Background: an optimization exercise with open tools, aiming at small area, a short achievable clock period and few clock cycles. Do not read the settings as production practice. Where RTL was checked, it was by simulation tests only, not by an equivalence proof against the original. Not every run is shown, and edits may drop behaviour that the tests do not exercise. The RTL of runs 4 and 5 was laid out without a check of its function. Power and IR-drop figures of this design are not reliable: the tool's default activity estimate is inflated in some of its runs.

[design/flow/config.mk]
export PLATFORM = sky130hd
export DESIGN_NAME = LCD_CTRL
export DESIGN_NICKNAME = LCD_CTRL
export VERILOG_FILES = /design/flow/design.v
export SDC_FILE = /design/flow/constraint.sdc
export NUM_CORES = 8
export LEC_CHECK = 0
export CAP_MARGIN = 20
export CORE_MARGIN = 2
export CORE_UTILIZATION = 25
export SLEW_MARGIN = 20
[design/flow/constraint.sdc]
create_clock -name core_clock -period 12.0 [get_ports {clk}]
set_input_delay 2.4000 -clock core_clock [delete_from_list [all_inputs] [get_ports {clk}]]
set_output_delay 2.4000 -clock core_clock [all_outputs]
set_load 0.01 [all_outputs]
[design/flow/design.v]
module LCD_CTRL (
  input              clk,
  input              reset,
  input        [3:0] cmd,
  input              cmd_valid,
  input        [7:0] IROM_Q,
  output logic       IROM_rd,
  output logic [5:0] IROM_A,
  output logic       IRAM_valid,
  output logic [7:0] IRAM_D,
  output logic [5:0] IRAM_A,
  output logic       busy,
  output             done
);
  typedef enum logic [3:0] {
    IDLE,
    ROM_RD,
    CMD_SU,
    CMD_SD,
    CMD_SL,
    CMD_SR,
    CMD_MAX,
    CMD_MIN,
    CMD_AVG,
    CMD_CCW,
    CMD_CW,
    CMD_MX,
    CMD_MY,
    CMD_WR,
    DONE
  } state_t;
  state_t cs, ns;
  parameter int BIT_WIDTH = 8;
  logic [BIT_WIDTH-1:0] map[8][8];
  logic [6:0] rom_rd_cnt, rom_rd_cnt_r;
  logic [6:0] cmd_cnt;
  logic [3:0] op_x, op_y;   
  logic [2*BIT_WIDTH-1:0] calc_res, calc_res_tmp1, calc_res_tmp2;
  logic [2:0] rom_rd_x, rom_rd_y, ram_wr_x, ram_wr_y;
  always_ff @(posedge clk or posedge reset) begin
    if (reset) rom_rd_cnt <= '0;
    else if (cs == ROM_RD) rom_rd_cnt <= rom_rd_cnt + 1'b1;
    else if (cs == CMD_WR) rom_rd_cnt <= rom_rd_cnt + 1'b1;
    else rom_rd_cnt <= '0;
  end
  always_ff @(posedge clk or posedge reset) begin
    if (reset) rom_rd_cnt_r <= '0;
    else rom_rd_cnt_r <= rom_rd_cnt;
  end
  assign rom_rd_x = rom_rd_cnt_r[2:0];
  assign rom_rd_y = rom_rd_cnt_r[5:3];
  assign ram_wr_x = rom_rd_cnt[2:0];
  assign ram_wr_y = rom_rd_cnt[5:3];
  always_ff @(posedge clk or posedge reset) begin
    if (reset) IROM_A <= '0;
    else if (cs == ROM_RD) IROM_A <= rom_rd_cnt;
  end
  always_ff @(posedge clk or posedge reset) begin
    if (reset) IROM_rd <= 1'b0;
    else if (cs == ROM_RD) IROM_rd <= 1'b1;
    else IROM_rd <= 1'b0;
  end
  always_ff @(posedge clk) begin
    if (IROM_rd == 1'b1) map[rom_rd_y][rom_rd_x] <= IROM_Q;   
    else if (cs == CMD_MAX || cs == CMD_MIN || cs == CMD_AVG) begin   
      map[op_y][op_x]      <= calc_res;
      map[op_y-1'b1][op_x] <= calc_res;
      map[op_y][op_x-1'b1] <= calc_res;
      map[op_y-1][op_x-1]  <= calc_res;
    end else if (cs == CMD_CCW) begin   
      map[op_y-1][op_x-1] <= map[op_y-1][op_x];
      map[op_y][op_x-1]   <= map[op_y-1][op_x-1];
      map[op_y][op_x]     <= map[op_y][op_x-1];
      map[op_y-1][op_x]   <= map[op_y][op_x];
    end else if (cs == CMD_CW) begin   
      map[op_y-1][op_x-1] <= map[op_y][op_x-1];
      map[op_y-1][op_x]   <= map[op_y-1][op_x-1];
      map[op_y][op_x]     <= map[op_y-1][op_x];
      map[op_y][op_x-1]   <= map[op_y][op_x];
    end else if (cs == CMD_MX) begin   
      map[op_y-1][op_x-1] <= map[op_y][op_x-1];
      map[op_y-1][op_x]   <= map[op_y][op_x];
      map[op_y][op_x]     <= map[op_y-1][op_x];
      map[op_y][op_x-1]   <= map[op_y-1][op_x-1];
    end else if (cs == CMD_MY) begin   
      map[op_y-1][op_x-1] <= map[op_y-1][op_x];
      map[op_y-1][op_x]   <= map[op_y-1][op_x-1];
      map[op_y][op_x]     <= map[op_y][op_x-1];
      map[op_y][op_x-1]   <= map[op_y][op_x];
    end
  end
  always_ff @(posedge clk or posedge reset) begin
    if (reset) IRAM_valid <= 1'b0;
    else if (cs == CMD_WR) IRAM_valid <= 1'b1;
    else IRAM_valid <= 1'b0;
  end
  assign IRAM_A = rom_rd_cnt_r;
  always_ff @(posedge clk or posedge reset) begin
    if (reset) IRAM_D <= '0;
    else if (cs == CMD_WR) IRAM_D <= map[ram_wr_y][ram_wr_x];
  end
  always_ff @(posedge clk or posedge reset) begin
    if (reset) begin
      op_x <= 4'd4;
      op_y <= 4'd4;
    end else begin
      case (cs)
        CMD_SU: begin
          op_x <= op_x;
          op_y <= (op_y != 4'd1) ? op_y - 1'd1 : op_y;
        end
        CMD_SD: begin
          op_x <= op_x;
          op_y <= (op_y != 4'd7) ? op_y + 1'd1 : op_y;
        end
        CMD_SL: begin
          op_x <= (op_x != 4'd1) ? op_x - 1'd1 : op_x;
          op_y <= op_y;
        end
        CMD_SR: begin
          op_x <= (op_x != 4'd7) ? op_x + 1'd1 : op_x;
          op_y <= op_y;
        end
        default: begin
          op_x <= op_x;
          op_y <= op_y;
        end
      endcase
    end
  end
  always_comb begin
    calc_res_tmp1 = '0;
    calc_res_tmp2 = '0;
    case (cs)
      CMD_MAX: begin
        if (map[op_y][op_x] > map[op_y][op_x-1]) calc_res_tmp1 = map[op_y][op_x];
        else calc_res_tmp1 = map[op_y][op_x-1];
        if (map[op_y-1][op_x] > map[op_y-1][op_x-1]) calc_res_tmp2 = map[op_y-1][op_x];
        else calc_res_tmp2 = map[op_y-1][op_x-1];
        if (calc_res_tmp1 > calc_res_tmp2) calc_res = calc_res_tmp1;
        else calc_res = calc_res_tmp2;
      end
      CMD_MIN: begin
        if (map[op_y][op_x] < map[op_y][op_x-1]) calc_res_tmp1 = map[op_y][op_x];
        else calc_res_tmp1 = map[op_y][op_x-1];
        if (map[op_y-1][op_x] < map[op_y-1][op_x-1]) calc_res_tmp2 = map[op_y-1][op_x];
        else calc_res_tmp2 = map[op_y-1][op_x-1];
        if (calc_res_tmp1 < calc_res_tmp2) calc_res = calc_res_tmp1;
        else calc_res = calc_res_tmp2;
      end
      CMD_AVG: begin
        calc_res_tmp1 = map[op_y][op_x] + map[op_y][op_x-1] + map[op_y-1][op_x] + map[op_y-1][op_x-1];
        calc_res_tmp2 = calc_res_tmp1 >> 2;
        calc_res = calc_res_tmp2;
      end
      default: calc_res = '0;
    endcase
  end
  always_ff @(posedge clk or posedge reset) begin
    if (reset) cs <= ROM_RD;
    else cs <= ns;
  end
  always_comb begin
    case (cs)
      IDLE: begin
        case (cmd)
          4'b0000: ns = (cmd_valid == 1) ? CMD_WR : IDLE;   
          4'b0001: ns = (cmd_valid == 1) ? CMD_SU : IDLE;   
          4'b0010: ns = (cmd_valid == 1) ? CMD_SD : IDLE;   
          4'b0011: ns = (cmd_valid == 1) ? CMD_SL : IDLE;   
          4'b0100: ns = (cmd_valid == 1) ? CMD_SR : IDLE;   
          4'b0101: ns = (cmd_valid == 1) ? CMD_MAX : IDLE;   
          4'b0110: ns = (cmd_valid == 1) ? CMD_MIN : IDLE;   
          4'b0111: ns = (cmd_valid == 1) ? CMD_AVG : IDLE;   
          4'b1000: ns = (cmd_valid == 1) ? CMD_CCW : IDLE;   
          4'b1001: ns = (cmd_valid == 1) ? CMD_CW : IDLE;   
          4'b1010: ns = (cmd_valid == 1) ? CMD_MX : IDLE;   
          4'b1011: ns = (cmd_valid == 1) ? CMD_MY : IDLE;   
          default: ns = (cmd_valid == 1) ? CMD_WR : IDLE;   
        endcase
      end
      ROM_RD:  ns = (rom_rd_cnt_r == 63) ? IDLE : ROM_RD;
      CMD_SU:  ns = IDLE;
      CMD_SD:  ns = IDLE;
      CMD_SL:  ns = IDLE;
      CMD_SR:  ns = IDLE;
      CMD_MAX: ns = IDLE;
      CMD_MIN: ns = IDLE;
      CMD_AVG: ns = IDLE;
      CMD_CW:  ns = IDLE;
      CMD_CCW: ns = IDLE;
      CMD_MX:  ns = IDLE;
      CMD_MY:  ns = IDLE;
      CMD_WR:  ns = (rom_rd_cnt_r == 63) ? DONE : CMD_WR;
      DONE:    ns = IDLE;
      default: ns = cs;   
    endcase
  end
  assign done = (cs == DONE);
  assign busy = (cs != IDLE);
endmodule
[design/flow/run.sh]
#!/bin/bash
# synth_recipe.tcl (not shown) runs the flow's synth.tcl, then flattens the netlist and writes it again
# the make line also repeats each setting of config.mk as NAME=value (left out here)
make -C /OpenROAD-flow-scripts/flow DESIGN_CONFIG=/design/flow/config.mk WORK_HOME=/design/flow/orfs CLKGATE_MAP_FILE= SYNTH_SCRIPT=/design/flow/synth_recipe.tcl finish
Run 1, local utilization:
The die is cut into 22 by 22 equal tiles; white is low, dark blue is high, 0 to 100% covered.
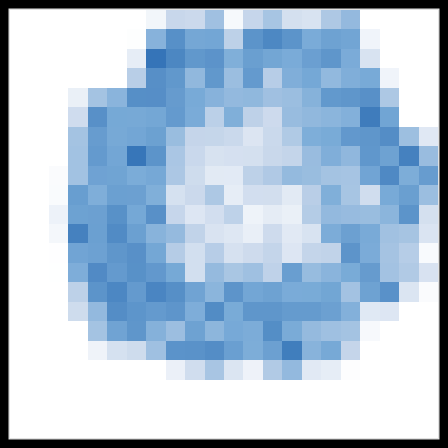
emptiest ninth of the die	lower left
fullest tile	72%
nearly empty tiles	35%
mean over tiles	26%
Initial Util: 0.252
Core ar.: 195000 um^2
fin util: 0.287

Run 1, static IR drop:
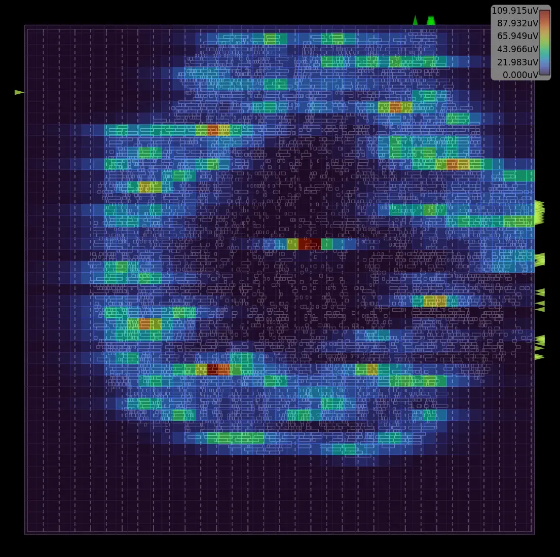

==> impl_metrics.toml, run 1 <==
[clock_tree]
postCtsHoldBufs = 0
postCtsSetupRepairBufs = 0
cts-root-buf = "clkbuf_16"
insertion_delay_ns = 0.75
cts-htree-levels = 3
clkTransAtPathRegs_ns = 0.06
clock_sinks = 554
cts_made_buffers = 71
max-clock-path-buffers = 3
post_cts_resize_count = 0

[routing]
drc = 0
dr.first_iter.drc_count = 11963
routedWlPerCell_um = 43.1
avgViaCountPerCell = 7.24
vias = 55592
routed_wirelength_mm = 331

[cells_and_area]
stdcell_area_um2 = 56000
final_cell_count_no_fill = 7677
final_cell_mix = "nand2_1 (571), edfxtp_1 (512), nor2_1 (486)"
largest_reg_flops = 512
largestRegisters = "map (512), IRAM_D (8)"
largest_register = "map"
final_common_cell = "nand2_1"
final_nets = 5033
drive_gt1_frac = 0.175

[worst_setup_path]
path_max_fanout = 24
regToRegSetupSlack_ns = 1.08
criticalPathCategory = "flop to flop"
crit_path_end_kind = "flop"
startpoint_type = "flop"
crit_top_cell = "buf_4"
slowest_stage = "a2111oi_0"
slowest_delay_ns = 1.09
cp.arrival_ns = 11.26
crit_required_ns = 12.35

[sta]
tightest_slew_ns = 1.40
finalCritPeriodShare = 0.910
fmax_mhz = 91.6
slew_headroom = 0.0662
rsz0062_at_grt = "false"
setup_viol = 0
fin_crit_ns = 10.92
skew_ns = 0.0515
hold_viol_final = 0
tns_ns = 0

[logic_synthesis]
synth_edf_count = 512
synth_area_um2 = 49100
post-synth-top-count-cell = "nand2_1"
yosys_warnings = 1
syn_inst = 5033
synth_area_leaders = "edfxtp_1 (31%), mux4_2 (13%), a22oi_1 (6.5%)"
synth_top_area_share = 0.313
synth_common_cells = "nand2_1 (575), edfxtp_1 (512), nor2_1 (499)"
syn_nets = 5130
synth_seq_cells = 554
syn_area_per_cell_um2 = 9.75
synth_top_cell_by_area = "edfxtp_1"
ys.flop_type = "edfxtp_1"
synthArstFlopShare = 0.0758
ys_seq_area_frac = 0.335

[place]
post-place-cells = 7483
placed_cell_area_um2 = 53500
place_congestion = 1.13

[status]
run_status = "no timing/DRC/antenna violations"

[grt]
grt_max_degree = 78
grt_pass1_vias = 49324
grt_pass1_wl_mm = 440
grt_usage = 0.319
antenna_found_initial = 38

[floorplan]
boundaryPins = 39
die-area_um2 = 200000
rows = 162

[run]
drv_cap = 0

[worst_hold_path]
holdCritPathClass = "flop to flop"
Testbench counts for the RTL of run 1, summed over its fixed seeds: cycles 10,176.
Run 1, I/O pins on the die edge:
Scale bar: 100 um. Pins as bars across the die edge, other pins in gray.
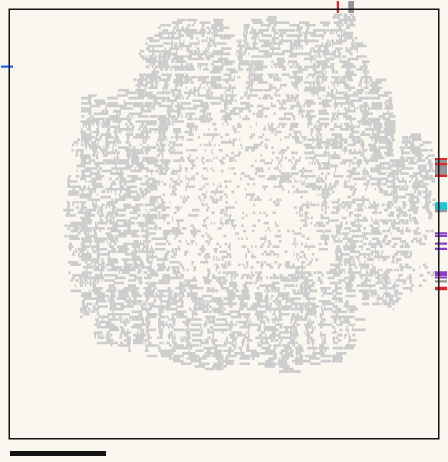
color	port	pins	direction	edge
red	`IRAM_A`	6	output	5 right, 1 top
blue	`clk`	1	input	left
purple	`IROM_Q`	8	input	right
cyan	`cmd`	4	input	right
Die Y: 447 um
Buffers on Ports: 38
die width: 447 um

## run 1: per-layer routing
| metal | track usage | part of all wire | up-vias |
|---|---|---|---|
| met5 | 0.00635 | 0.0010 | - |
| met4 | 0.242 | 0.10 | 32 |
| met3 | 0.159 | 0.17 | 1870 |
| met2 | 0.435 | 0.39 | 6497 |
| met1 | 0.379 | 0.34 | 26908 |
| li1 | - | - | 20285 |
## run 1: worst max-delay path: cells and delay by family (launching register included)
kind	cells	cell delay, ns
simple gates	6	2.06
fa+ha+maj	4	1.39
compound gates	12	4.35
buf+inv	4	1.32
xor+xnor	3	0.73
flops	1	0.62
## run 1: layout make-up
| type | count | area, um^2 |
|---|---|---|
| repair buffers | 303 | 2970 |
| diodes | 62 | 155 |
| fillers | 20467 | 139000 |
| multi-input cells | 3936 | 30700 |
| inverters | 70 | 268 |
| flip-flops and latches | 554 | 16500 |
| well taps | 2624 | 3280 |
| clock inverters | 40 | 297 |
| clock buffers | 88 | 1930 |
## run 1: through the flow
| step | hold slack (ns) | worst slack (ns) |
|---|---|---|
| floorplan | 0.352 | 2.55 |
| global placement | 0.385 | 1.34 |
| detailed placement | 0.384 | 1.51 |
| CTS | 0.398 | 1.47 |
| global route | 0.406 | 1.06 |
| finish | 0.395 | 1.08 |
## run 1: cells by family after synthesis
family	after synthesis	synth area share
XOR/XNOR	34	0.00709
adder cells (fa/ha/maj)	82	0.0238
AND/OR/NAND/NOR	1556	0.138
buffers and inverters	543	0.0514
AO/OA/AOI/OAI	1709	0.256
multiplexers	555	0.188
flip-flops	554	0.335
## run 1: final timing paths
kind / start / end / cells after the start
worst max-delay path: op_x[2] / map[11][7] / 29
worst min-delay path: rom_rd_cnt[6] / rom_rd_cnt_r[6] / 0
worst max register to register: op_x[2] / map[11][7] / 29
worst min register to register: rom_rd_cnt[6] / rom_rd_cnt_r[6] / 0
max in group asynchronous: reset / op_x[1] / 2
min in group asynchronous: reset / op_x[0] / 2
Run 1, clock wiring as the flow saved it:
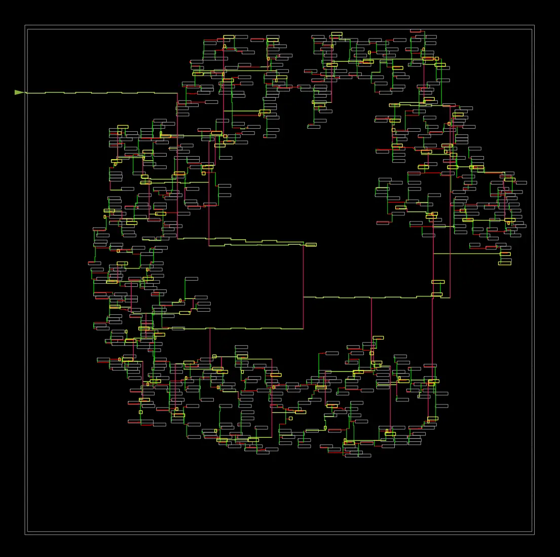

## Run 2: files that changed since run 1, shown whole
==> design/flow/design.v <==
module LCD_CTRL (
  input              clk,
  input              reset,
  input        [3:0] cmd,
  input              cmd_valid,
  input        [7:0] IROM_Q,
  output logic       IROM_rd,
  output logic [5:0] IROM_A,
  output logic       IRAM_valid,
  output logic [7:0] IRAM_D,
  output logic [5:0] IRAM_A,
  output logic       busy,
  output logic       done
);
  logic [7:0] img [64];
  logic [63:0] vld;
  logic [2:0] x, y;           
  logic       pend;           
  logic [2:0] op;             
  logic       wr_act;         
  logic [5:0] wptr;
  logic [1:0] ya, yb, xa, xb;
  assign ya = y[2:1];
  assign yb = 2'(3'(y - 3'd1) >> 1);
  assign xa = x[2:1];
  assign xb = 2'(3'(x - 3'd1) >> 1);
  logic [1:0] sr [4], sc [4];   
  logic [7:0] K  [4];
  logic [3:0] vk;
  always_comb
    for (int k = 0; k < 4; k++) begin
      if (wr_act) begin
        sr[k] = wptr[5:4];
        sc[k] = wptr[2:1];
      end else begin
        sr[k] = k[1] ? yb : ya;
        sc[k] = k[0] ? xb : xa;
      end
      K[k]  = img[{sr[k], k[1], sc[k], k[0]}];
      vk[k] = vld[{sr[k], k[1], sc[k], k[0]}];
    end
  logic ready, exec;
  assign ready = &vk;
  assign exec  = pend & ready;
  logic [7:0] mx01, mx23, mn01, mn23, vmax, vmin, vavg, alu;
  logic [9:0] sum;
  assign mx01 = (K[0] > K[1]) ? K[0] : K[1];
  assign mx23 = (K[2] > K[3]) ? K[2] : K[3];
  assign vmax = (mx01 > mx23) ? mx01 : mx23;
  assign mn01 = (K[0] < K[1]) ? K[0] : K[1];
  assign mn23 = (K[2] < K[3]) ? K[2] : K[3];
  assign vmin = (mn01 < mn23) ? mn01 : mn23;
  assign sum  = 10'(K[0]) + 10'(K[1]) + 10'(K[2]) + 10'(K[3]);
  assign vavg = sum[9:2];
  always_comb
    case (op)
      3'd0:    alu = vmax;
      3'd1:    alu = vmin;
      default: alu = vavg;
    endcase
  logic       cw_cls;
  logic [3:0] from1;        
  assign cw_cls = (op == 3'd4) ^ x[0] ^ y[0];
  always_comb
    for (int k = 0; k < 4; k++)
      from1[k] = (op == 3'd6) | ((op == 3'd3 || op == 3'd4) & ((k[1] == k[0]) ^ cw_cls));
  logic [7:0] wb [4];
  always_comb
    for (int k = 0; k < 4; k++)
      if (IROM_rd & !wr_act) wb[k] = IROM_Q;
      else if (op <= 3'd2)   wb[k] = alu;
      else if (from1[k])     wb[k] = K[k ^ 1];
      else                   wb[k] = K[k ^ 2];
  logic ldst;
  assign ldst = IROM_rd & !wr_act;
  for (genvar p = 0; p < 64; p++) begin : g_pix
    localparam int R = p / 8, C = p % 8, KC = (R % 2) * 2 + (C % 2);
    logic inwin, ld;
    assign inwin = (R / 2 == sr[KC]) && (C / 2 == sc[KC]);
    assign ld    = ldst && (IROM_A == 6'(p)) && !vld[p];
    always_ff @(posedge clk)
      if ((exec && inwin) || ld) img[p] <= wb[KC];
    always_ff @(posedge clk or posedge reset)
      if (reset) vld[p] <= 1'b0;
      else if (ld) vld[p] <= 1'b1;
  end
  logic       acc, is_wr, is_data;
  logic [2:0] nx, ny;
  assign acc     = cmd_valid & !busy;
  assign is_wr   = (cmd == 4'd0) || (cmd >= 4'd12);
  assign is_data = (cmd >= 4'd5) && (cmd <= 4'd11);
  always_comb begin
    nx = x;
    ny = y;
    if (acc)
      case (cmd)
        4'd1: if (y != 3'd1) ny = y - 3'd1;
        4'd2: if (y != 3'd7) ny = y + 3'd1;
        4'd3: if (x != 3'd1) nx = x - 3'd1;
        4'd4: if (x != 3'd7) nx = x + 3'd1;
        default: ;
      endcase
  end
  always_ff @(posedge clk or posedge reset)
    if (reset) begin
      x    <= 3'd4;
      y    <= 3'd4;
      pend <= 1'b0;
      op   <= 3'd0;
    end else begin
      x <= nx;
      y <= ny;
      if (acc) begin
        pend <= is_data;
        op   <= 3'(cmd - 4'd5);
      end else if (exec) pend <= 1'b0;
    end
  logic [1:0] nya, nyb, nxa, nxb;
  assign nya = ny[2:1];
  assign nyb = 2'(3'(ny - 3'd1) >> 1);
  assign nxa = nx[2:1];
  assign nxb = 2'(3'(nx - 3'd1) >> 1);
  logic [5:0] na [4];
  logic [3:0] need;
  always_comb
    for (int k = 0; k < 4; k++) begin
      na[k]   = {k[1] ? nyb : nya, k[1], k[0] ? nxb : nxa, k[0]};
      need[k] = !vld[na[k]] && !(ldst && IROM_A == na[k]);
    end
  logic       wr_start;
  assign wr_start = acc & is_wr;
  always_ff @(posedge clk or posedge reset)
    if (reset) begin
      IROM_rd <= 1'b0;
      IROM_A  <= 6'd0;
    end else if (wr_start) begin
      IROM_rd <= 1'b1;
      IROM_A  <= 6'd0;
    end else if (wr_act) begin
      IROM_rd <= (wptr != 6'd63);
      IROM_A  <= wptr + 6'd1;
    end else begin
      IROM_rd <= |need;
      if (need[0])      IROM_A <= na[0];
      else if (need[1]) IROM_A <= na[1];
      else if (need[2]) IROM_A <= na[2];
      else              IROM_A <= na[3];
    end
  logic [1:0] wk;
  assign wk = {wptr[3], wptr[0]};
  always_ff @(posedge clk or posedge reset)
    if (reset) begin
      wr_act     <= 1'b0;
      wptr       <= 6'd0;
      IRAM_valid <= 1'b0;
      done       <= 1'b0;
    end else begin
      IRAM_valid <= wr_act;
      done       <= IRAM_valid && !wr_act;
      if (wr_start) begin
        wr_act <= 1'b1;
        wptr   <= 6'd0;
      end else if (wr_act) begin
        wptr <= wptr + 6'd1;
        if (wptr == 6'd63) wr_act <= 1'b0;
      end
    end
  always_ff @(posedge clk)
    if (wr_act) begin
      IRAM_A <= wptr;
      IRAM_D <= vk[wk] ? K[wk] : IROM_Q;
    end
  assign busy = wr_act | IRAM_valid | done | (pend & !ready);
endmodule
Run 2, clock wiring as the flow saved it:
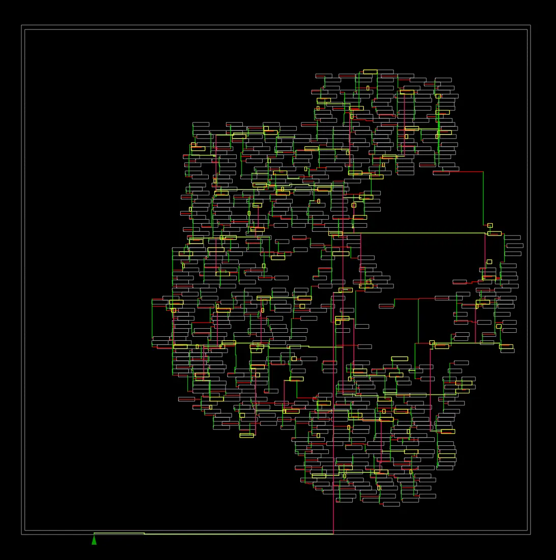
worst skew pair latency: 0.66 ns
Clock Buffer Count: 76
Layout Skew: 0.0460 ns

Run 2, local utilization:
The die is cut into 34 by 34 equal tiles; white is low, dark blue is high, 0 to 100% covered.
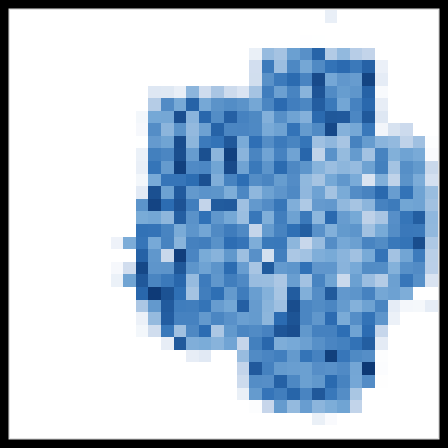
fin util: 0.295
Initial Util: 0.252
Core ar.: 114000 um^2

==> run 2 against run 1 <==
  * Cell count shrank 49%
  * Hold slack improved by 0.13 ns
  * Wire length fell by 71%
  * Die area is 41% lower
  * Final area is 40% lower
  * Sequential share of layout area grew 24 points
  * Synthesized area shrank 41%
  * Still clean on timing, DRC and antenna
  * Fmax increased by 12%
  * Via count fell by 63%
  * First-iteration DRC count decreased by 76%
==> impl_metrics.toml, run 2 <==
[worst_setup_path]
slowest_delay_ns = 0.90
crit_top_cell = "o21ai_0"
cp_num_buf_inv = 3
startpoint_type = "flop"
criticalPathCategory = "flop to flop"
crit_path_end_kind = "flop"
regToRegSetupSlack_ns = 2.22
slowest_stage = "o21ai_0"
path_max_fanout = 29
crit_required_ns = 12.28
cp.arrival_ns = 10.06
crit_family = "compound AO/OA/AOI/OAI gates"

[clock_tree]
post_cts_resize_count = 0
cts_made_buffers = 61
max-clock-path-buffers = 3
clkTransAtPathRegs_ns = 0.07
cts_tree = "built"
cts-htree-levels = 2
postCtsHoldBufs = 0
cts-root-buf = "clkbuf_16"
clock_sinks = 616
postCtsSetupRepairBufs = 0

[cells_and_area]
stdcell_area_um2 = 33700
drive_gt1_frac = 0.147
final_cell_mix = "edfxtp_1 (526), nor2_1 (165), nand2_1 (160)"
largest_reg_flops = 512
largest_register = "img"
final_nets = 2421
largestRegisters = "img (512), vld (64), IRAM_D (8)"
final_cell_count_no_fill = 3897
antennaDiodeCount = 0
syn_to_final_growth_pct = 17.1
final_common_cell = "edfxtp_1"

[routing]
dr.first_iter.drc_count = 2915
vias = 20789
routedWlPerCell_um = 24.6
avgViaCountPerCell = 5.33
drc = 0
drtPass1Iterations = 7
routed_wirelength_mm = 95.9
antenna_left = 0

[floorplan]
rows = 124
die-area_um2 = 118000
boundaryPins = 39

[logic_synthesis]
synth_area_leaders = "edfxtp_1 (55%), dfrtp_1 (7.7%), ha_1 (2.6%)"
synthArstFlopShare = 0.146
post-synth-top-count-cell = "edfxtp_1"
ys_types = 96
ys.flop_type = "edfxtp_1"
syn_nets = 2303
synth_seq_cells = 616
synth_common_cells = "edfxtp_1 (526), nor2_1 (167), nand2_1 (160)"
syn_inst = 2214
synth_top_area_share = 0.550
syn_area_per_cell_um2 = 13.0
synth_area_um2 = 28700
synth_top_cell_by_area = "edfxtp_1"
synth_edf_count = 526
ys_seq_area_frac = 0.628
yosys_warnings = 7

[sta]
tns_ns = 0
fmax_mhz = 102
slew_headroom = 0.220
rsz0062_at_grt = "false"
fin_crit_ns = 9.78
tightest_slew_ns = 1.16
drv_slew = 0
finalCritPeriodShare = 0.815
setup_ws_ns = 2.22
setup_viol = 0
hold_viol_final = 0

[place]
placed_cell_area_um2 = 31600
detailedPlace.worstSlack_ns = 2.55
numPortBuffers = 38
dp_hpwl_mm = 64.1
place_congestion = 0.961
post-place-cells = 3781

[grt]
grt_pass1_vias = 19775
antenna_found_initial = 0
grt_pass1_wl_mm = 139
grt-ovfl-total = 0
grt_usage = 0.159
grt_max_degree = 53

[worst_hold_path]
holdCritPathClass = "flop to flop"

[status]
run_status = "no timing/DRC/antenna violations"

[run]
drv_cap = 0
Testbench counts for the RTL of run 2, summed over its fixed seeds: cycles 5,556.
Run 2, static IR drop:
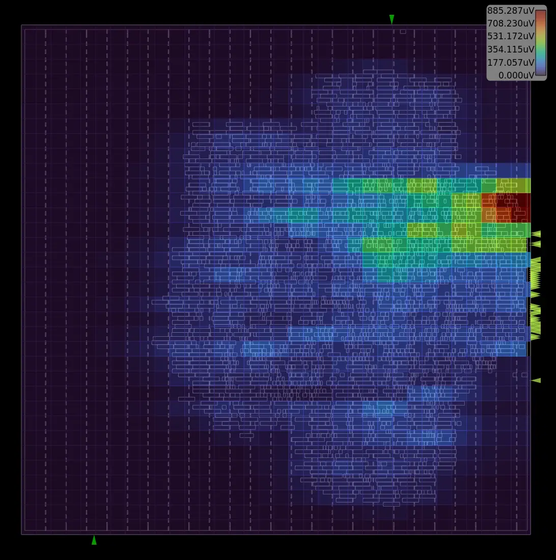

Run 2, I/O pins on the die edge:
Scale bar: 100 um. Pins as bars across the die edge, other pins in gray.
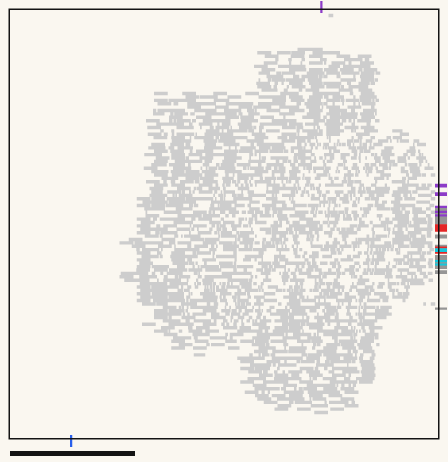
color	port	pins	direction	edge
red	`IRAM_A`	6	output	right
cyan	`cmd`	4	input	right
blue	`clk`	1	input	bottom
purple	`IROM_Q`	8	input	7 right, 1 top
Die Y: 343 um
die width: 343 um

==> run 2: per-stage QoR <==
stage,hold WS (ns),utilization
2_1_floorplan,0.420,-
3_3_place_gp,0.485,0.277
3_5_place_dp,0.498,0.277
4_1_cts,0.514,0.294
5_1_grt,0.537,0.295
6_report,0.522,0.295
==> run 2: cell families after synthesis <==
kind of cell             Yosys count  synth area share
XOR/XNOR                          30            0.0108
flip-flops                       616             0.628
AO/OA/AOI/OAI                    636             0.156
buffers and inverters            189            0.0270
adder cells (fa/ha/maj)           74            0.0361
AND/OR/NAND/NOR                  559            0.0929
multiplexers                     110            0.0493
==> run 2: path summary, 6_finish.rpt <==
check / from / cells past startpoint / to
max in group asynchronous: reset / 3 / vld[57]
max reg2reg: wr_act / 28 / img[22][7]
max: wr_act / 28 / img[22][7]
min: vld[41] / 1 / vld[41]
min in group asynchronous: reset / 2 / IROM_A[4]
min reg2reg: vld[41] / 1 / vld[41]
==> run 2: layout make-up <==
| class | instances | area (um^2) |
|---|---|---|
| Clock buffer | 76 | 1600 |
| Clock inverter | 40 | 398 |
| Fill cell | 11570 | 80500 |
| Inverter | 71 | 269 |
| Multi-Input combinational cell | 1409 | 10100 |
| Sequential cell | 616 | 18100 |
| Tap cell | 1512 | 1890 |
| Timing Repair Buffer | 173 | 1390 |
==> run 2: metal layers <==
metal,part of all wire,vias up,GRT usage
met4,0.036,0,0.0573
met5,0,-,0
met2,0.45,1217,0.249
met1,0.41,10475,0.219
li1,-,8912,-
met3,0.10,185,0.0296
Run 2, placement by cell class:
Scale bar: 100 um. Fill, decap, tap and diode cells in gray.
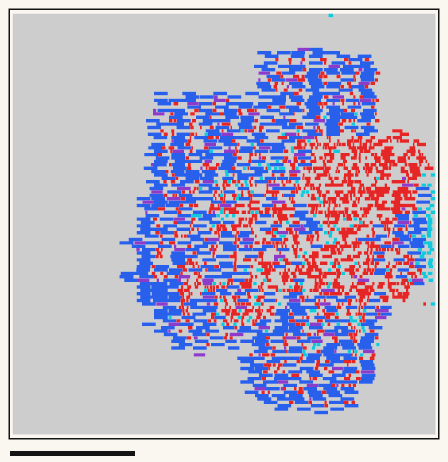

--- run 3 (changed files replaced; the others as in run 2) ---
==> design/flow/design.v <==
module LCD_CTRL (
  input              clk,
  input              reset,
  input        [3:0] cmd,
  input              cmd_valid,
  input        [7:0] IROM_Q,
  output logic       IROM_rd,
  output logic [5:0] IROM_A,
  output logic       IRAM_valid,
  output logic [7:0] IRAM_D,
  output logic [5:0] IRAM_A,
  output logic       busy,
  output logic       done
);
  logic [7:0]  img [64];
  logic [63:0] vld;
  logic [2:0] x, y;           
  logic [1:0] ra, rb, ca, cb;
  logic [7:0] W [4];          
  logic [3:0] Wv;             
  logic       pend;           
  logic       is_alu;         
  logic [1:0] alu_op;         
  logic [3:0] from1;          
  logic       wr_act;         
  logic [5:0] wptr;
  logic [5:0] la [4];
  logic [7:0] L  [4];
  logic [3:0] LV;
  always_comb
    for (int k = 0; k < 4; k++) begin
      la[k] = {k[1] ? rb : ra, k[1], k[0] ? cb : ca, k[0]};
      L[k]  = img[la[k]];
      LV[k] = vld[la[k]];
    end
  logic ready, exec, ldst;
  assign ready = &Wv;
  assign exec  = pend & ready;
  assign ldst  = IROM_rd & !wr_act;
  logic [3:0] ldhit;
  always_comb
    for (int k = 0; k < 4; k++) ldhit[k] = ldst && (IROM_A == la[k]);
  logic c01, c02, c03, c12, c13, c23;   
  assign c01 = W[0] >= W[1];
  assign c02 = W[0] >= W[2];
  assign c03 = W[0] >= W[3];
  assign c12 = W[1] >= W[2];
  assign c13 = W[1] >= W[3];
  assign c23 = W[2] >= W[3];
  logic [3:0] mx, mn, s;
  assign mx[0] =  c01 &  c02 &  c03;
  assign mx[1] = !c01 &  c12 &  c13;
  assign mx[2] = !c02 & !c12 &  c23;
  assign mx[3] = !c03 & !c13 & !c23;
  assign mn[0] = !c01 & !c02 & !c03;
  assign mn[1] =  c01 & !c12 & !c13;
  assign mn[2] =  c02 &  c12 & !c23;
  assign mn[3] =  c03 &  c13 &  c23;
  always_comb
    for (int i = 0; i < 4; i++)
      s[i] = (alu_op == 2'd0) ? mx[i] : (alu_op == 2'd1) ? mn[i] : 1'b0;
  logic [9:0] sum;
  logic [7:0] avg;
  assign sum = 10'(W[0]) + 10'(W[1]) + 10'(W[2]) + 10'(W[3]);
  assign avg = sum[9:2];
  logic [7:0] wb [4];
  always_comb
    for (int k = 0; k < 4; k++) begin
      wb[k] = (is_alu && alu_op == 2'd2) ? avg : 8'd0;
      for (int i = 0; i < 4; i++)
        if ((is_alu && s[i]) ||
            (!is_alu && i == (k ^ 1) && from1[k]) ||
            (!is_alu && i == (k ^ 2) && !from1[k]))
          wb[k] = wb[k] | W[i];
    end
  logic [7:0] bus [4];
  always_comb
    for (int k = 0; k < 4; k++) bus[k] = ldst ? IROM_Q : wb[k];
  for (genvar p = 0; p < 64; p++) begin : g_pix
    localparam int R = p / 8, C = p % 8, KC = (R % 2) * 2 + (C % 2);
    logic inwin, ld;
    assign inwin = (6'(p) == la[KC]);
    assign ld    = ldst && (IROM_A == 6'(p)) && !vld[p];
    always_ff @(posedge clk)
      if ((exec && inwin) || ld) img[p] <= bus[KC];
    always_ff @(posedge clk or posedge reset)
      if (reset) vld[p] <= 1'b0;
      else if (ld) vld[p] <= 1'b1;
  end
  always_ff @(posedge clk)
    for (int k = 0; k < 4; k++)
      W[k] <= (exec || ldhit[k]) ? bus[k] : L[k];
  always_ff @(posedge clk or posedge reset)
    if (reset) Wv <= 4'd0;
    else Wv <= LV | ldhit;
  logic       acc, is_wr, is_data, wr_start;
  logic [2:0] nx, ny;
  assign acc      = cmd_valid & !busy;
  assign is_wr    = (cmd == 4'd0) || (cmd >= 4'd12);
  assign is_data  = (cmd >= 4'd5) && (cmd <= 4'd11);
  assign wr_start = acc & is_wr;
  always_comb begin
    nx = x;
    ny = y;
    if (acc)
      case (cmd)
        4'd1: if (y != 3'd1) ny = y - 3'd1;
        4'd2: if (y != 3'd7) ny = y + 3'd1;
        4'd3: if (x != 3'd1) nx = x - 3'd1;
        4'd4: if (x != 3'd7) nx = x + 3'd1;
        default: ;
      endcase
  end
  logic       cw_cls;
  logic [3:0] nfrom1;
  assign cw_cls = (cmd == 4'd9) ^ x[0] ^ y[0];
  always_comb
    for (int k = 0; k < 4; k++)
      nfrom1[k] = (cmd == 4'd11) | ((cmd == 4'd8 || cmd == 4'd9) & ((k[1] == k[0]) ^ cw_cls));
  logic [5:0] nwptr;
  logic       nwr;
  always_comb begin
    nwr   = wr_act;
    nwptr = wptr;
    if (wr_start) begin
      nwr   = 1'b1;
      nwptr = 6'd0;
    end else if (wr_act) begin
      nwptr = wptr + 6'd1;
      if (wptr == 6'd63) nwr = 1'b0;
    end
  end
  always_ff @(posedge clk or posedge reset)
    if (reset) begin
      x      <= 3'd4;
      y      <= 3'd4;
      ra     <= 2'd2;
      rb     <= 2'd1;
      ca     <= 2'd2;
      cb     <= 2'd1;
      pend   <= 1'b0;
      is_alu <= 1'b0;
      alu_op <= 2'd0;
      from1  <= 4'd0;
      wr_act <= 1'b0;
      wptr   <= 6'd0;
    end else begin
      x      <= nx;
      y      <= ny;
      wr_act <= nwr;
      wptr   <= nwptr;
      if (nwr) begin
        ra <= nwptr[5:4];
        rb <= nwptr[5:4];
        ca <= nwptr[2:1];
        cb <= nwptr[2:1];
      end else begin
        ra <= ny[2:1];
        rb <= 2'(3'(ny - 3'd1) >> 1);
        ca <= nx[2:1];
        cb <= 2'(3'(nx - 3'd1) >> 1);
      end
      if (acc) begin
        pend   <= is_data;
        is_alu <= cmd <= 4'd7;
        alu_op <= 2'(cmd - 4'd5);
        from1  <= nfrom1;
      end else if (exec) pend <= 1'b0;
    end
  logic [3:0] need;
  assign need = ~(LV | ldhit);
  always_ff @(posedge clk or posedge reset)
    if (reset) begin
      IROM_rd <= 1'b0;
      IROM_A  <= 6'd27;
    end else if (wr_start) begin
      IROM_rd <= 1'b1;
      IROM_A  <= 6'd0;
    end else if (wr_act) begin
      IROM_rd <= (wptr != 6'd63);
      IROM_A  <= nwptr;
    end else begin
      IROM_rd <= |need;
      if (need[0])      IROM_A <= la[0];
      else if (need[1]) IROM_A <= la[1];
      else if (need[2]) IROM_A <= la[2];
      else              IROM_A <= la[3];
    end
  logic [1:0] wk;
  assign wk = {wptr[3], wptr[0]};
  always_ff @(posedge clk or posedge reset)
    if (reset) begin
      IRAM_valid <= 1'b0;
      done       <= 1'b0;
      busy       <= 1'b0;
    end else begin
      IRAM_valid <= wr_act;
      done       <= IRAM_valid && !wr_act;
      busy       <= nwr | IRAM_valid |
                    (((acc & is_data) | (pend & !exec)) & !(&(LV | ldhit)));
    end
  always_ff @(posedge clk)
    if (wr_act) begin
      IRAM_A <= wptr;
      IRAM_D <= LV[wk] ? L[wk] : IROM_Q;
    end
endmodule
Run 3, placement by cell class:
Scale bar: 100 um. Fill, decap, tap and diode cells in gray.
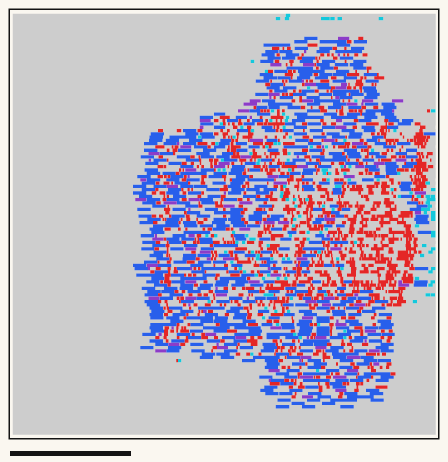
color	class	cells
blue	sequential cells	663
purple	clock drivers and dummy loads	127
cyan	remaining buffers and delay cells	153
red	remaining logic cells	1596
# rows: 128
post-route cell area: 35700 um^2

Run 3, static IR drop:
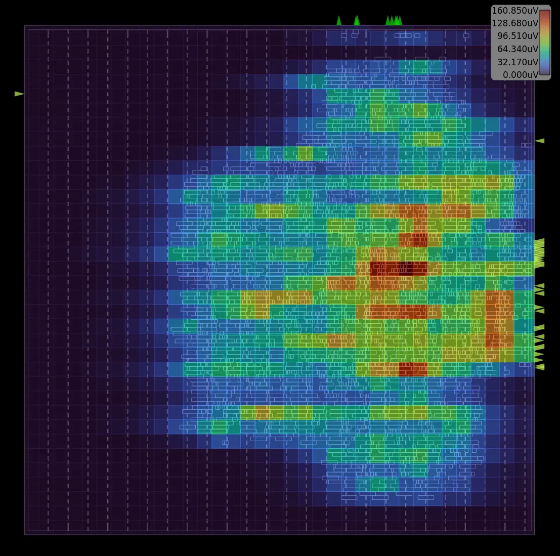

==> run 3 against run 2 <==
  * Largest cell class unchanged
  * Hold slack lost 0.030 ns
  * Synthesized area grew 6.6%
  * Wire length grew 0.11%
  * Via count grew 2.5%
  * Sequential share of layout area shrank 0.20 points
  * Fmax grew 100%
  * Non-clock buffer count shrank 20
==> impl_metrics.toml, run 3 <==
[cells_and_area]
n_fill_cell = 12357
drive_gt1_frac = 0.141
antennaDiodeCount = 0
final_common_cell = "edfxtp_1"
largest_register = "img"

[logic_synthesis]
synth_mux_area_frac = 0.0659
synth_compound_area_frac = 0.134
synth_seq_cells = 663
yosys.area_share.simple = 0.104
yosys_warnings = 7
synthArstFlopShare = 0.158
post-synth-top-count-cell = "edfxtp_1"
syn_nets = 2492
synth_top_cell_by_area = "edfxtp_1"
yosys.area_share.adder = 0.0382
synth_xor_area_frac = 0.00572
synth_area_leaders = "edfxtp_1 (52%), dfrtp_1 (7.8%), ha_1 (2.8%)"
synth_top_family_by_area = "compound AO/OA/AOI/OAI gates"
synth_edf_count = 526
synth_area_um2 = 30600

[status]
run_status = "no timing/DRC/antenna violations"

[grt]
grt_pass1_wl_mm = 141
use_met1 = 0.200
grtUsageMet3 = 0.0264
grt-ovfl-total = 0
grtUsageMet2 = 0.241
grt_max_degree = 64

[routing]
avgViaCountPerCell = 5.12
vias = 21316
drtPass1Iterations = 6
m1WireLength_mm = 40.2
topRoutingLayerUsed = "met4"
wl_met2_mm = 44.9
drc = 0

[worst_setup_path]
slowest_delay_ns = 0.65
cp_num_buf_inv = 2
criticalPathCategory = "flop to flop"
cp.arrival_ns = 5.07
startpoint_type = "flop"

[sta]
tns_ns = 0
fin_crit_ns = 4.81
whs_ns = 0.492
drv_slew = 0
tightest_slew_ns = 1.07
setup_viol = 0
fmax_mhz = 208

[floorplan]
core_um2 = 122000
initial_core_util = 0.252

[clock_tree]
postCtsSetupRepairBufs = 0
cts_tree = "built"
clkTransAtPathRegs_ns = 0.06
clock_sinks = 663

[place]
place_congestion = 0.936

[power_and_ir_drop]
Testbench counts for the RTL of run 3, summed over its fixed seeds: cycles 5,820.
Run 3, clock wiring as the flow saved it:
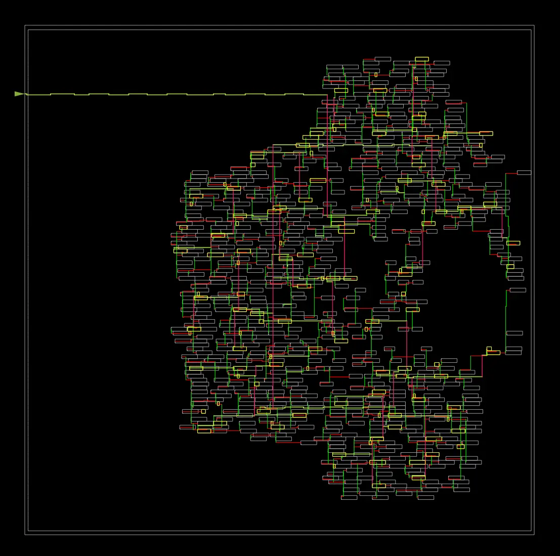
seq_cells: 663
number of buffers created by CTS: 69
worst skew pair latency: 0.65 ns

Run 3, I/O pins on the die edge:
Scale bar: 100 um. Pins as bars across the die edge, other pins in gray.
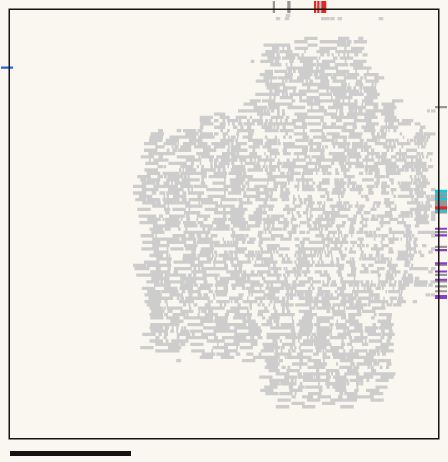
color	port	pins	direction	edge
blue	`clk`	1	input	left
cyan	`cmd`	4	input	right
red	`IRAM_A`	6	output	4 top, 2 right
purple	`IROM_Q`	8	input	right
all pins by edge	30 right, 8 top, 1 left
die width: 354 um
Die Y: 354 um

==> run 3: cell count changes in the layout (fill, tap and decap cells not counted), sizes merged, moves of 22 or more <==
cell,delta
a222oi,-43
a22oi,-56
clkbuf,+22
dfxtp,+32
mux2i,+24
nand2,+39
nand2b,+24
o21ai,+31
==> run 3: worst register-to-register path: stages, from the launching register on <==
cell and delay (ns):
dfxtp_1 0.45, inv_1 0.13, fa_1 0.54, inv_1 0.05, fa_1 0.45, nand2_1 0.08
nor2_1 0.06, fa_1 0.46, a21o_1 0.18, a21oi_1 0.24, o21ai_0 0.19, a21o_1 0.21
a21oi_1 0.14, o21ai_0 0.13, nor3_2 0.65, a21oi_1 0.48
==> run 3: per-stage QoR <==
step	setup WS, ns	std cells
4_1_cts	7.19	4163
6_report	7.19	4164
2_1_floorplan	6.86	2393
5_1_grt	6.93	4164
3_3_place_gp	6.93	4034
3_5_place_dp	6.87	4036
==> run 3: cell type report <==
class	instances	area (um^2)	area share
flip-flops and latches	663	19100	0.534
multi-input cells	1520	10800	0.301
inverters	76	289	0.00809
well taps	1625	2030	0.0569
clock inverters	30	403	0.0113
clock buffers	97	1910	0.0535
repair buffers	153	1240	0.0348
==> run 3: final timing paths <==
check	to	from	cells past startpoint	slack [ns]
hold / removal	vld[13]	vld[13]	1	0.49
setup / recovery	img[16][7]	W[0][1]	15	7.19
hold reg to reg	vld[13]	vld[13]	1	0.49
min in group asynchronous	vld[8]	reset	2	2.19
max in group asynchronous	vld[63]	reset	3	8.49
setup reg to reg	img[16][7]	W[0][1]	15	7.19
==> run 3: cells by family after synthesis <==
logic type / Yosys count
flops: 663
buf+inv: 210
fa+ha+maj: 84
mux: 155
compound gates: 606
xor+xnor: 20
simple gates: 655
Run 3, local utilization:
The die is cut into 35 by 35 equal tiles; white is low, dark blue is high, 0 to 100% covered.
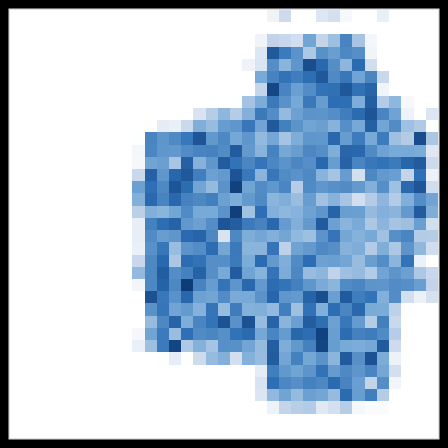

## Run 4: files that changed since run 3, shown whole
==> design/flow/design.v <==
module LCD_CTRL (
  input              clk,
  input              reset,
  input        [3:0] cmd,
  input              cmd_valid,
  input        [7:0] IROM_Q,
  output logic       IROM_rd,
  output logic [5:0] IROM_A,
  output logic       IRAM_valid,
  output logic [7:0] IRAM_D,
  output logic [5:0] IRAM_A,
  output logic       busy,
  output logic       done
);
  logic [7:0]  img [64];
  logic [63:0] vld;
  logic [2:0] x, y;           
  logic [1:0] ra, rb, ca, cb;
  logic [1:0] dra, drb, dca, dcb;   
  logic       dirty;                
  logic [7:0] W [4];          
  logic [3:0] Wv;             
  logic [3:0] rl;             
  logic       pend;           
  logic       is_alu;         
  logic [1:0] alu_op;         
  logic [3:0] from1;          
  logic       wr_act;         
  logic [5:0] wptr;
  logic [5:0] wa [4];
  always_comb
    for (int k = 0; k < 4; k++)
      wa[k] = {k[1] ? rb : ra, k[1], k[0] ? cb : ca, k[0]};
  logic [5:0] la [4];
  logic [7:0] L  [4];
  logic [3:0] LV;
  always_comb
    for (int k = 0; k < 4; k++) begin
      la[k] = wr_act ? {wptr[5:4], k[1], wptr[2:1], k[0]} : wa[k];
      L[k]  = img[la[k]];
      LV[k] = vld[la[k]];
    end
  logic ready, exec, ldst, hit;
  assign ready = &Wv;
  assign exec  = pend & ready;
  assign ldst  = IROM_rd & !wr_act;
  assign hit   = ldst && (IROM_A[5:4] == (IROM_A[3] ? rb : ra)) &&
                         (IROM_A[2:1] == (IROM_A[0] ? cb : ca));
  logic [3:0] ldhit;
  always_comb
    for (int k = 0; k < 4; k++) ldhit[k] = hit && ({IROM_A[3], IROM_A[0]} == 2'(k));
  function automatic logic ge8(input logic [7:0] a, input logic [7:0] b);
    logic [7:0] g, p;
    logic [3:0] g2, p2;
    logic [1:0] g4, p4;
    for (int i = 0; i < 8; i++) begin
      g[i] = a[i] & ~b[i];
      p[i] = a[i] | ~b[i];
    end
    for (int i = 0; i < 4; i++) begin
      g2[i] = g[2*i+1] | (p[2*i+1] & g[2*i]);
      p2[i] = p[2*i+1] & p[2*i];
    end
    for (int i = 0; i < 2; i++) begin
      g4[i] = g2[2*i+1] | (p2[2*i+1] & g2[2*i]);
      p4[i] = p2[2*i+1] & p2[2*i];
    end
    ge8 = g4[1] | (p4[1] & (g4[0] | p4[0]));
  endfunction
  logic c01, c02, c03, c12, c13, c23;   
  assign c01 = ge8(W[0], W[1]);
  assign c02 = ge8(W[0], W[2]);
  assign c03 = ge8(W[0], W[3]);
  assign c12 = ge8(W[1], W[2]);
  assign c13 = ge8(W[1], W[3]);
  assign c23 = ge8(W[2], W[3]);
  logic [3:0] mx, mn, s;
  assign mx[0] =  c01 &  c02 &  c03;
  assign mx[1] = !c01 &  c12 &  c13;
  assign mx[2] = !c02 & !c12 &  c23;
  assign mx[3] = !c03 & !c13 & !c23;
  assign mn[0] = !c01 & !c02 & !c03;
  assign mn[1] =  c01 & !c12 & !c13;
  assign mn[2] =  c02 &  c12 & !c23;
  assign mn[3] =  c03 &  c13 &  c23;
  always_comb
    for (int i = 0; i < 4; i++)
      s[i] = (alu_op == 2'd0) ? mx[i] : (alu_op == 2'd1) ? mn[i] : 1'b0;
  logic [9:0] sum;
  logic [7:0] avg;
  assign sum = 10'(W[0]) + 10'(W[1]) + 10'(W[2]) + 10'(W[3]);
  assign avg = sum[9:2];
  logic [7:0] wb [4];
  always_comb
    for (int k = 0; k < 4; k++) begin
      wb[k] = (is_alu && alu_op == 2'd2) ? avg : 8'd0;
      for (int i = 0; i < 4; i++)
        if ((is_alu && s[i]) ||
            (!is_alu && i == (k ^ 1) && from1[k]) ||
            (!is_alu && i == (k ^ 2) && !from1[k]))
          wb[k] = wb[k] | W[i];
    end
  always_ff @(posedge clk)
    for (int k = 0; k < 4; k++)
      if (exec)          W[k] <= wb[k];
      else if (ldhit[k]) W[k] <= IROM_Q;
      else if (rl[k])    W[k] <= L[k];
  logic [3:0] nWv;
  always_comb
    for (int k = 0; k < 4; k++)
      nWv[k] = ldhit[k] | (rl[k] ? LV[k] : Wv[k]);
  always_ff @(posedge clk or posedge reset)
    if (reset) Wv <= 4'd0;
    else Wv <= nWv;
  for (genvar p = 0; p < 64; p++) begin : g_pix
    localparam int R = p / 8, C = p % 8, KC = (R % 2) * 2 + (C % 2);
    logic wen;
    assign wen = dirty && ((R % 2) ? (R / 2 == drb) : (R / 2 == dra)) &&
                          ((C % 2) ? (C / 2 == dcb) : (C / 2 == dca));
    always_ff @(posedge clk)
      if (wen) img[p] <= W[KC];
    always_ff @(posedge clk or posedge reset)
      if (reset) vld[p] <= 1'b0;
      else if (hit && IROM_A == 6'(p)) vld[p] <= 1'b1;
  end
  logic       acc, is_wr, is_data, wr_start;
  logic [2:0] nx, ny;
  logic [3:0] nrl;
  assign acc      = cmd_valid & !busy;
  assign is_wr    = (cmd == 4'd0) || (cmd >= 4'd12);
  assign is_data  = (cmd >= 4'd5) && (cmd <= 4'd11);
  assign wr_start = acc & is_wr;
  always_comb begin
    nx  = x;
    ny  = y;
    nrl = 4'd0;
    if (acc)
      case (cmd)
        4'd1: if (y != 3'd1) begin ny = y - 3'd1; nrl = y[0] ? 4'b1100 : 4'b0011; end
        4'd2: if (y != 3'd7) begin ny = y + 3'd1; nrl = y[0] ? 4'b0011 : 4'b1100; end
        4'd3: if (x != 3'd1) begin nx = x - 3'd1; nrl = x[0] ? 4'b1010 : 4'b0101; end
        4'd4: if (x != 3'd7) begin nx = x + 3'd1; nrl = x[0] ? 4'b0101 : 4'b1010; end
        default: ;
      endcase
  end
  logic       cw_cls;
  logic [3:0] nfrom1;
  assign cw_cls = (cmd == 4'd9) ^ x[0] ^ y[0];
  always_comb
    for (int k = 0; k < 4; k++)
      nfrom1[k] = (cmd == 4'd11) | ((cmd == 4'd8 || cmd == 4'd9) & ((k[1] == k[0]) ^ cw_cls));
  logic [5:0] nwptr;
  logic       nwr;
  always_comb begin
    nwr   = wr_act;
    nwptr = wptr;
    if (wr_start) begin
      nwr   = 1'b1;
      nwptr = 6'd0;
    end else if (wr_act) begin
      nwptr = wptr + 6'd1;
      if (wptr == 6'd63) nwr = 1'b0;
    end
  end
  logic npend;
  assign npend = acc ? is_data : (pend & !exec);
  always_ff @(posedge clk or posedge reset)
    if (reset) begin
      x      <= 3'd4;
      y      <= 3'd4;
      ra     <= 2'd2;
      rb     <= 2'd1;
      ca     <= 2'd2;
      cb     <= 2'd1;
      dra    <= 2'd2;
      drb    <= 2'd1;
      dca    <= 2'd2;
      dcb    <= 2'd1;
      dirty  <= 1'b0;
      rl     <= 4'd0;
      pend   <= 1'b0;
      is_alu <= 1'b0;
      alu_op <= 2'd0;
      from1  <= 4'd0;
      wr_act <= 1'b0;
      wptr   <= 6'd0;
    end else begin
      x      <= nx;
      y      <= ny;
      ra     <= ny[2:1];
      rb     <= 2'(3'(ny - 3'd1) >> 1);
      ca     <= nx[2:1];
      cb     <= 2'(3'(nx - 3'd1) >> 1);
      dra    <= ra;
      drb    <= rb;
      dca    <= ca;
      dcb    <= cb;
      dirty  <= exec | hit;
      rl     <= nrl;
      wr_act <= nwr;
      wptr   <= nwptr;
      pend   <= npend;
      if (acc) begin
        is_alu <= cmd <= 4'd7;
        alu_op <= 2'(cmd - 4'd5);
        from1  <= nfrom1;
      end
    end
  logic [3:0] need;
  assign need = ~nWv;
  always_ff @(posedge clk or posedge reset)
    if (reset) begin
      IROM_rd <= 1'b0;
      IROM_A  <= 6'd27;
    end else if (wr_start) begin
      IROM_rd <= 1'b1;
      IROM_A  <= 6'd0;
    end else if (wr_act) begin
      IROM_rd <= (wptr != 6'd63);
      IROM_A  <= nwptr;
    end else begin
      IROM_rd <= |need;
      if (need[0])      IROM_A <= wa[0];
      else if (need[1]) IROM_A <= wa[1];
      else if (need[2]) IROM_A <= wa[2];
      else              IROM_A <= wa[3];
    end
  logic [1:0] wk;
  logic       inwin, pv;
  logic [7:0] pd;
  assign wk    = {wptr[3], wptr[0]};
  assign inwin = (wptr == wa[wk]);
  assign pv    = inwin ? Wv[wk] : LV[wk];
  assign pd    = inwin ? W[wk] : L[wk];
  always_ff @(posedge clk or posedge reset)
    if (reset) begin
      IRAM_valid <= 1'b0;
      done       <= 1'b0;
      busy       <= 1'b0;
    end else begin
      IRAM_valid <= wr_act;
      done       <= IRAM_valid && !wr_act;
      busy       <= nwr | IRAM_valid | (npend & !(&nWv));
    end
  always_ff @(posedge clk)
    if (wr_act) begin
      IRAM_A <= wptr;
      IRAM_D <= pv ? pd : IROM_Q;
    end
endmodule
==> design/flow/config.mk <==
export PLATFORM = sky130hd
export DESIGN_NAME = LCD_CTRL
export DESIGN_NICKNAME = LCD_CTRL
export VERILOG_FILES = /design/flow/design.v
export SDC_FILE = /design/flow/constraint.sdc
export NUM_CORES = 8
export LEC_CHECK = 0
export CAP_MARGIN = 20
export CORE_MARGIN = 2
export CORE_UTILIZATION = 60
export SLEW_MARGIN = 20
Run 4, local utilization:
The die is cut into 23 by 23 equal tiles; white is low, dark blue is high, 0 to 100% covered.
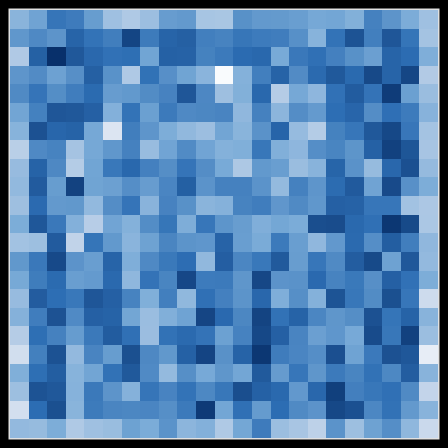
mean over tiles	63%
tiles over 75% full	24%
fullest tile	100%
fin util: 0.671
Core ar.: 49900 um^2

Run 4, static IR drop:
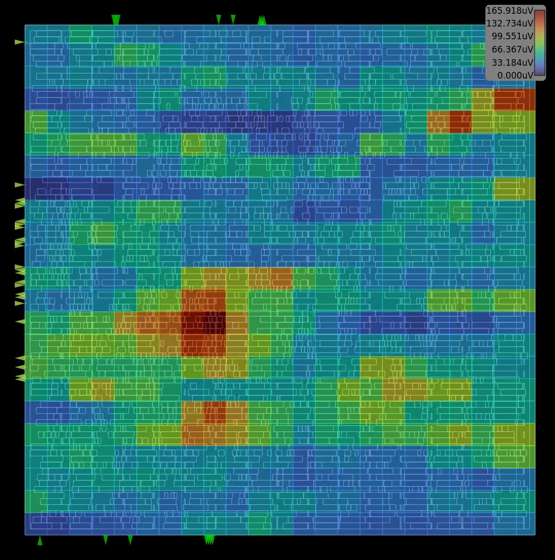

Run 4, I/O pins on the die edge:
Scale bar: 50 um. Pins as bars across the die edge, other pins in gray.
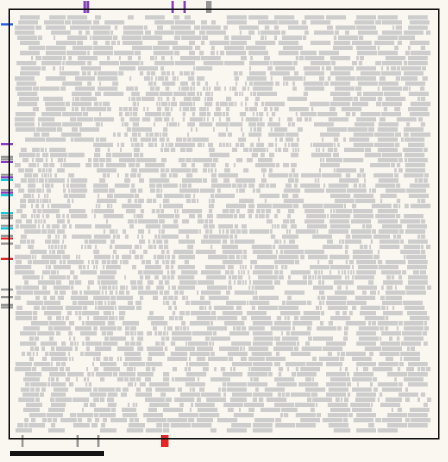
color	port	pins	direction	edge
red	`IRAM_A`	6	output	4 bottom, 2 left
cyan	`cmd`	4	input	left
blue	`clk`	1	input	left
purple	`IROM_Q`	8	input	4 left, 4 top
Die Y: 228 um
die width: 228 um

Run 4, a small window of the routed layout:
Window x 47 to 67, y 47 to 67 um. Cells in gray, sequential cells in the stronger gray; small squares are vias.
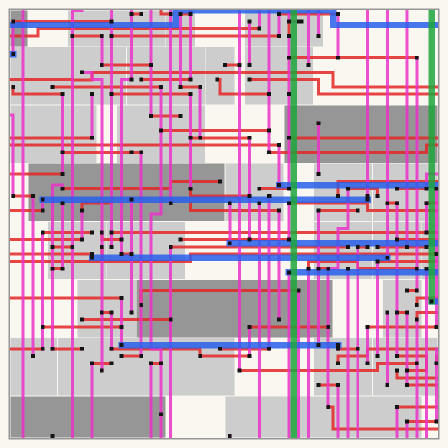
color	layer
magenta	M2
blue	M3
red	M1
green	M4
netlist names of flops here include	`vld` (4)
sequential cells in the window	4
most frequent	a21o_1 (4), dfrtp_1 (4), mux2i_1 (3)
cells with their middle in the window	26

==> run 4 against run 3 <==
  * Die area down 58%
  * Sequential share of layout area grew 5.2 points
  * Register-to-register slack worse by 0.06 ns
  * Via count down 3.9%
  * Worst setup slack worse by 0.060 ns
  * Sequential cell count grew 9
  * Synthesized cell count fell by 7.4%
  * Clock skew is 0.025 ns lower
  * Still clean
  * Synthesized area is 1.4% lower
==> impl_metrics.toml, run 4 <==
[logic_synthesis]
yosys_warnings = 7
post-synth-top-count-cell = "edfxtp_1"
synth_area_leaders = "edfxtp_1 (56%), dfrtp_1 (8.5%), a22oi_1 (3.9%)"
synth_seq_cells = 672
synth_edf_count = 558
syn_nets = 2291
synth_top_cell_by_area = "edfxtp_1"
synthArstFlopShare = 0.170
synth_area_um2 = 30200

[worst_setup_path]
crit_required_ns = 12.33
crit_path_end_kind = "flop"
slowest_delay_ns = 0.83
path_depth = 16
cp.arrival_ns = 5.20
startpoint_type = "flop"
crit_family = "compound AO/OA/AOI/OAI gates"
r2r-start = "W[0][1]"
r2r_end = "W[1][7]"
criticalPathCategory = "flop to flop"
reg2reg_depth = 16
cp_num_buf_inv = 2
regToRegSetupSlack_ns = 7.13

[floorplan]
die-area_um2 = 52100
initial_core_util = 0.605
rows = 82

[status]
run_status = "no timing/DRC/antenna violations"

[clock_tree]
cts_tree = "built"
postCtsSetupRepairBufs = 0
clkTransAtPathRegs_ns = 0.06
cts_made_buffers = 70
clock_sinks = 672
insertion_delay_ns = 0.62

[run]
drv_cap = 0

[cells_and_area]
n_fill_cell = 3638
largest_register = "img"
largestRegisters = "img (512), vld (64), W (32)"
final_common_cell = "edfxtp_1"
stdcell_area_um2 = 33500
drive_gt1_frac = 0.113
final_cell_mix = "edfxtp_1 (558), a22oi_1 (157), nor2_1 (151)"

[grt]
grt_pass1_vias = 19894
grt_max_degree = 80
grt-ovfl-total = 0
grt_pass1_wl_mm = 133

[sta]
drv_slew = 0
tns_ns = 0
setup_viol = 0
finalCritPeriodShare = 0.406
fin_crit_ns = 4.87
tightest_slew_ns = 1.18
rsz0062_at_grt = "false"
fmax_mhz = 205

[worst_hold_path]
hold_depth = 1
hold_path_end = "vld[11]"
hp-start = "vld[11]"

[routing]
routed_wirelength_mm = 90.5
dr.first_iter.drc_count = 2978
vias = 20491
drc = 0
avgViaCountPerCell = 6.94
drtPass1Iterations = 8

[place]
place_congestion = 0.952
run 4: changes by cell type after synthesis, sizes merged, moves of 24 or more:
cell	before	now
o22ai	88	40
a22oi	37	157
nand2b	94	23
a221oi	33	9
dfxtp	32	0
or2	22	55
a21oi	112	88
mux2	42	5
a222oi	5	55
o21bai	3	44
nand2	200	99
o21ai	115	60
edfxtp	526	558
ha	68	44
run 4: metal layers:
metal	global-route usage	share of wire	routed length, um
met3	0.0724	0.10	9490
met4	0.117	0.035	3130
met2	0.551	0.47	42300
met1	0.487	0.39	35700
met5	0	0	0
run 4: how the worst max path moves through the flow:
stage	end	slack, ns	startpoint
final	W[1][7]	7.13	W[0][1]
after global routing	W[1][7]	6.84	W[0][1]
after CTS	W[3][7]	7.20	W[0][1]
after detailed placement	W[3][7]	7.24	W[0][1]
after global placement	IROM_A[2]	7.30	cmd[2]
after floorplan	IRAM_valid	6.60	reset
run 4: cells by family (layout without fill, tap and decap cells):
group                    after synthesis  in the layout  share of synthesized area
AO/OA/AOI/OAI                        624            624                      0.151
XOR/XNOR                              22             22                    0.00638
adder cells (fa/ha/maj)               66             66                     0.0308
buffers and inverters                225            290                     0.0313
flip-flops                           672            672                      0.650
multiplexers                         119            119                     0.0502
other                                  0              1                          0
AND/OR/NAND/NOR                      488            488                     0.0802
run 4: metrics by stage:
step,instances,setup slack (ns),utilization,hold slack (ns)
2_1_floorplan,2216,6.60,-,0.349
3_3_place_gp,2823,7.30,0.624,0.431
3_5_place_dp,2823,7.24,0.624,0.442
4_1_cts,2950,7.20,0.670,0.455
5_1_grt,2953,6.84,0.671,0.469
6_report,2954,7.13,0.671,0.450
run 4: area by class of cell:
cell class / instances / area [um^2] / area share
clock inverters: 38 / 437 / 0.0130
repair buffers: 87 / 752 / 0.0225
well taps: 672 / 841 / 0.0251
diodes: 1 / 2.50 / 0.0000748
flip-flops and latches: 672 / 19600 / 0.586
inverters: 76 / 288 / 0.00860
clock buffers: 89 / 1850 / 0.0554
multi-input cells: 1319 / 9670 / 0.289
Run 4, clock wiring as the flow saved it:
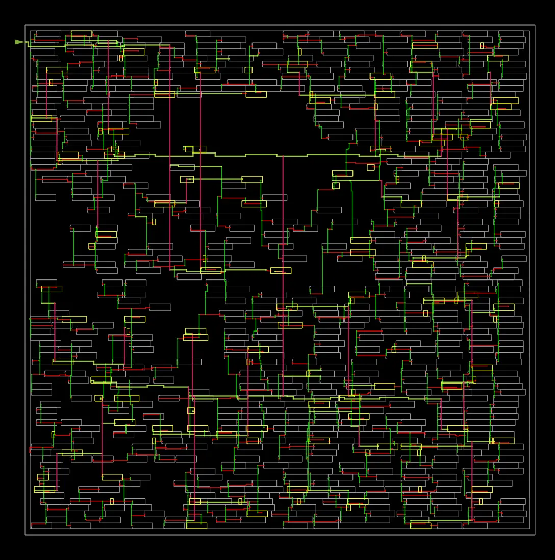

==> run 5: changes to the inputs <==
--- a/design/flow/config.mk
+++ b/design/flow/config.mk
@@ -7,5 +7,5 @@
 export LEC_CHECK = 0
 export CAP_MARGIN = 20
 export CORE_MARGIN = 2
-export CORE_UTILIZATION = 60
+export CORE_UTILIZATION = 25
 export SLEW_MARGIN = 20
Run 5, clock wiring as the flow saved it:
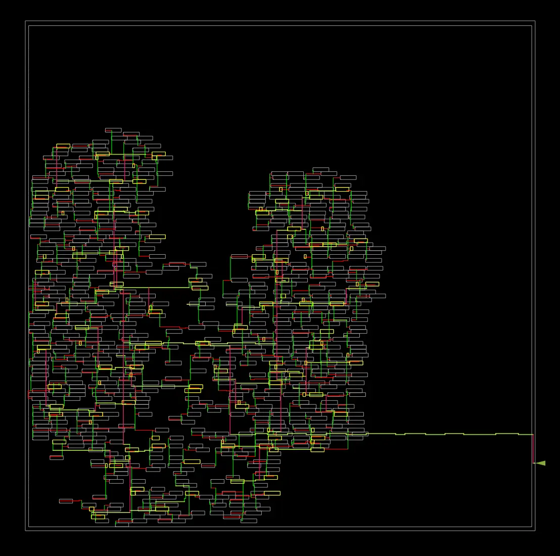
number of buffers created by CTS: 71

Run 5, I/O pins on the die edge:
Scale bar: 100 um. Pins as bars across the die edge, other pins in gray.
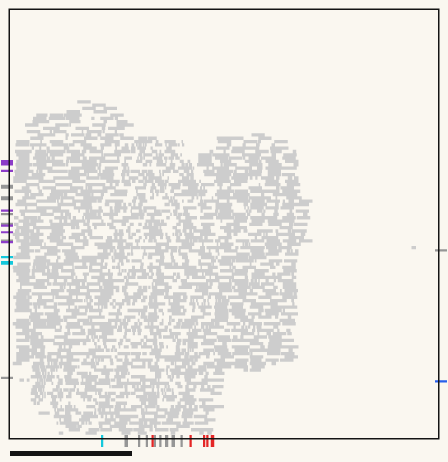
color	port	pins	direction	edge
cyan	`cmd`	4	input	3 left, 1 bottom
blue	`clk`	1	input	right
purple	`IROM_Q`	8	input	left
red	`IRAM_A`	6	output	bottom
all pins by edge	19 left, 18 bottom, 2 right
die width: 352 um
Die Y: 352 um

==> run 5 against run 4 <==
  * Sequential cell count unchanged
  * Cell count increased by 32%
  * Count of clock-buffer cells in the layout increased by 7
  * Die area increased by 140%
  * Worst setup slack got worse by 0.12 ns
  * Highest routed layer is now met5
  * Clock skew increased by 0.026 ns
  * Wire length increased by 3.8%
==> impl_metrics.toml, run 5 <==
[cells_and_area]
largest_register = "img"
final_cell_mix = "edfxtp_1 (558), nor2_1 (157), a22oi_1 (157)"
n_fill_cell = 12144
drive_gt1_frac = 0.114
final_common_cell = "edfxtp_1"
largestRegisters = "img (512), vld (64), W (32)"

[routing]
routed_wirelength_mm = 94.0
avgViaCountPerCell = 5.23
drtPass1Iterations = 6
dr.first_iter.drc_count = 2710
vias = 20400
drc = 0

[logic_synthesis]
yosys_warnings = 7
post-synth-top-count-cell = "edfxtp_1"
synthArstFlopShare = 0.170
synth_seq_cells = 672
syn_nets = 2291
synth_edf_count = 558
synth_top_cell_by_area = "edfxtp_1"
ys.flop_type = "edfxtp_1"
synth_area_um2 = 30200
synth_area_leaders = "edfxtp_1 (56%), dfrtp_1 (8.5%), a22oi_1 (3.9%)"

[floorplan]
rows = 127
die-area_um2 = 124000

[grt]
grt_pass1_wl_mm = 137
grt-ovfl-total = 0
grt_max_degree = 69
grt_pass1_vias = 19882

[clock_tree]
cts_tree = "built"
clkTransAtPathRegs_ns = 0.06
clock_sinks = 672
postCtsHoldBufs = 0
postCtsSetupRepairBufs = 0

[worst_setup_path]
startpoint_type = "flop"
crit_family = "compound AO/OA/AOI/OAI gates"
slowest_delay_ns = 0.89
crit_path_end_kind = "flop"
regToRegSetupSlack_ns = 7.01
criticalPathCategory = "flop to flop"
cp.arrival_ns = 5.30
cp_num_buf_inv = 2
crit_required_ns = 12.31

[sta]
slew_headroom = 0.201
drv_slew = 0
tns_ns = 0
fin_crit_ns = 4.99
tightest_slew_ns = 1.19
rsz0062_at_grt = "false"
finalCritPeriodShare = 0.415
fmax_mhz = 201
setup_viol = 0

[place]
place_congestion = 0.903
numPortBuffers = 38

[status]
run_status = "no timing/DRC/antenna violations"

[run]
drv_cap = 0
Run 5, static IR drop:
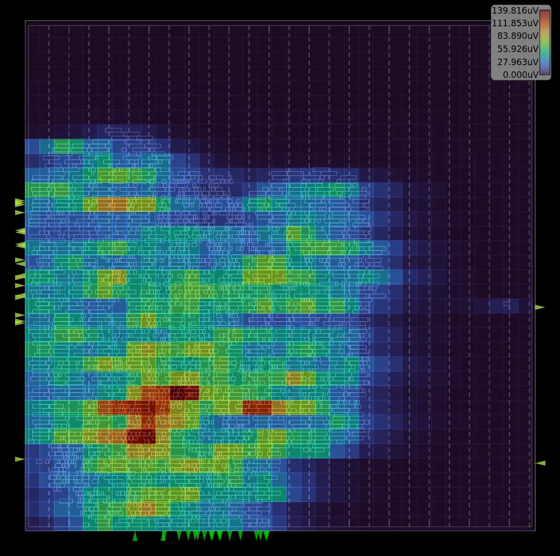

Run 5, local utilization:
The die is cut into 35 by 35 equal tiles; white is low, dark blue is high, 0 to 100% covered.
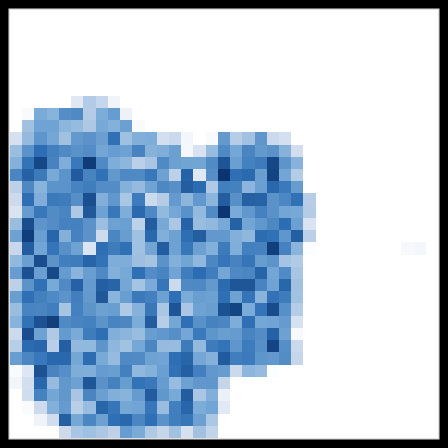
emptiest ninth of the die	upper right
fullest tile	98%
nearly empty tiles	52%
Core ar.: 120000 um^2
fin util: 0.289
Initial Util: 0.252

[run 5: cell types whose count changed in the layout (fill, tap and decap cells not counted), moves of 4 or more]
cell      delta
clkinv_2     +4
buf_4        +7
clkbuf_1     +6
clkinv_1     -8
nor2_2       -5
nor2_1       +6
[run 5: final timing paths]
kind,to,cells past startpoint,start
worst max-delay path,W[1][7],16,W[1][1]
worst min register to register,drb[0],0,rb[0]
min in group asynchronous,y[0],2,reset
max in group asynchronous,vld[48],3,reset
worst max register to register,W[1][7],16,W[1][1]
worst min-delay path,drb[0],0,rb[0]
[run 5: stage by stage]
step / hold slack [ns] / cells / cell area, um^2 / worst slack (ns)
2_1_floorplan: 0.349 / 2216 / 30200 / 6.60
3_3_place_gp: 0.429 / 3771 / 32400 / 7.15
3_5_place_dp: 0.431 / 3772 / 32400 / 7.03
4_1_cts: 0.428 / 3898 / 34600 / 7.05
5_1_grt: 0.438 / 3900 / 34600 / 6.72
6_report: 0.423 / 3901 / 34600 / 7.01
[run 5: cell families (layout without fill, tap and decap cells)]
group / count (synthesis) / in the layout / share of synthesized area
AOI/OAI and AO/OA: 624 / 624 / 0.151
DFF: 672 / 672 / 0.650
other: 0 / 1 / 0
buffers and inverters: 225 / 297 / 0.0313
and+or+nand+nor: 488 / 488 / 0.0802
xor gates and xnor gates: 22 / 22 / 0.00638
adders and majority gates: 66 / 66 / 0.0308
muxes: 119 / 119 / 0.0502
[run 5: metal layers]
layer	vias up	share of wire	global-route usage
met5	-	0.00053	0
met4	8	0.036	0.0571
met3	211	0.096	0.0303
met2	1178	0.45	0.233
met1	10297	0.42	0.206
li1	8706	-	-
[run 5: layout make-up]
cell class	instances	area, um^2	area share
Timing Repair Buffer	95	820	0.0237
Multi-Input combinational cell	1319	9650	0.278
Clock buffer	96	1920	0.0555
Sequential cell	672	19600	0.566
Tap cell	1612	2020	0.0582
Inverter	76	288	0.00831
Antenna cell	1	2.50	0.0000722
Clock inverter	30	327	0.00943
Run 5, a small window of the routed layout:
Window x 78 to 98, y 78 to 98 um. Cells in gray, sequential cells in the stronger gray; small squares are vias.
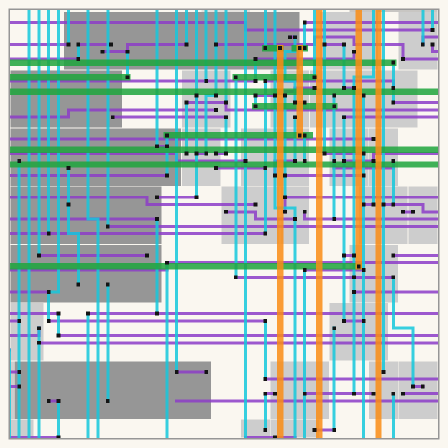

==> run 6: changes to the inputs <==
--- a/design/flow/design.v
+++ b/design/flow/design.v
@@ -40,15 +40,19 @@
       L[k]  = img[la[k]];
       LV[k] = vld[la[k]];
     end
-  logic ready, exec, ldst, hit;
-  assign ready = &Wv;
+  logic ready, exec, ldst, hit, is_avg;
+  assign is_avg = is_alu && alu_op == 2'd2;
+  assign ready = &Wv && (!is_avg || uni || avgok);
   assign exec  = pend & ready;
   assign ldst  = IROM_rd & !wr_act;
-  assign hit   = ldst && (IROM_A[5:4] == (IROM_A[3] ? rb : ra)) &&
-                         (IROM_A[2:1] == (IROM_A[0] ? cb : ca));
+  logic [1:0] ik;
+  assign ik  = {IROM_A[3], IROM_A[0]};
+  assign hit = ldst && (IROM_A[5:4] == (IROM_A[3] ? rb : ra)) &&
+                       (IROM_A[2:1] == (IROM_A[0] ? cb : ca)) &&
+                       !(rl[ik] && LV[ik]);
   logic [3:0] ldhit;
   always_comb
-    for (int k = 0; k < 4; k++) ldhit[k] = hit && ({IROM_A[3], IROM_A[0]} == 2'(k));
+    for (int k = 0; k < 4; k++) ldhit[k] = hit && (ik == 2'(k));
   function automatic logic ge8(input logic [7:0] a, input logic [7:0] b);
     logic [7:0] g, p;
     logic [3:0] g2, p2;
@@ -87,13 +91,15 @@
     for (int i = 0; i < 4; i++)
       s[i] = (alu_op == 2'd0) ? mx[i] : (alu_op == 2'd1) ? mn[i] : 1'b0;
   logic [9:0] sum;
-  logic [7:0] avg;
+  logic [7:0] AVGR, avg;
+  logic       avgok, uni;
   assign sum = 10'(W[0]) + 10'(W[1]) + 10'(W[2]) + 10'(W[3]);
-  assign avg = sum[9:2];
+  assign avg = uni ? W[0] : AVGR;
+  always_ff @(posedge clk) AVGR <= sum[9:2];
   logic [7:0] wb [4];
   always_comb
     for (int k = 0; k < 4; k++) begin
-      wb[k] = (is_alu && alu_op == 2'd2) ? avg : 8'd0;
+      wb[k] = is_avg ? avg : 8'd0;
       for (int i = 0; i < 4; i++)
         if ((is_alu && s[i]) ||
             (!is_alu && i == (k ^ 1) && from1[k]) ||
@@ -124,24 +130,63 @@
       else if (hit && IROM_A == 6'(p)) vld[p] <= 1'b1;
   end
   logic       acc, is_wr, is_data, wr_start;
-  logic [2:0] nx, ny;
-  logic [3:0] nrl;
   assign acc      = cmd_valid & !busy;
   assign is_wr    = (cmd == 4'd0) || (cmd >= 4'd12);
   assign is_data  = (cmd >= 4'd5) && (cmd <= 4'd11);
   assign wr_start = acc & is_wr;
+  logic       mu, md, ml, mr;       
+  assign mu = acc && cmd == 4'd1 && y != 3'd1;
+  assign md = acc && cmd == 4'd2 && y != 3'd7;
+  assign ml = acc && cmd == 4'd3 && x != 3'd1;
+  assign mr = acc && cmd == 4'd4 && x != 3'd7;
+  logic [2:0] ym1, yp1, xm1, xp1, ym2, xm2;
+  assign ym1 = y - 3'd1;
+  assign yp1 = y + 3'd1;
+  assign ym2 = y - 3'd2;
+  assign xm1 = x - 3'd1;
+  assign xp1 = x + 3'd1;
+  assign xm2 = x - 3'd2;
+  logic [2:0] nx, ny;
+  logic [1:0] nra, nrb, nca, ncb;
+  logic [3:0] nrl;
+  logic [5:0] na;
   always_comb begin
     nx  = x;
     ny  = y;
+    nra = ra;
+    nrb = rb;
+    nca = ca;
+    ncb = cb;
     nrl = 4'd0;
-    if (acc)
-      case (cmd)
-        4'd1: if (y != 3'd1) begin ny = y - 3'd1; nrl = y[0] ? 4'b1100 : 4'b0011; end
-        4'd2: if (y != 3'd7) begin ny = y + 3'd1; nrl = y[0] ? 4'b0011 : 4'b1100; end
-        4'd3: if (x != 3'd1) begin nx = x - 3'd1; nrl = x[0] ? 4'b1010 : 4'b0101; end
-        4'd4: if (x != 3'd7) begin nx = x + 3'd1; nrl = x[0] ? 4'b0101 : 4'b1010; end
-        default: ;
-      endcase
+    na  = 6'd0;
+    if (mu) begin
+      ny  = ym1;
+      nra = ym1[2:1];
+      nrb = ym2[2:1];
+      nrl = y[0] ? 4'b1100 : 4'b0011;
+      na  = {ym2, ca, 1'b0};
+    end
+    if (md) begin
+      ny  = yp1;
+      nra = yp1[2:1];
+      nrb = y[2:1];
+      nrl = y[0] ? 4'b0011 : 4'b1100;
+      na  = {yp1, ca, 1'b0};
+    end
+    if (ml) begin
+      nx  = xm1;
+      nca = xm1[2:1];
+      ncb = xm2[2:1];
+      nrl = x[0] ? 4'b1010 : 4'b0101;
+      na  = {ra, 1'b0, xm2};
+    end
+    if (mr) begin
+      nx  = xp1;
+      nca = xp1[2:1];
+      ncb = x[2:1];
+      nrl = x[0] ? 4'b0101 : 4'b1010;
+      na  = {ra, 1'b0, xp1};
+    end
   end
   logic       cw_cls;
   logic [3:0] nfrom1;
@@ -162,8 +207,11 @@
       if (wptr == 6'd63) nwr = 1'b0;
     end
   end
-  logic npend;
-  assign npend = acc ? is_data : (pend & !exec);
+  logic npend, nis_avg, navgok, nuni;
+  assign npend   = acc ? is_data : (pend & !exec);
+  assign nis_avg = acc ? (cmd == 4'd7) : is_avg;
+  assign navgok  = !(hit | (|rl));
+  assign nuni    = (exec & is_alu) | (uni & !(hit | (|rl)));
   always_ff @(posedge clk or posedge reset)
     if (reset) begin
       x      <= 3'd4;
@@ -178,6 +226,8 @@
       dcb    <= 2'd1;
       dirty  <= 1'b0;
       rl     <= 4'd0;
+      avgok  <= 1'b0;
+      uni    <= 1'b0;
       pend   <= 1'b0;
       is_alu <= 1'b0;
       alu_op <= 2'd0;
@@ -187,16 +237,18 @@
     end else begin
       x      <= nx;
       y      <= ny;
-      ra     <= ny[2:1];
-      rb     <= 2'(3'(ny - 3'd1) >> 1);
-      ca     <= nx[2:1];
-      cb     <= 2'(3'(nx - 3'd1) >> 1);
+      ra     <= nra;
+      rb     <= nrb;
+      ca     <= nca;
+      cb     <= ncb;
       dra    <= ra;
       drb    <= rb;
       dca    <= ca;
       dcb    <= cb;
       dirty  <= exec | hit;
       rl     <= nrl;
+      avgok  <= navgok;
+      uni    <= nuni;
       wr_act <= nwr;
       wptr   <= nwptr;
       pend   <= npend;
@@ -218,6 +270,9 @@
     end else if (wr_act) begin
       IROM_rd <= (wptr != 6'd63);
       IROM_A  <= nwptr;
+    end else if (mu | md | ml | mr) begin
+      IROM_rd <= 1'b1;
+      IROM_A  <= na;
     end else begin
       IROM_rd <= |need;
       if (need[0])      IROM_A <= wa[0];
@@ -240,7 +295,7 @@
     end else begin
       IRAM_valid <= wr_act;
       done       <= IRAM_valid && !wr_act;
-      busy       <= nwr | IRAM_valid | (npend & !(&nWv));
+      busy       <= nwr | IRAM_valid | (npend & !(&nWv && (!nis_avg || nuni || navgok)));
     end
   always_ff @(posedge clk)
     if (wr_act) begin
Run 6, a small window of the routed layout:
Window x 79 to 99, y 79 to 99 um. Cells in gray, sequential cells in the stronger gray; small squares are vias.
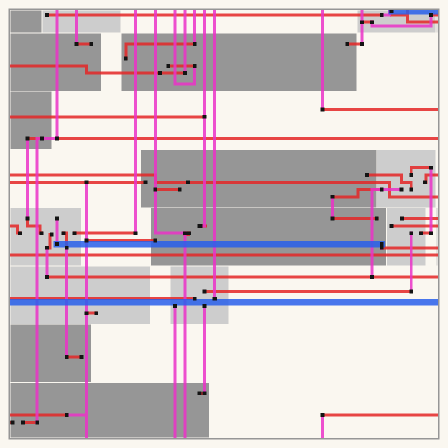

Run 6, static IR drop:
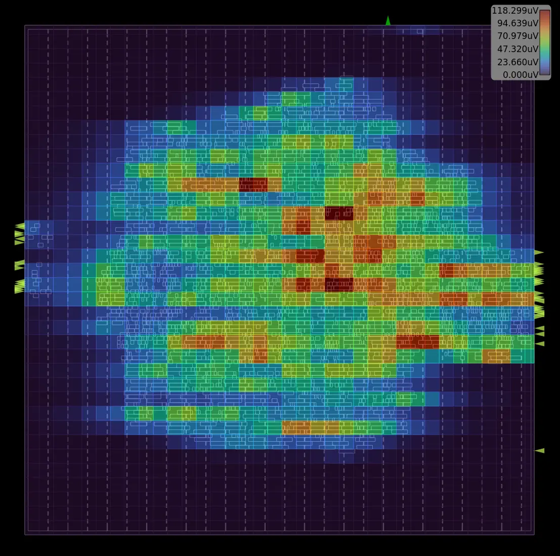

Run 6, I/O pins on the die edge:
Scale bar: 100 um. Pins as bars across the die edge, other pins in gray.
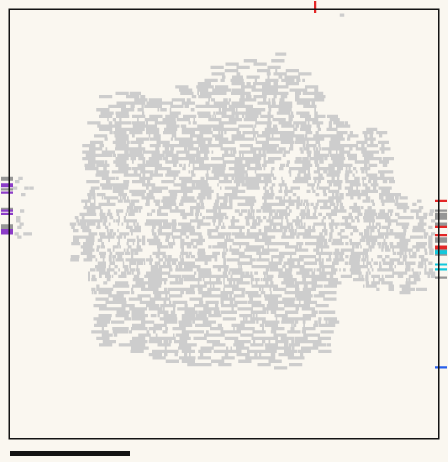
color	port	pins	direction	edge
blue	`clk`	1	input	right
purple	`IROM_Q`	8	input	left
red	`IRAM_A`	6	output	5 right, 1 top
cyan	`cmd`	4	input	right
Die Y: 356 um
die width: 356 um

Run 6, local utilization:
The die is cut into 36 by 36 equal tiles; white is low, dark blue is high, 0 to 100% covered.
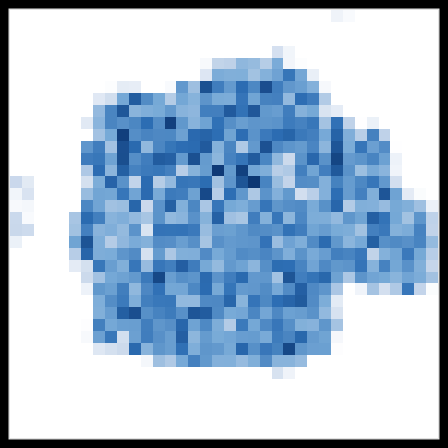
emptiest ninth of the die	lower right
tiles over 75% full	6.0%
mean over tiles	27%
Core ar.: 123000 um^2
Initial Util: 0.251

==> run 6 against run 5 <==
  * Clock skew shrank 0.0069 ns
  * Cell count is 3.8% higher
  * Core utilization rose by 0.16 points
  * Worst setup slack improved by 0.23 ns
  * Synthesized area is 2.9% higher
  * Sequential share of layout area decreased by 1.4 points
  * Fmax up 4.7%
  * Via count up 6.3%
  * Count of clock-buffer cells in the layout is 12 lower
  * Global-route usage rose by 0.39 points
==> impl_metrics.toml, run 6 <==
[logic_synthesis]
syn_nets = 2398
synth_common_cells = "edfxtp_1 (558), nor2_1 (167), clkbuf_1 (130)"
ys_seq_area_frac = 0.639
yosys_warnings = 7
synth_top_area_share = 0.540
synth_seq_cells = 682
synthArstFlopShare = 0.170
ys_types = 78
syn_inst = 2331
post-synth-top-count-cell = "edfxtp_1"
synth_area_leaders = "edfxtp_1 (54%), dfrtp_1 (8.4%), mux2i_1 (4.0%)"
synth_edf_count = 558
ys.flop_type = "edfxtp_1"
synth_top_cell_by_area = "edfxtp_1"
syn_area_per_cell_um2 = 13.3
synth_area_um2 = 31100

[routing]
drc = 0
drtPass1Iterations = 6
avgViaCountPerCell = 5.35
antenna_left = 0
dr.first_iter.drc_count = 2846
routed_wirelength_mm = 100
vias = 21686
routedWlPerCell_um = 24.7

[worst_setup_path]
r2r-start = "wr_act"
path_max_fanout = 47
criticalPathCategory = "flop to flop"
regToRegSetupSlack_ns = 7.24
startpoint_type = "flop"
worstSetupStartpoint = "wr_act"
cp.arrival_ns = 5.15
crit_required_ns = 12.39
crit_path_end_kind = "flop"

[cells_and_area]
largest_register = "img"
final_util = 0.291
final_common_cell = "edfxtp_1"
final_nets = 2426
final_cell_mix = "edfxtp_1 (558), nor2_1 (164), nand2_1 (124)"
drive_gt1_frac = 0.121
largest_reg_flops = 512
largestRegisters = "img (512), vld (64), W (32)"
regArea_um2 = 19800
antennaDiodeCount = 0
final_cell_count_no_fill = 4050
syn_to_final_growth_pct = 15.6
stdcell_area_um2 = 35900
n_fill_cell = 12461
multi_input_area_um2 = 10400

[worst_hold_path]
holdCritPathClass = "flop to flop"
hp-start = "vld[13]"

[clock_tree]
insertion_delay_ns = 0.64
cts_made_buffers = 71
cts_tree = "built"
cts-htree-levels = 3
postCtsSetupRepairBufs = 0
clkTransAtPathRegs_ns = 0.07
postCtsHoldBufs = 0
cts-root-buf = "clkbuf_16"
max-clock-path-buffers = 3
post_cts_resize_count = 0
clock_sinks = 682

[run]
drv_cap = 0

[sta]
tightest_slew_ns = 1.18
rsz0062_at_grt = "false"
whs_ns = 0.456
finalCritPeriodShare = 0.397
drv_slew = 0
hold_viol_final = 0
fin_crit_ns = 4.76
setup_viol = 0
setup_ws_ns = 7.24
slew_headroom = 0.210
tns_ns = 0
fmax_mhz = 210
skew_ns = 0.0348

[grt]
grt_pass1_wl_mm = 146
grt-ovfl-total = 0
grt_pass1_vias = 20599
antenna_found_initial = 0
grt_max_degree = 64
grt_usage = 0.154

[place]
post-place-cells = 3922
placed_cell_area_um2 = 33500
numPortBuffers = 38
dp_hpwl_mm = 65.7
place_congestion = 0.862
detailedPlace.worstSlack_ns = 6.99

[floorplan]
die-area_um2 = 127000
rows = 129
boundaryPins = 39

[status]
run_status = "no timing/DRC/antenna violations"

[power_and_ir_drop]
Testbench counts for the RTL of run 6, summed over its fixed seeds: cycles 5,676.
[run 6: changes by cell type after synthesis, moves of 25 or more]
| cell | before | now |
|---|---|---|
| o21bai_1 | 44 | 8 |
| nand3_1 | 24 | 64 |
| inv_1 | 74 | 46 |
| mux2i_1 | 89 | 124 |
| clkbuf_1 | 81 | 130 |
| nand2_1 | 99 | 124 |
| a21o_1 | 26 | 54 |
| a22oi_1 | 157 | 113 |
[run 6: final timing paths]
path / end / cells after the start
setup / recovery: IRAM_D[6] / 10
hold / removal: vld[13] / 1
setup reg to reg: IRAM_D[6] / 10
hold reg to reg: vld[13] / 1
max in group asynchronous: vld[38] / 3
min in group asynchronous: alu_op[0] / 2
[run 6: area by class of cell]
class                           instances  area share
Sequential cell                       682       0.552
Multi-Input combinational cell       1441       0.291
Tap cell                             1637      0.0570
Clock buffer                           84      0.0517
Timing Repair Buffer                  117      0.0271
Clock inverter                         43      0.0161
Inverter                               46     0.00488
[run 6: cell families after synthesis]
| family | synth area share |
|---|---|
| fa+ha+maj | 0.0280 |
| flops | 0.639 |
| compound gates | 0.149 |
| mux | 0.0588 |
| buf+inv | 0.0260 |
| simple gates | 0.0930 |
| xor+xnor | 0.00621 |
[run 6: critical path: stages (launching register included)]
cell,delay [ns]
dfrtp_2,0.98
or3b_2,0.29
nand2_1,0.62
buf_4,0.49
a222oi_1,0.35
o22ai_1,0.14
nor3_1,0.39
o21ai_0,0.44
mux4_2,0.55
mux2i_1,0.13
o21ai_0,0.08
[run 6: per-layer routing]
| metal | vias to the layer above | global-route usage | wire, um |
|---|---|---|---|
| met1 | 11030 | 0.223 | 42900 |
| li1 | 9229 | - | - |
| met5 | - | 0 | 0 |
| met3 | 151 | 0.0377 | 11300 |
| met2 | 1276 | 0.226 | 43300 |
| met4 | 0 | 0.0436 | 2570 |
Run 6, clock wiring as the flow saved it:
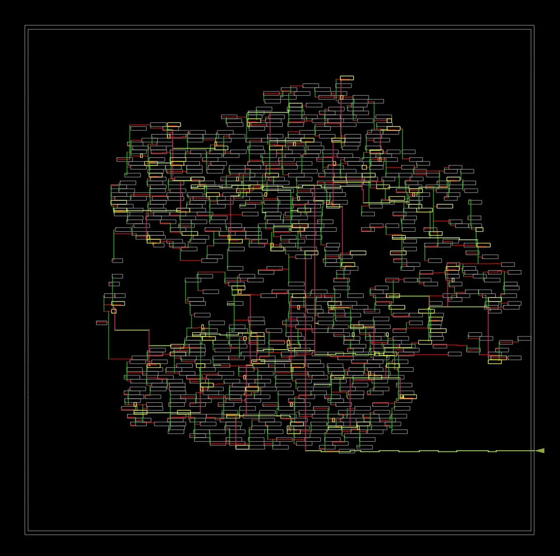

==> run 7: changes to the inputs <==
==> design/flow/flow/run.sh (new file) <==
#!/bin/bash
# Standard layout, with plain port buffers and timing repair aiming past the clock period.
set -euo pipefail
bash standard.sh SETUP_SLACK_MARGIN=8.7 "BUFFER_PORTS_ARGS=-buffer_cell sky130_fd_sc_hd__buf_4" finish > make.log 2>&1
==> design/flow/standard.sh (new file) <==
#!/bin/bash
# synth_recipe.tcl (not shown) runs the flow's synth.tcl, then flattens the netlist and writes it again
# the make line also repeats each setting of config.mk as NAME=value (left out here)
make -C /OpenROAD-flow-scripts/flow DESIGN_CONFIG=/design/flow/config.mk WORK_HOME=/design/flow/orfs CLKGATE_MAP_FILE= SYNTH_SCRIPT=/design/flow/synth_recipe.tcl "${@:-finish}"
--- a/design/flow/config.mk
+++ b/design/flow/config.mk
@@ -7,5 +7,6 @@
 export LEC_CHECK = 0
 export CAP_MARGIN = 20
 export CORE_MARGIN = 2
-export CORE_UTILIZATION = 25
+export CORE_UTILIZATION = 50
+export CTS_CLUSTER_SIZE = 30
 export SLEW_MARGIN = 20
removed: design/flow/run.sh
Run 7, clock wiring as the flow saved it:
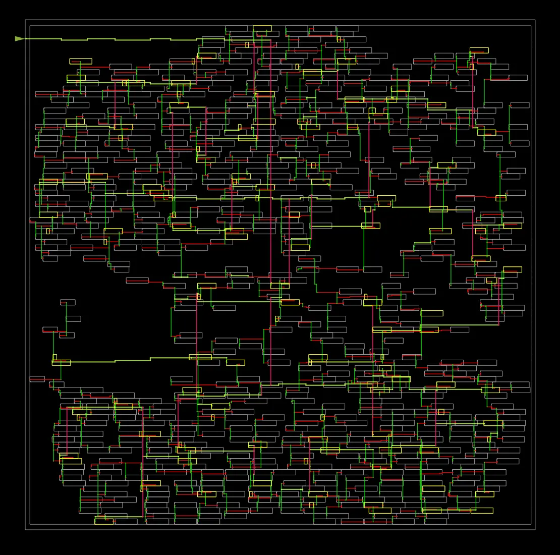
number of buffers created by CTS: 75
seq_cells: 682

Run 7, local utilization:
The die is cut into 25 by 25 equal tiles; white is low, dark blue is high, 0 to 100% covered.
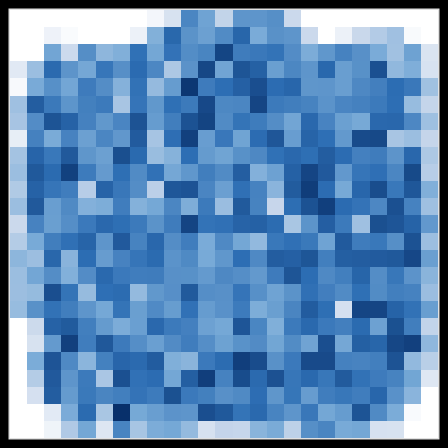
Core ar.: 61600 um^2
fin util: 0.626
Initial Util: 0.504

Run 7, I/O pins on the die edge:
Scale bar: 100 um. Pins as bars across the die edge, other pins in gray.
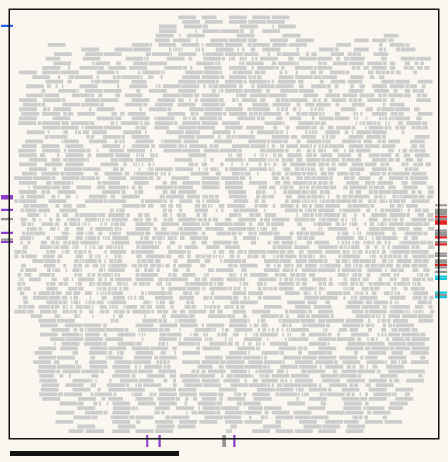
color	port	pins	direction	edge
cyan	`cmd`	4	input	right
blue	`clk`	1	input	left
purple	`IROM_Q`	8	input	5 left, 3 bottom
red	`IRAM_A`	6	output	right
all pins by edge	26 right, 8 left, 5 bottom
die width: 253 um
Die Y: 253 um

Run 7, a small window of the routed layout:
Window x 53 to 73, y 53 to 73 um. Cells in gray, sequential cells in the stronger gray; small squares are vias.
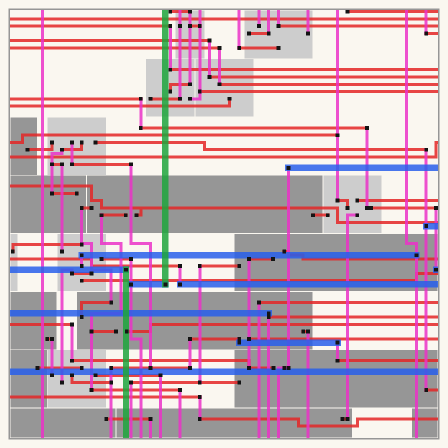

==> run 7 against run 6 <==
  * Still clean on timing, DRC and antenna
  * Core utilization is 33 points higher
  * Die area is 50% lower
  * Final area is 7.3% higher
  * Synthesized area stayed put
  * Worst setup slack better by 1.0 ns
  * Sequential cell count stayed put
==> impl_metrics.toml, run 7 <==
[status]
run_status = "no timing/DRC/antenna violations"

[worst_setup_path]
regToRegSetupSlack_ns = 8.31
reg2reg_depth = 11
cp.arrival_ns = 1.35
slowest_stage = "dfstp_4"
path_max_fanout = 2
r2r_end = "IRAM_D[7]"
slowest_delay_ns = 0.63

[routing]
antenna_left = 0
vias = 23494
dr.first_iter.drc_count = 3445
drtPass1Iterations = 8

[logic_synthesis]
synthArstFlopShare = 0.170
synth_common_cells = "edfxtp_1 (558), nor2_1 (167), clkbuf_1 (130)"
synth_top_area_share = 0.540
yosys.area_share.simple = 0.0930
ys.flop_type = "edfxtp_1"
post-synth-top-count-cell = "edfxtp_1"
synth_area_um2 = 31100
synth_seq_cells = 682
synth_top_cell_by_area = "edfxtp_1"
synth_xor_area_frac = 0.00621
synth_mux_area_frac = 0.0588
syn_area_per_cell_um2 = 13.3
syn_inst = 2331
synth_compound_area_frac = 0.149
yosys_warnings = 7
synth_edf_count = 558

[cells_and_area]
n_fill_cell = 4597
stdcell_area_um2 = 38500
largest_reg_flops = 512
largest_register = "img"
final_common_cell = "edfxtp_1"
final_nets = 2626
largestRegisters = "img (512), vld (64), W (32)"
final_cell_count_no_fill = 3454

[place]
numPortBuffers = 38
detailedPlace.worstSlack_ns = 7.19
dp_hpwl_mm = 66.2
place_congestion = 0.951
post-place-cells = 3109
placed_cell_area_um2 = 32500

[worst_hold_path]
hold_path_end = "vld[12]"
hp-start = "vld[12]"
holdCritPathClass = "flop to flop"

[sta]
finalCritPeriodShare = 0.313
skew_ns = 0.0176
whs_ns = 0.455
setup_ws_ns = 8.25
slew_headroom = 0.172
tns_ns = 0
hold_viol_final = 0
rsz0062_at_grt = "true"
fin_crit_ns = 3.75
setup_viol = 0
tightest_slew_ns = 1.24

[clock_tree]
cts-root-buf = "clkbuf_16"
clock_sinks = 682
cts-htree-levels = 3
insertion_delay_ns = 0.63

[floorplan]
rows = 91
boundaryPins = 39
die-area_um2 = 64100

[grt]
grt_pass1_wl_mm = 157
grt_max_degree = 83
grt_usage = 0.342

[run]
drv_cap = 0
run 7: kinds of logic after synthesis:
| family | count (synthesis) |
|---|---|
| mux | 155 |
| flops | 682 |
| fa+ha+maj | 62 |
| buf+inv | 208 |
| compound gates | 627 |
| simple gates | 575 |
| xor+xnor | 22 |
run 7: how the worst max path moves through the flow:
stage / slack, ns / from / endpoint / depth (start not counted)
CTS: 8.23 / IROM_A[0] / IROM_A[0] / 1
floorplan: 8.20 / reset / IRAM_valid / 1
detailed placement: 7.19 / wr_act / IRAM_D[3] / 8
global route: 8.20 / wr_act / IRAM_D[7] / 12
global placement: 7.03 / wr_act / IRAM_D[2] / 8
finish: 8.25 / IROM_A[0] / IROM_A[0] / 1
run 7: area by class of cell:
type / instances / area [um^2] / area share
diodes: 1 / 2.50 / 0.0000649
clock inverters: 34 / 468 / 0.0121
well taps: 837 / 1050 / 0.0272
repair buffers: 310 / 3310 / 0.0860
flip-flops and latches: 682 / 19900 / 0.516
multi-input cells: 1444 / 11600 / 0.300
inverters: 46 / 194 / 0.00503
clock buffers: 100 / 2070 / 0.0538
run 7: routing by layer:
layer | vias up | track usage | part of all wire
li1 | 9653 | - | -
met1 | 11820 | 0.484 | 0.39
met2 | 1713 | 0.510 | 0.44
met3 | 308 | 0.0842 | 0.13
met4 | 0 | 0.135 | 0.042
met5 | - | 0 | 0
run 7: timing repair:
action | in CTS | in global routing
resized for setup | 223 | 131
gates cloned | 15 | 7
setup buffers | 111 | 76
endpoints found under the hold margin | 0 | 0
endpoints found under the setup margin | 254 | 217
pin swaps | 58 | 53
Run 7, drive-strength map:
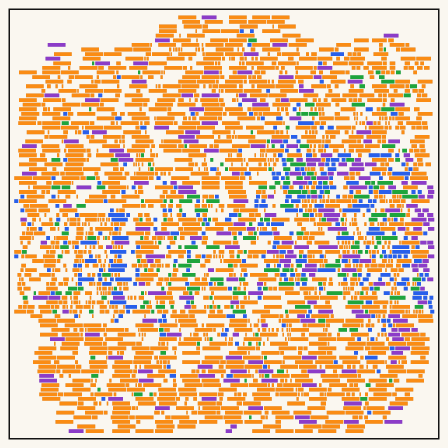

==> run 8: changes to the inputs <==
==> design/flow/flow/run.sh (replaced) <==
#!/bin/bash
# Standard layout, with plain port buffers and timing repair aiming past the clock period.
set -euo pipefail
bash standard.sh SETUP_SLACK_MARGIN=8.2 "BUFFER_PORTS_ARGS=-buffer_cell sky130_fd_sc_hd__buf_4" finish > make.log 2>&1
--- a/design/flow/config.mk
+++ b/design/flow/config.mk
@@ -8,5 +8,4 @@
 export CAP_MARGIN = 20
 export CORE_MARGIN = 2
 export CORE_UTILIZATION = 50
-export CTS_CLUSTER_SIZE = 30
 export SLEW_MARGIN = 20
Run 8, drive-strength map:
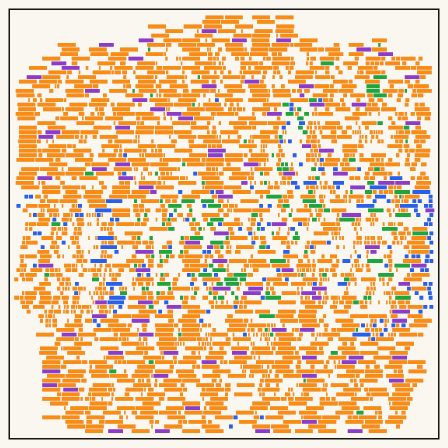
color	size	cells	share	most used
orange	x1 and smaller	2041	83%	edfxtp_1
blue	x3 and x4	160	6.5%	buf_4
green	x2	145	5.9%	or2_2
purple	x6 and larger	99	4.0%	clkbuf_16
post-route cell area: 35400 um^2
P&R area growth vs syn: 14.0%
number of signal-net buffers in the layout: 141
setup ws final: 8.22 ns

Run 8, clock wiring as the flow saved it:
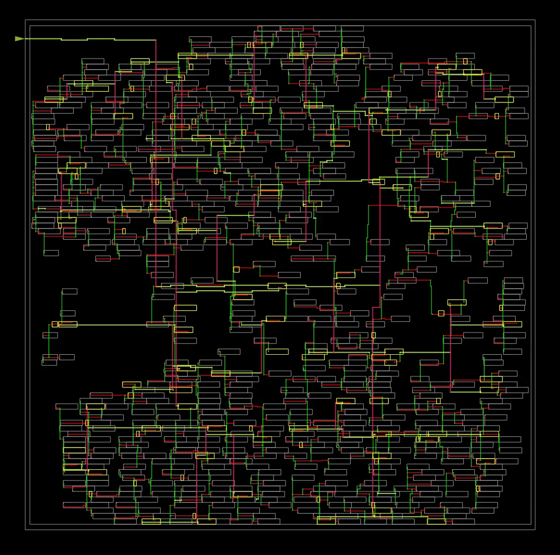
Clock Buffer Count: 90
worst skew pair latency: 0.64 ns

==> run 8 against run 7 <==
  * Still clean on timing, DRC and antenna
  * Die area unchanged
  * Cell count decreased by 5.0%
  * Clock skew increased by 0.013 ns
  * Wire length decreased by 9.5%
  * Register-to-register slack about the same
  * Critical path type unchanged
  * Highest routed layer unchanged
==> impl_metrics.toml, run 8 <==
[sta]
whs_ns = 0.456
rsz0062_at_grt = "false"
tightest_slew_ns = 1.16
tns_ns = 0
fin_crit_ns = 3.78
slew_headroom = 0.225
skew_ns = 0.0302
finalCritPeriodShare = 0.315
setup_viol = 0
hold_viol_final = 0

[floorplan]
die-area_um2 = 64100
rows = 91
core_um2 = 61600
initial_core_util = 0.504
dieHeight_um = 253
fp.dieW_um = 253
boundaryPins = 39

[cells_and_area]
antennaDiodeCount = 0
drive_gt1_frac = 0.165
final_common_cell = "edfxtp_1"
largestRegisters = "img (512), vld (64), W (32)"
largest_reg_flops = 512
final_cell_mix = "edfxtp_1 (558), nor2_1 (154), buf_4 (128)"
final_nets = 2454
largest_register = "img"

[logic_synthesis]
ys.flop_type = "edfxtp_1"
yosys.area_share.simple = 0.0930
yosys_warnings = 7
synth_mux_area_frac = 0.0588
synth_top_cell_by_area = "edfxtp_1"
synth_edf_count = 558
synth_area_um2 = 31100
synth_top_area_share = 0.540
syn_area_per_cell_um2 = 13.3
synthArstFlopShare = 0.170
ys_seq_area_frac = 0.639
post-synth-top-count-cell = "edfxtp_1"
yosys.area_share.adder = 0.0280
syn_inst = 2331
synth_common_cells = "edfxtp_1 (558), nor2_1 (167), clkbuf_1 (130)"
synth_xor_area_frac = 0.00621
synth_top_family_by_area = "compound AO/OA/AOI/OAI gates"
synth_seq_cells = 682
synth_compound_area_frac = 0.149

[worst_setup_path]
cp_num_buf_inv = 1
criticalPathCategory = "flop to output pin"
path_max_fanout = 12
crit_required_ns = 9.60
slowest_stage = "dfrtp_4"
worstPathCellList = "buf_4"
cp.arrival_ns = 1.38
startpoint_type = "flop"
r2r-start = "rb[0]"
slowest_delay_ns = 0.57
worstSetupStartpoint = "IROM_A[5]"
crit_path_end_kind = "output pin"
crit_family = "flip-flops"

[place]
placed_cell_area_um2 = 32300
numPortBuffers = 38
dp_hpwl_mm = 66.3
detailedPlace.worstSlack_ns = 7.35
place_congestion = 0.914

[clock_tree]
clock_sinks = 682
postCtsHoldBufs = 0
clkTransAtPathRegs_ns = 0.06
cts-root-buf = "clkbuf_16"
cts-htree-levels = 3
cts_made_buffers = 75

[worst_hold_path]
hp-start = "vld[11]"
holdCritPathClass = "flop to flop"

[routing]
dr.first_iter.drc_count = 2812
routed_wirelength_mm = 102
vias = 22061
antenna_left = 0
routedWlPerCell_um = 31.0
drtPass1Iterations = 8

[grt]
grt-ovfl-total = 0
grt_max_degree = 80
grt_pass1_wl_mm = 148
grt_usage = 0.318

[status]
run_status = "no timing/DRC/antenna violations"

[run]
drv_cap = 0
Run 8, static IR drop:
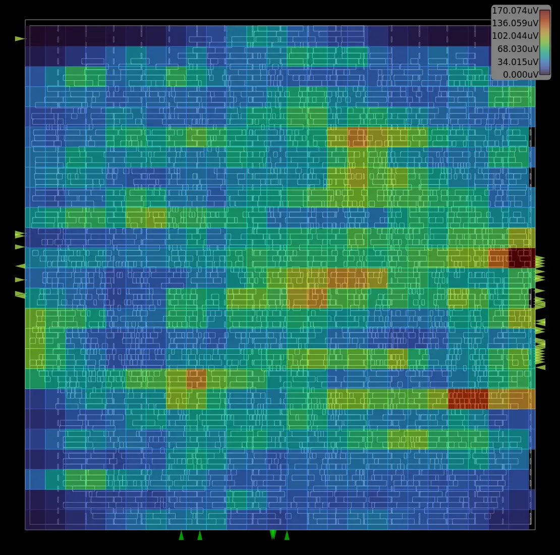

Run 8, a small window of the routed layout:
Window x 53 to 73, y 53 to 73 um. Cells in gray, sequential cells in the stronger gray; small squares are vias.
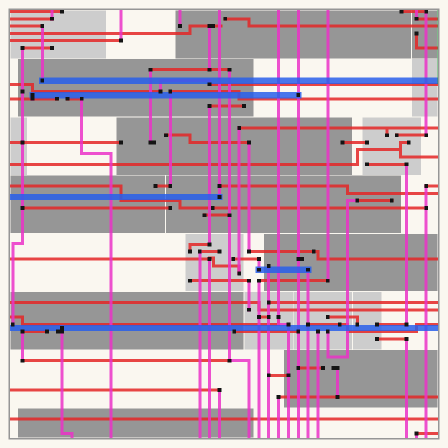
color	layer
magenta	M2
red	M1
blue	M3
green	M4
sequential cells in the window	9
most frequent	edfxtp_1 (9), a22oi_1 (3)
cells with their middle in the window	14
netlist names of flops here include	`img` (9)

## run 8: cell counts after synthesis
Identical to the previous run, type by type.
## run 8: cells by family (layout without fill, tap and decap cells)
logic type / Yosys count / in the layout
AOI/OAI and AO/OA: 627 / 627
xor gates and xnor gates: 22 / 22
muxes: 155 / 155
and+or+nand+nor: 575 / 575
buffers and inverters: 208 / 322
adders and majority gates: 62 / 62
DFF: 682 / 682
## run 8: final timing paths
| check | endpoint | slack [ns] | cells past startpoint |
|---|---|---|---|
| setup / recovery | IROM_A[5] | 8.22 | 1 |
| hold reg to reg | vld[11] | 0.46 | 1 |
| hold / removal | vld[11] | 0.46 | 1 |
| min in group asynchronous | ca[0] | 1.96 | 2 |
| setup reg to reg | IRAM_D[1] | 8.30 | 10 |
| max in group asynchronous | vld[45] | 8.86 | 4 |
## run 8: repair_timing
item / in CTS / in global routing
setup buffers: 12 / 19
gates cloned: 1 / 0
endpoints found under the hold margin: 0 / 0
gates resized for setup: 31 / 39
endpoints found under the setup margin: 145 / 115
pin swaps: 3 / 10
## run 8: metrics by stage
stage               cells   util
global placement     3112  0.524
detailed placement   3114  0.525
floorplan            2331      -
CTS                  3262  0.568
global route         3282  0.575
finish               3282  0.575
## run 8: area by class of cell
| class | count | area, um^2 |
|---|---|---|
| clock buffer | 90 | 1960 |
| clock inverter | 45 | 447 |
| sequential | 682 | 19900 |
| fill | 4966 | 26200 |
| multi-input combinational | 1441 | 10700 |
| tap | 837 | 1050 |
| inverter | 46 | 176 |
| timing repair buffer | 141 | 1170 |
## run 8: routing by layer
metal,global-route usage,vias to the layer above,routed length [um]
met1,0.462,11194,42100
li1,-,9310,-
met3,0.0609,178,10700
met5,0,-,0
met2,0.486,1379,45900
met4,0.0997,0,3100
Run 8, local utilization:
The die is cut into 25 by 25 equal tiles; white is low, dark blue is high, 0 to 100% covered.
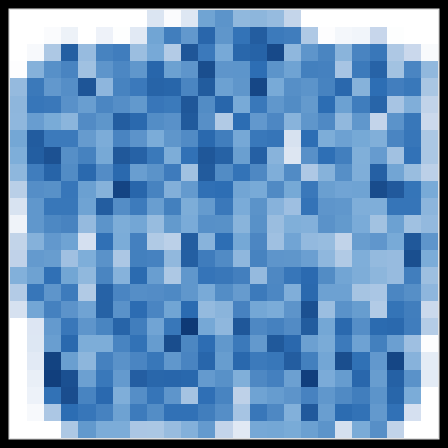

==> run 9: changes to the inputs <==
--- a/design/flow/config.mk
+++ b/design/flow/config.mk
@@ -8,4 +8,5 @@
 export CAP_MARGIN = 20
 export CORE_MARGIN = 2
 export CORE_UTILIZATION = 50
+export CTS_BUF_LIST = sky130_fd_sc_hd__clkbuf_8
 export SLEW_MARGIN = 20
Run 9, local utilization:
The die is cut into 25 by 25 equal tiles; white is low, dark blue is high, 0 to 100% covered.
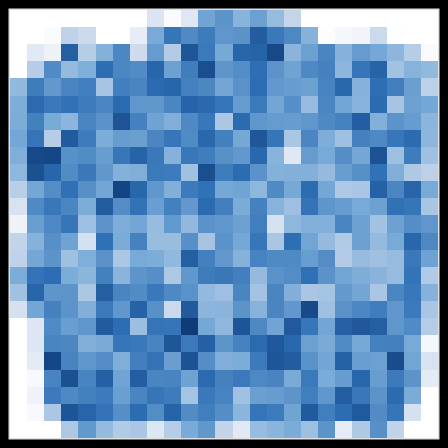
mean over tiles	53%
fullest tile	96%
nearly empty tiles	6.2%
tiles over 75% full	13%
fin util: 0.570

Run 9, drive-strength map:
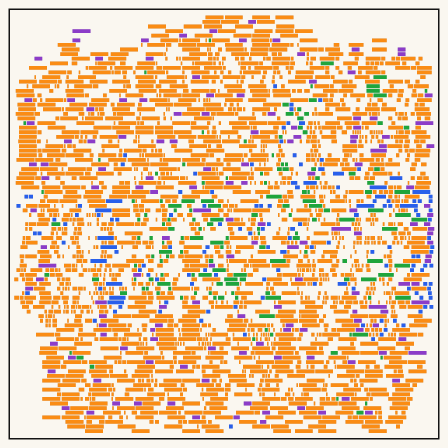
color	size	cells	share	most used
purple	x6 and larger	149	5.9%	clkbuf_8
green	x2	148	5.9%	or2_2
blue	x3 and x4	142	5.7%	buf_4
orange	x1 and smaller	2067	82%	edfxtp_1
number of signal-net buffers in the layout: 139
post-route cell area: 35100 um^2
P&R area growth vs syn: 13.1%
setup ws final: 8.17 ns

==> run 9 against run 8 <==
  * Still clean
  * Register-to-register slack is essentially flat
  * Final area shrank 0.75%
  * Die area is the same
  * Worst setup slack lost 0.057 ns
  * Sequential share of layout area grew 0.42 points
  * Critical endpoint is now IROM_A[0]
  * Largest cell class unchanged
==> impl_metrics.toml, run 9 <==
[place]
dp_hpwl_mm = 66.3
post-place-cells = 3114

[worst_hold_path]
holdCritPathClass = "flop to flop"
hold_depth = 1
hold_path_end = "vld[11]"
hp-start = "vld[11]"

[floorplan]
die-area_um2 = 64100
fp.dieW_um = 253

[worst_setup_path]
path_max_fanout = 2
crit_path_end_kind = "output pin"
worstPathCellList = "buf_6"
crit_family = "flip-flops"
startpoint_type = "flop"
regToRegSetupSlack_ns = 8.29
crit_required_ns = 9.60
r2r-start = "ca[0]"
reg2reg_depth = 8
cp.arrival_ns = 1.43
cp_num_buf_inv = 1

[sta]
tns_ns = 0
fin_crit_ns = 3.83
rsz0062_at_grt = "true"

[cells_and_area]
drive_gt1_frac = 0.175
largestRegisters = "img (512), vld (64), W (32)"
largest_register = "img"
largest_reg_flops = 512
final_nets = 2487

[logic_synthesis]
post-synth-top-count-cell = "edfxtp_1"
synth_edf_count = 558
synth_area_um2 = 31100
ys_seq_area_frac = 0.639
synthArstFlopShare = 0.170
yosys_warnings = 7

[clock_tree]
cts-htree-levels = 3
cts-root-buf = "clkbuf_8"

[status]
run_status = "no timing/DRC/antenna violations"

[grt]
grt_pass1_wl_mm = 147
grt_usage = 0.318

[routing]
vias = 22183
routedWlPerCell_um = 30.5
Run 9, a small window of the routed layout:
Window x 53 to 73, y 53 to 73 um. Cells in gray, sequential cells in the stronger gray; small squares are vias.
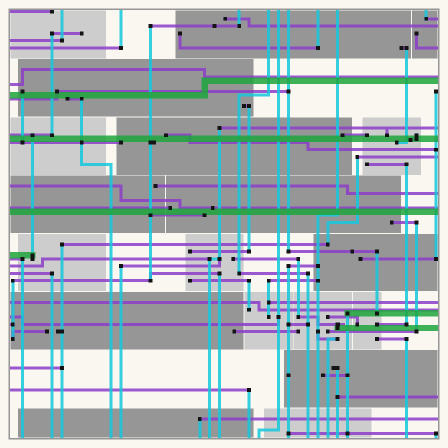

Run 9, I/O pins on the die edge:
Scale bar: 100 um. Pins as bars across the die edge, other pins in gray.
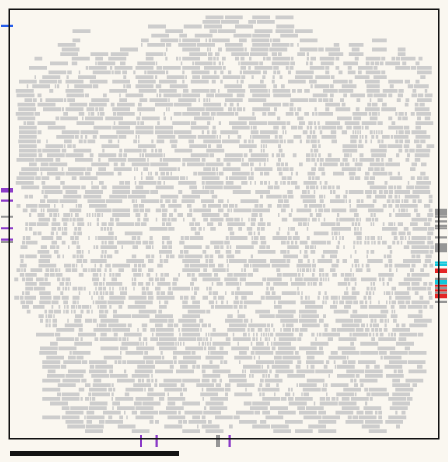

run 9: worst max-delay path by stage:
| stage | slack (ns) | endpoint | startpoint |
|---|---|---|---|
| 6_report | 8.17 | IROM_A[0] | IROM_A[0] |
| 5_1_grt | 8.11 | IROM_A[0] | IROM_A[0] |
| 4_1_cts | 8.12 | IROM_A[0] | IROM_A[0] |
| 3_5_place_dp | 7.35 | IRAM_D[3] | wr_act |
| 3_3_place_gp | 7.26 | IRAM_D[2] | wr_act |
| 2_1_floorplan | 8.20 | IRAM_valid | reset |
run 9: cell type report:
type                    instances  area [um^2]
repair buffers                139         1190
inverters                      46          176
multi-input cells            1441        10700
diodes                          2         5.00
fillers                      5042        26500
clock buffers                 114         1570
flip-flops and latches        682        19900
well taps                     837         1050
clock inverters                84          568
run 9: timing repair:
action	CTS	global route
setup buffers	17	12
gates resized for setup	39	36
pin swaps	3	6
setup endpoints to repair	152	123
cloned	1	0
run 9: per-layer routing:
layer	vias to the layer above	track usage	share of wire
met3	201	0.0681	0.10
met4	2	0.104	0.033
met1	11262	0.459	0.42
li1	9366	-	-
met5	-	0	0.00013
met2	1352	0.480	0.45
run 9: logic make-up (layout without fill, tap and decap cells):
logic type               Yosys count  count (layout)  synth area share
adder cells (fa/ha/maj)           62              62            0.0280
AND/OR/NAND/NOR                  575             575            0.0930
XOR/XNOR                          22              22           0.00621
flip-flops                       682             682             0.639
other                              0               2                 0
buffers and inverters            208             383            0.0260
multiplexers                     155             155            0.0588
AO/OA/AOI/OAI                    627             627             0.149
run 9: through the flow:
stage / hold WS (ns) / cell area [um^2] / util
2_1_floorplan: 0.358 / 31100 / -
3_3_place_gp: 0.441 / 32300 / 0.524
3_5_place_dp: 0.447 / 32300 / 0.525
4_1_cts: 0.461 / 34800 / 0.565
5_1_grt: 0.468 / 35100 / 0.570
6_report: 0.459 / 35100 / 0.570

==> static timing again, ports no longer ideal <==
Ports are ideal in the flow. The routed layouts listed here were re-timed in OpenROAD. Step 1 sets driving cells, clkbuf_16 on the clock port and buf_2 on the other inputs (assumed; they add their load-dependent delay and slew). Step 2 times the ports against the registers' clock, not the clock port: input delays grow and output delays shrink by t, the midpoint of the rising clock arrivals with the driver on. Slacks: ideal / step 1 / step 2; pairs: ideal / step 1.
| run | t, ns | setup WS [ns] | hold WS [ns] |
|---|---|---|---|
| run 1 | 0.808 | 1.085 / 1.085 / 1.085 | 0.395 / 0.395 / 0.395 |
| run 2 | 0.702 | 2.220 / 2.220 / 2.220 | 0.522 / 0.522 / 0.522 |
| run 3 | 0.702 | 7.192 / 7.192 / 6.693 | 0.492 / 0.492 / 0.492 |
| run 4 | 0.675 | 7.132 / 7.132 / 7.132 | 0.450 / 0.450 / 0.450 |
| run 5 | 0.668 | 7.014 / 7.014 / 7.014 | 0.423 / 0.423 / 0.423 |
| run 6 | 0.689 | 7.240 / 7.240 / 6.946 | 0.456 / 0.456 / 0.456 |
| run 7 | 0.681 | 8.248 / 8.188 / 8.045 | 0.455 / 0.455 / 0.455 |
| run 8 | 0.686 | 8.223 / 8.161 / 7.721 | 0.456 / 0.456 / 0.456 |
| run 9 | 0.764 | 8.166 / 8.104 / 7.590 | 0.459 / 0.459 / 0.459 |
After both steps every run listed still meets setup and hold. The setup slack of run 9, which loses most, moves by -0.062 ns with the drivers and by -0.576 ns with both steps.
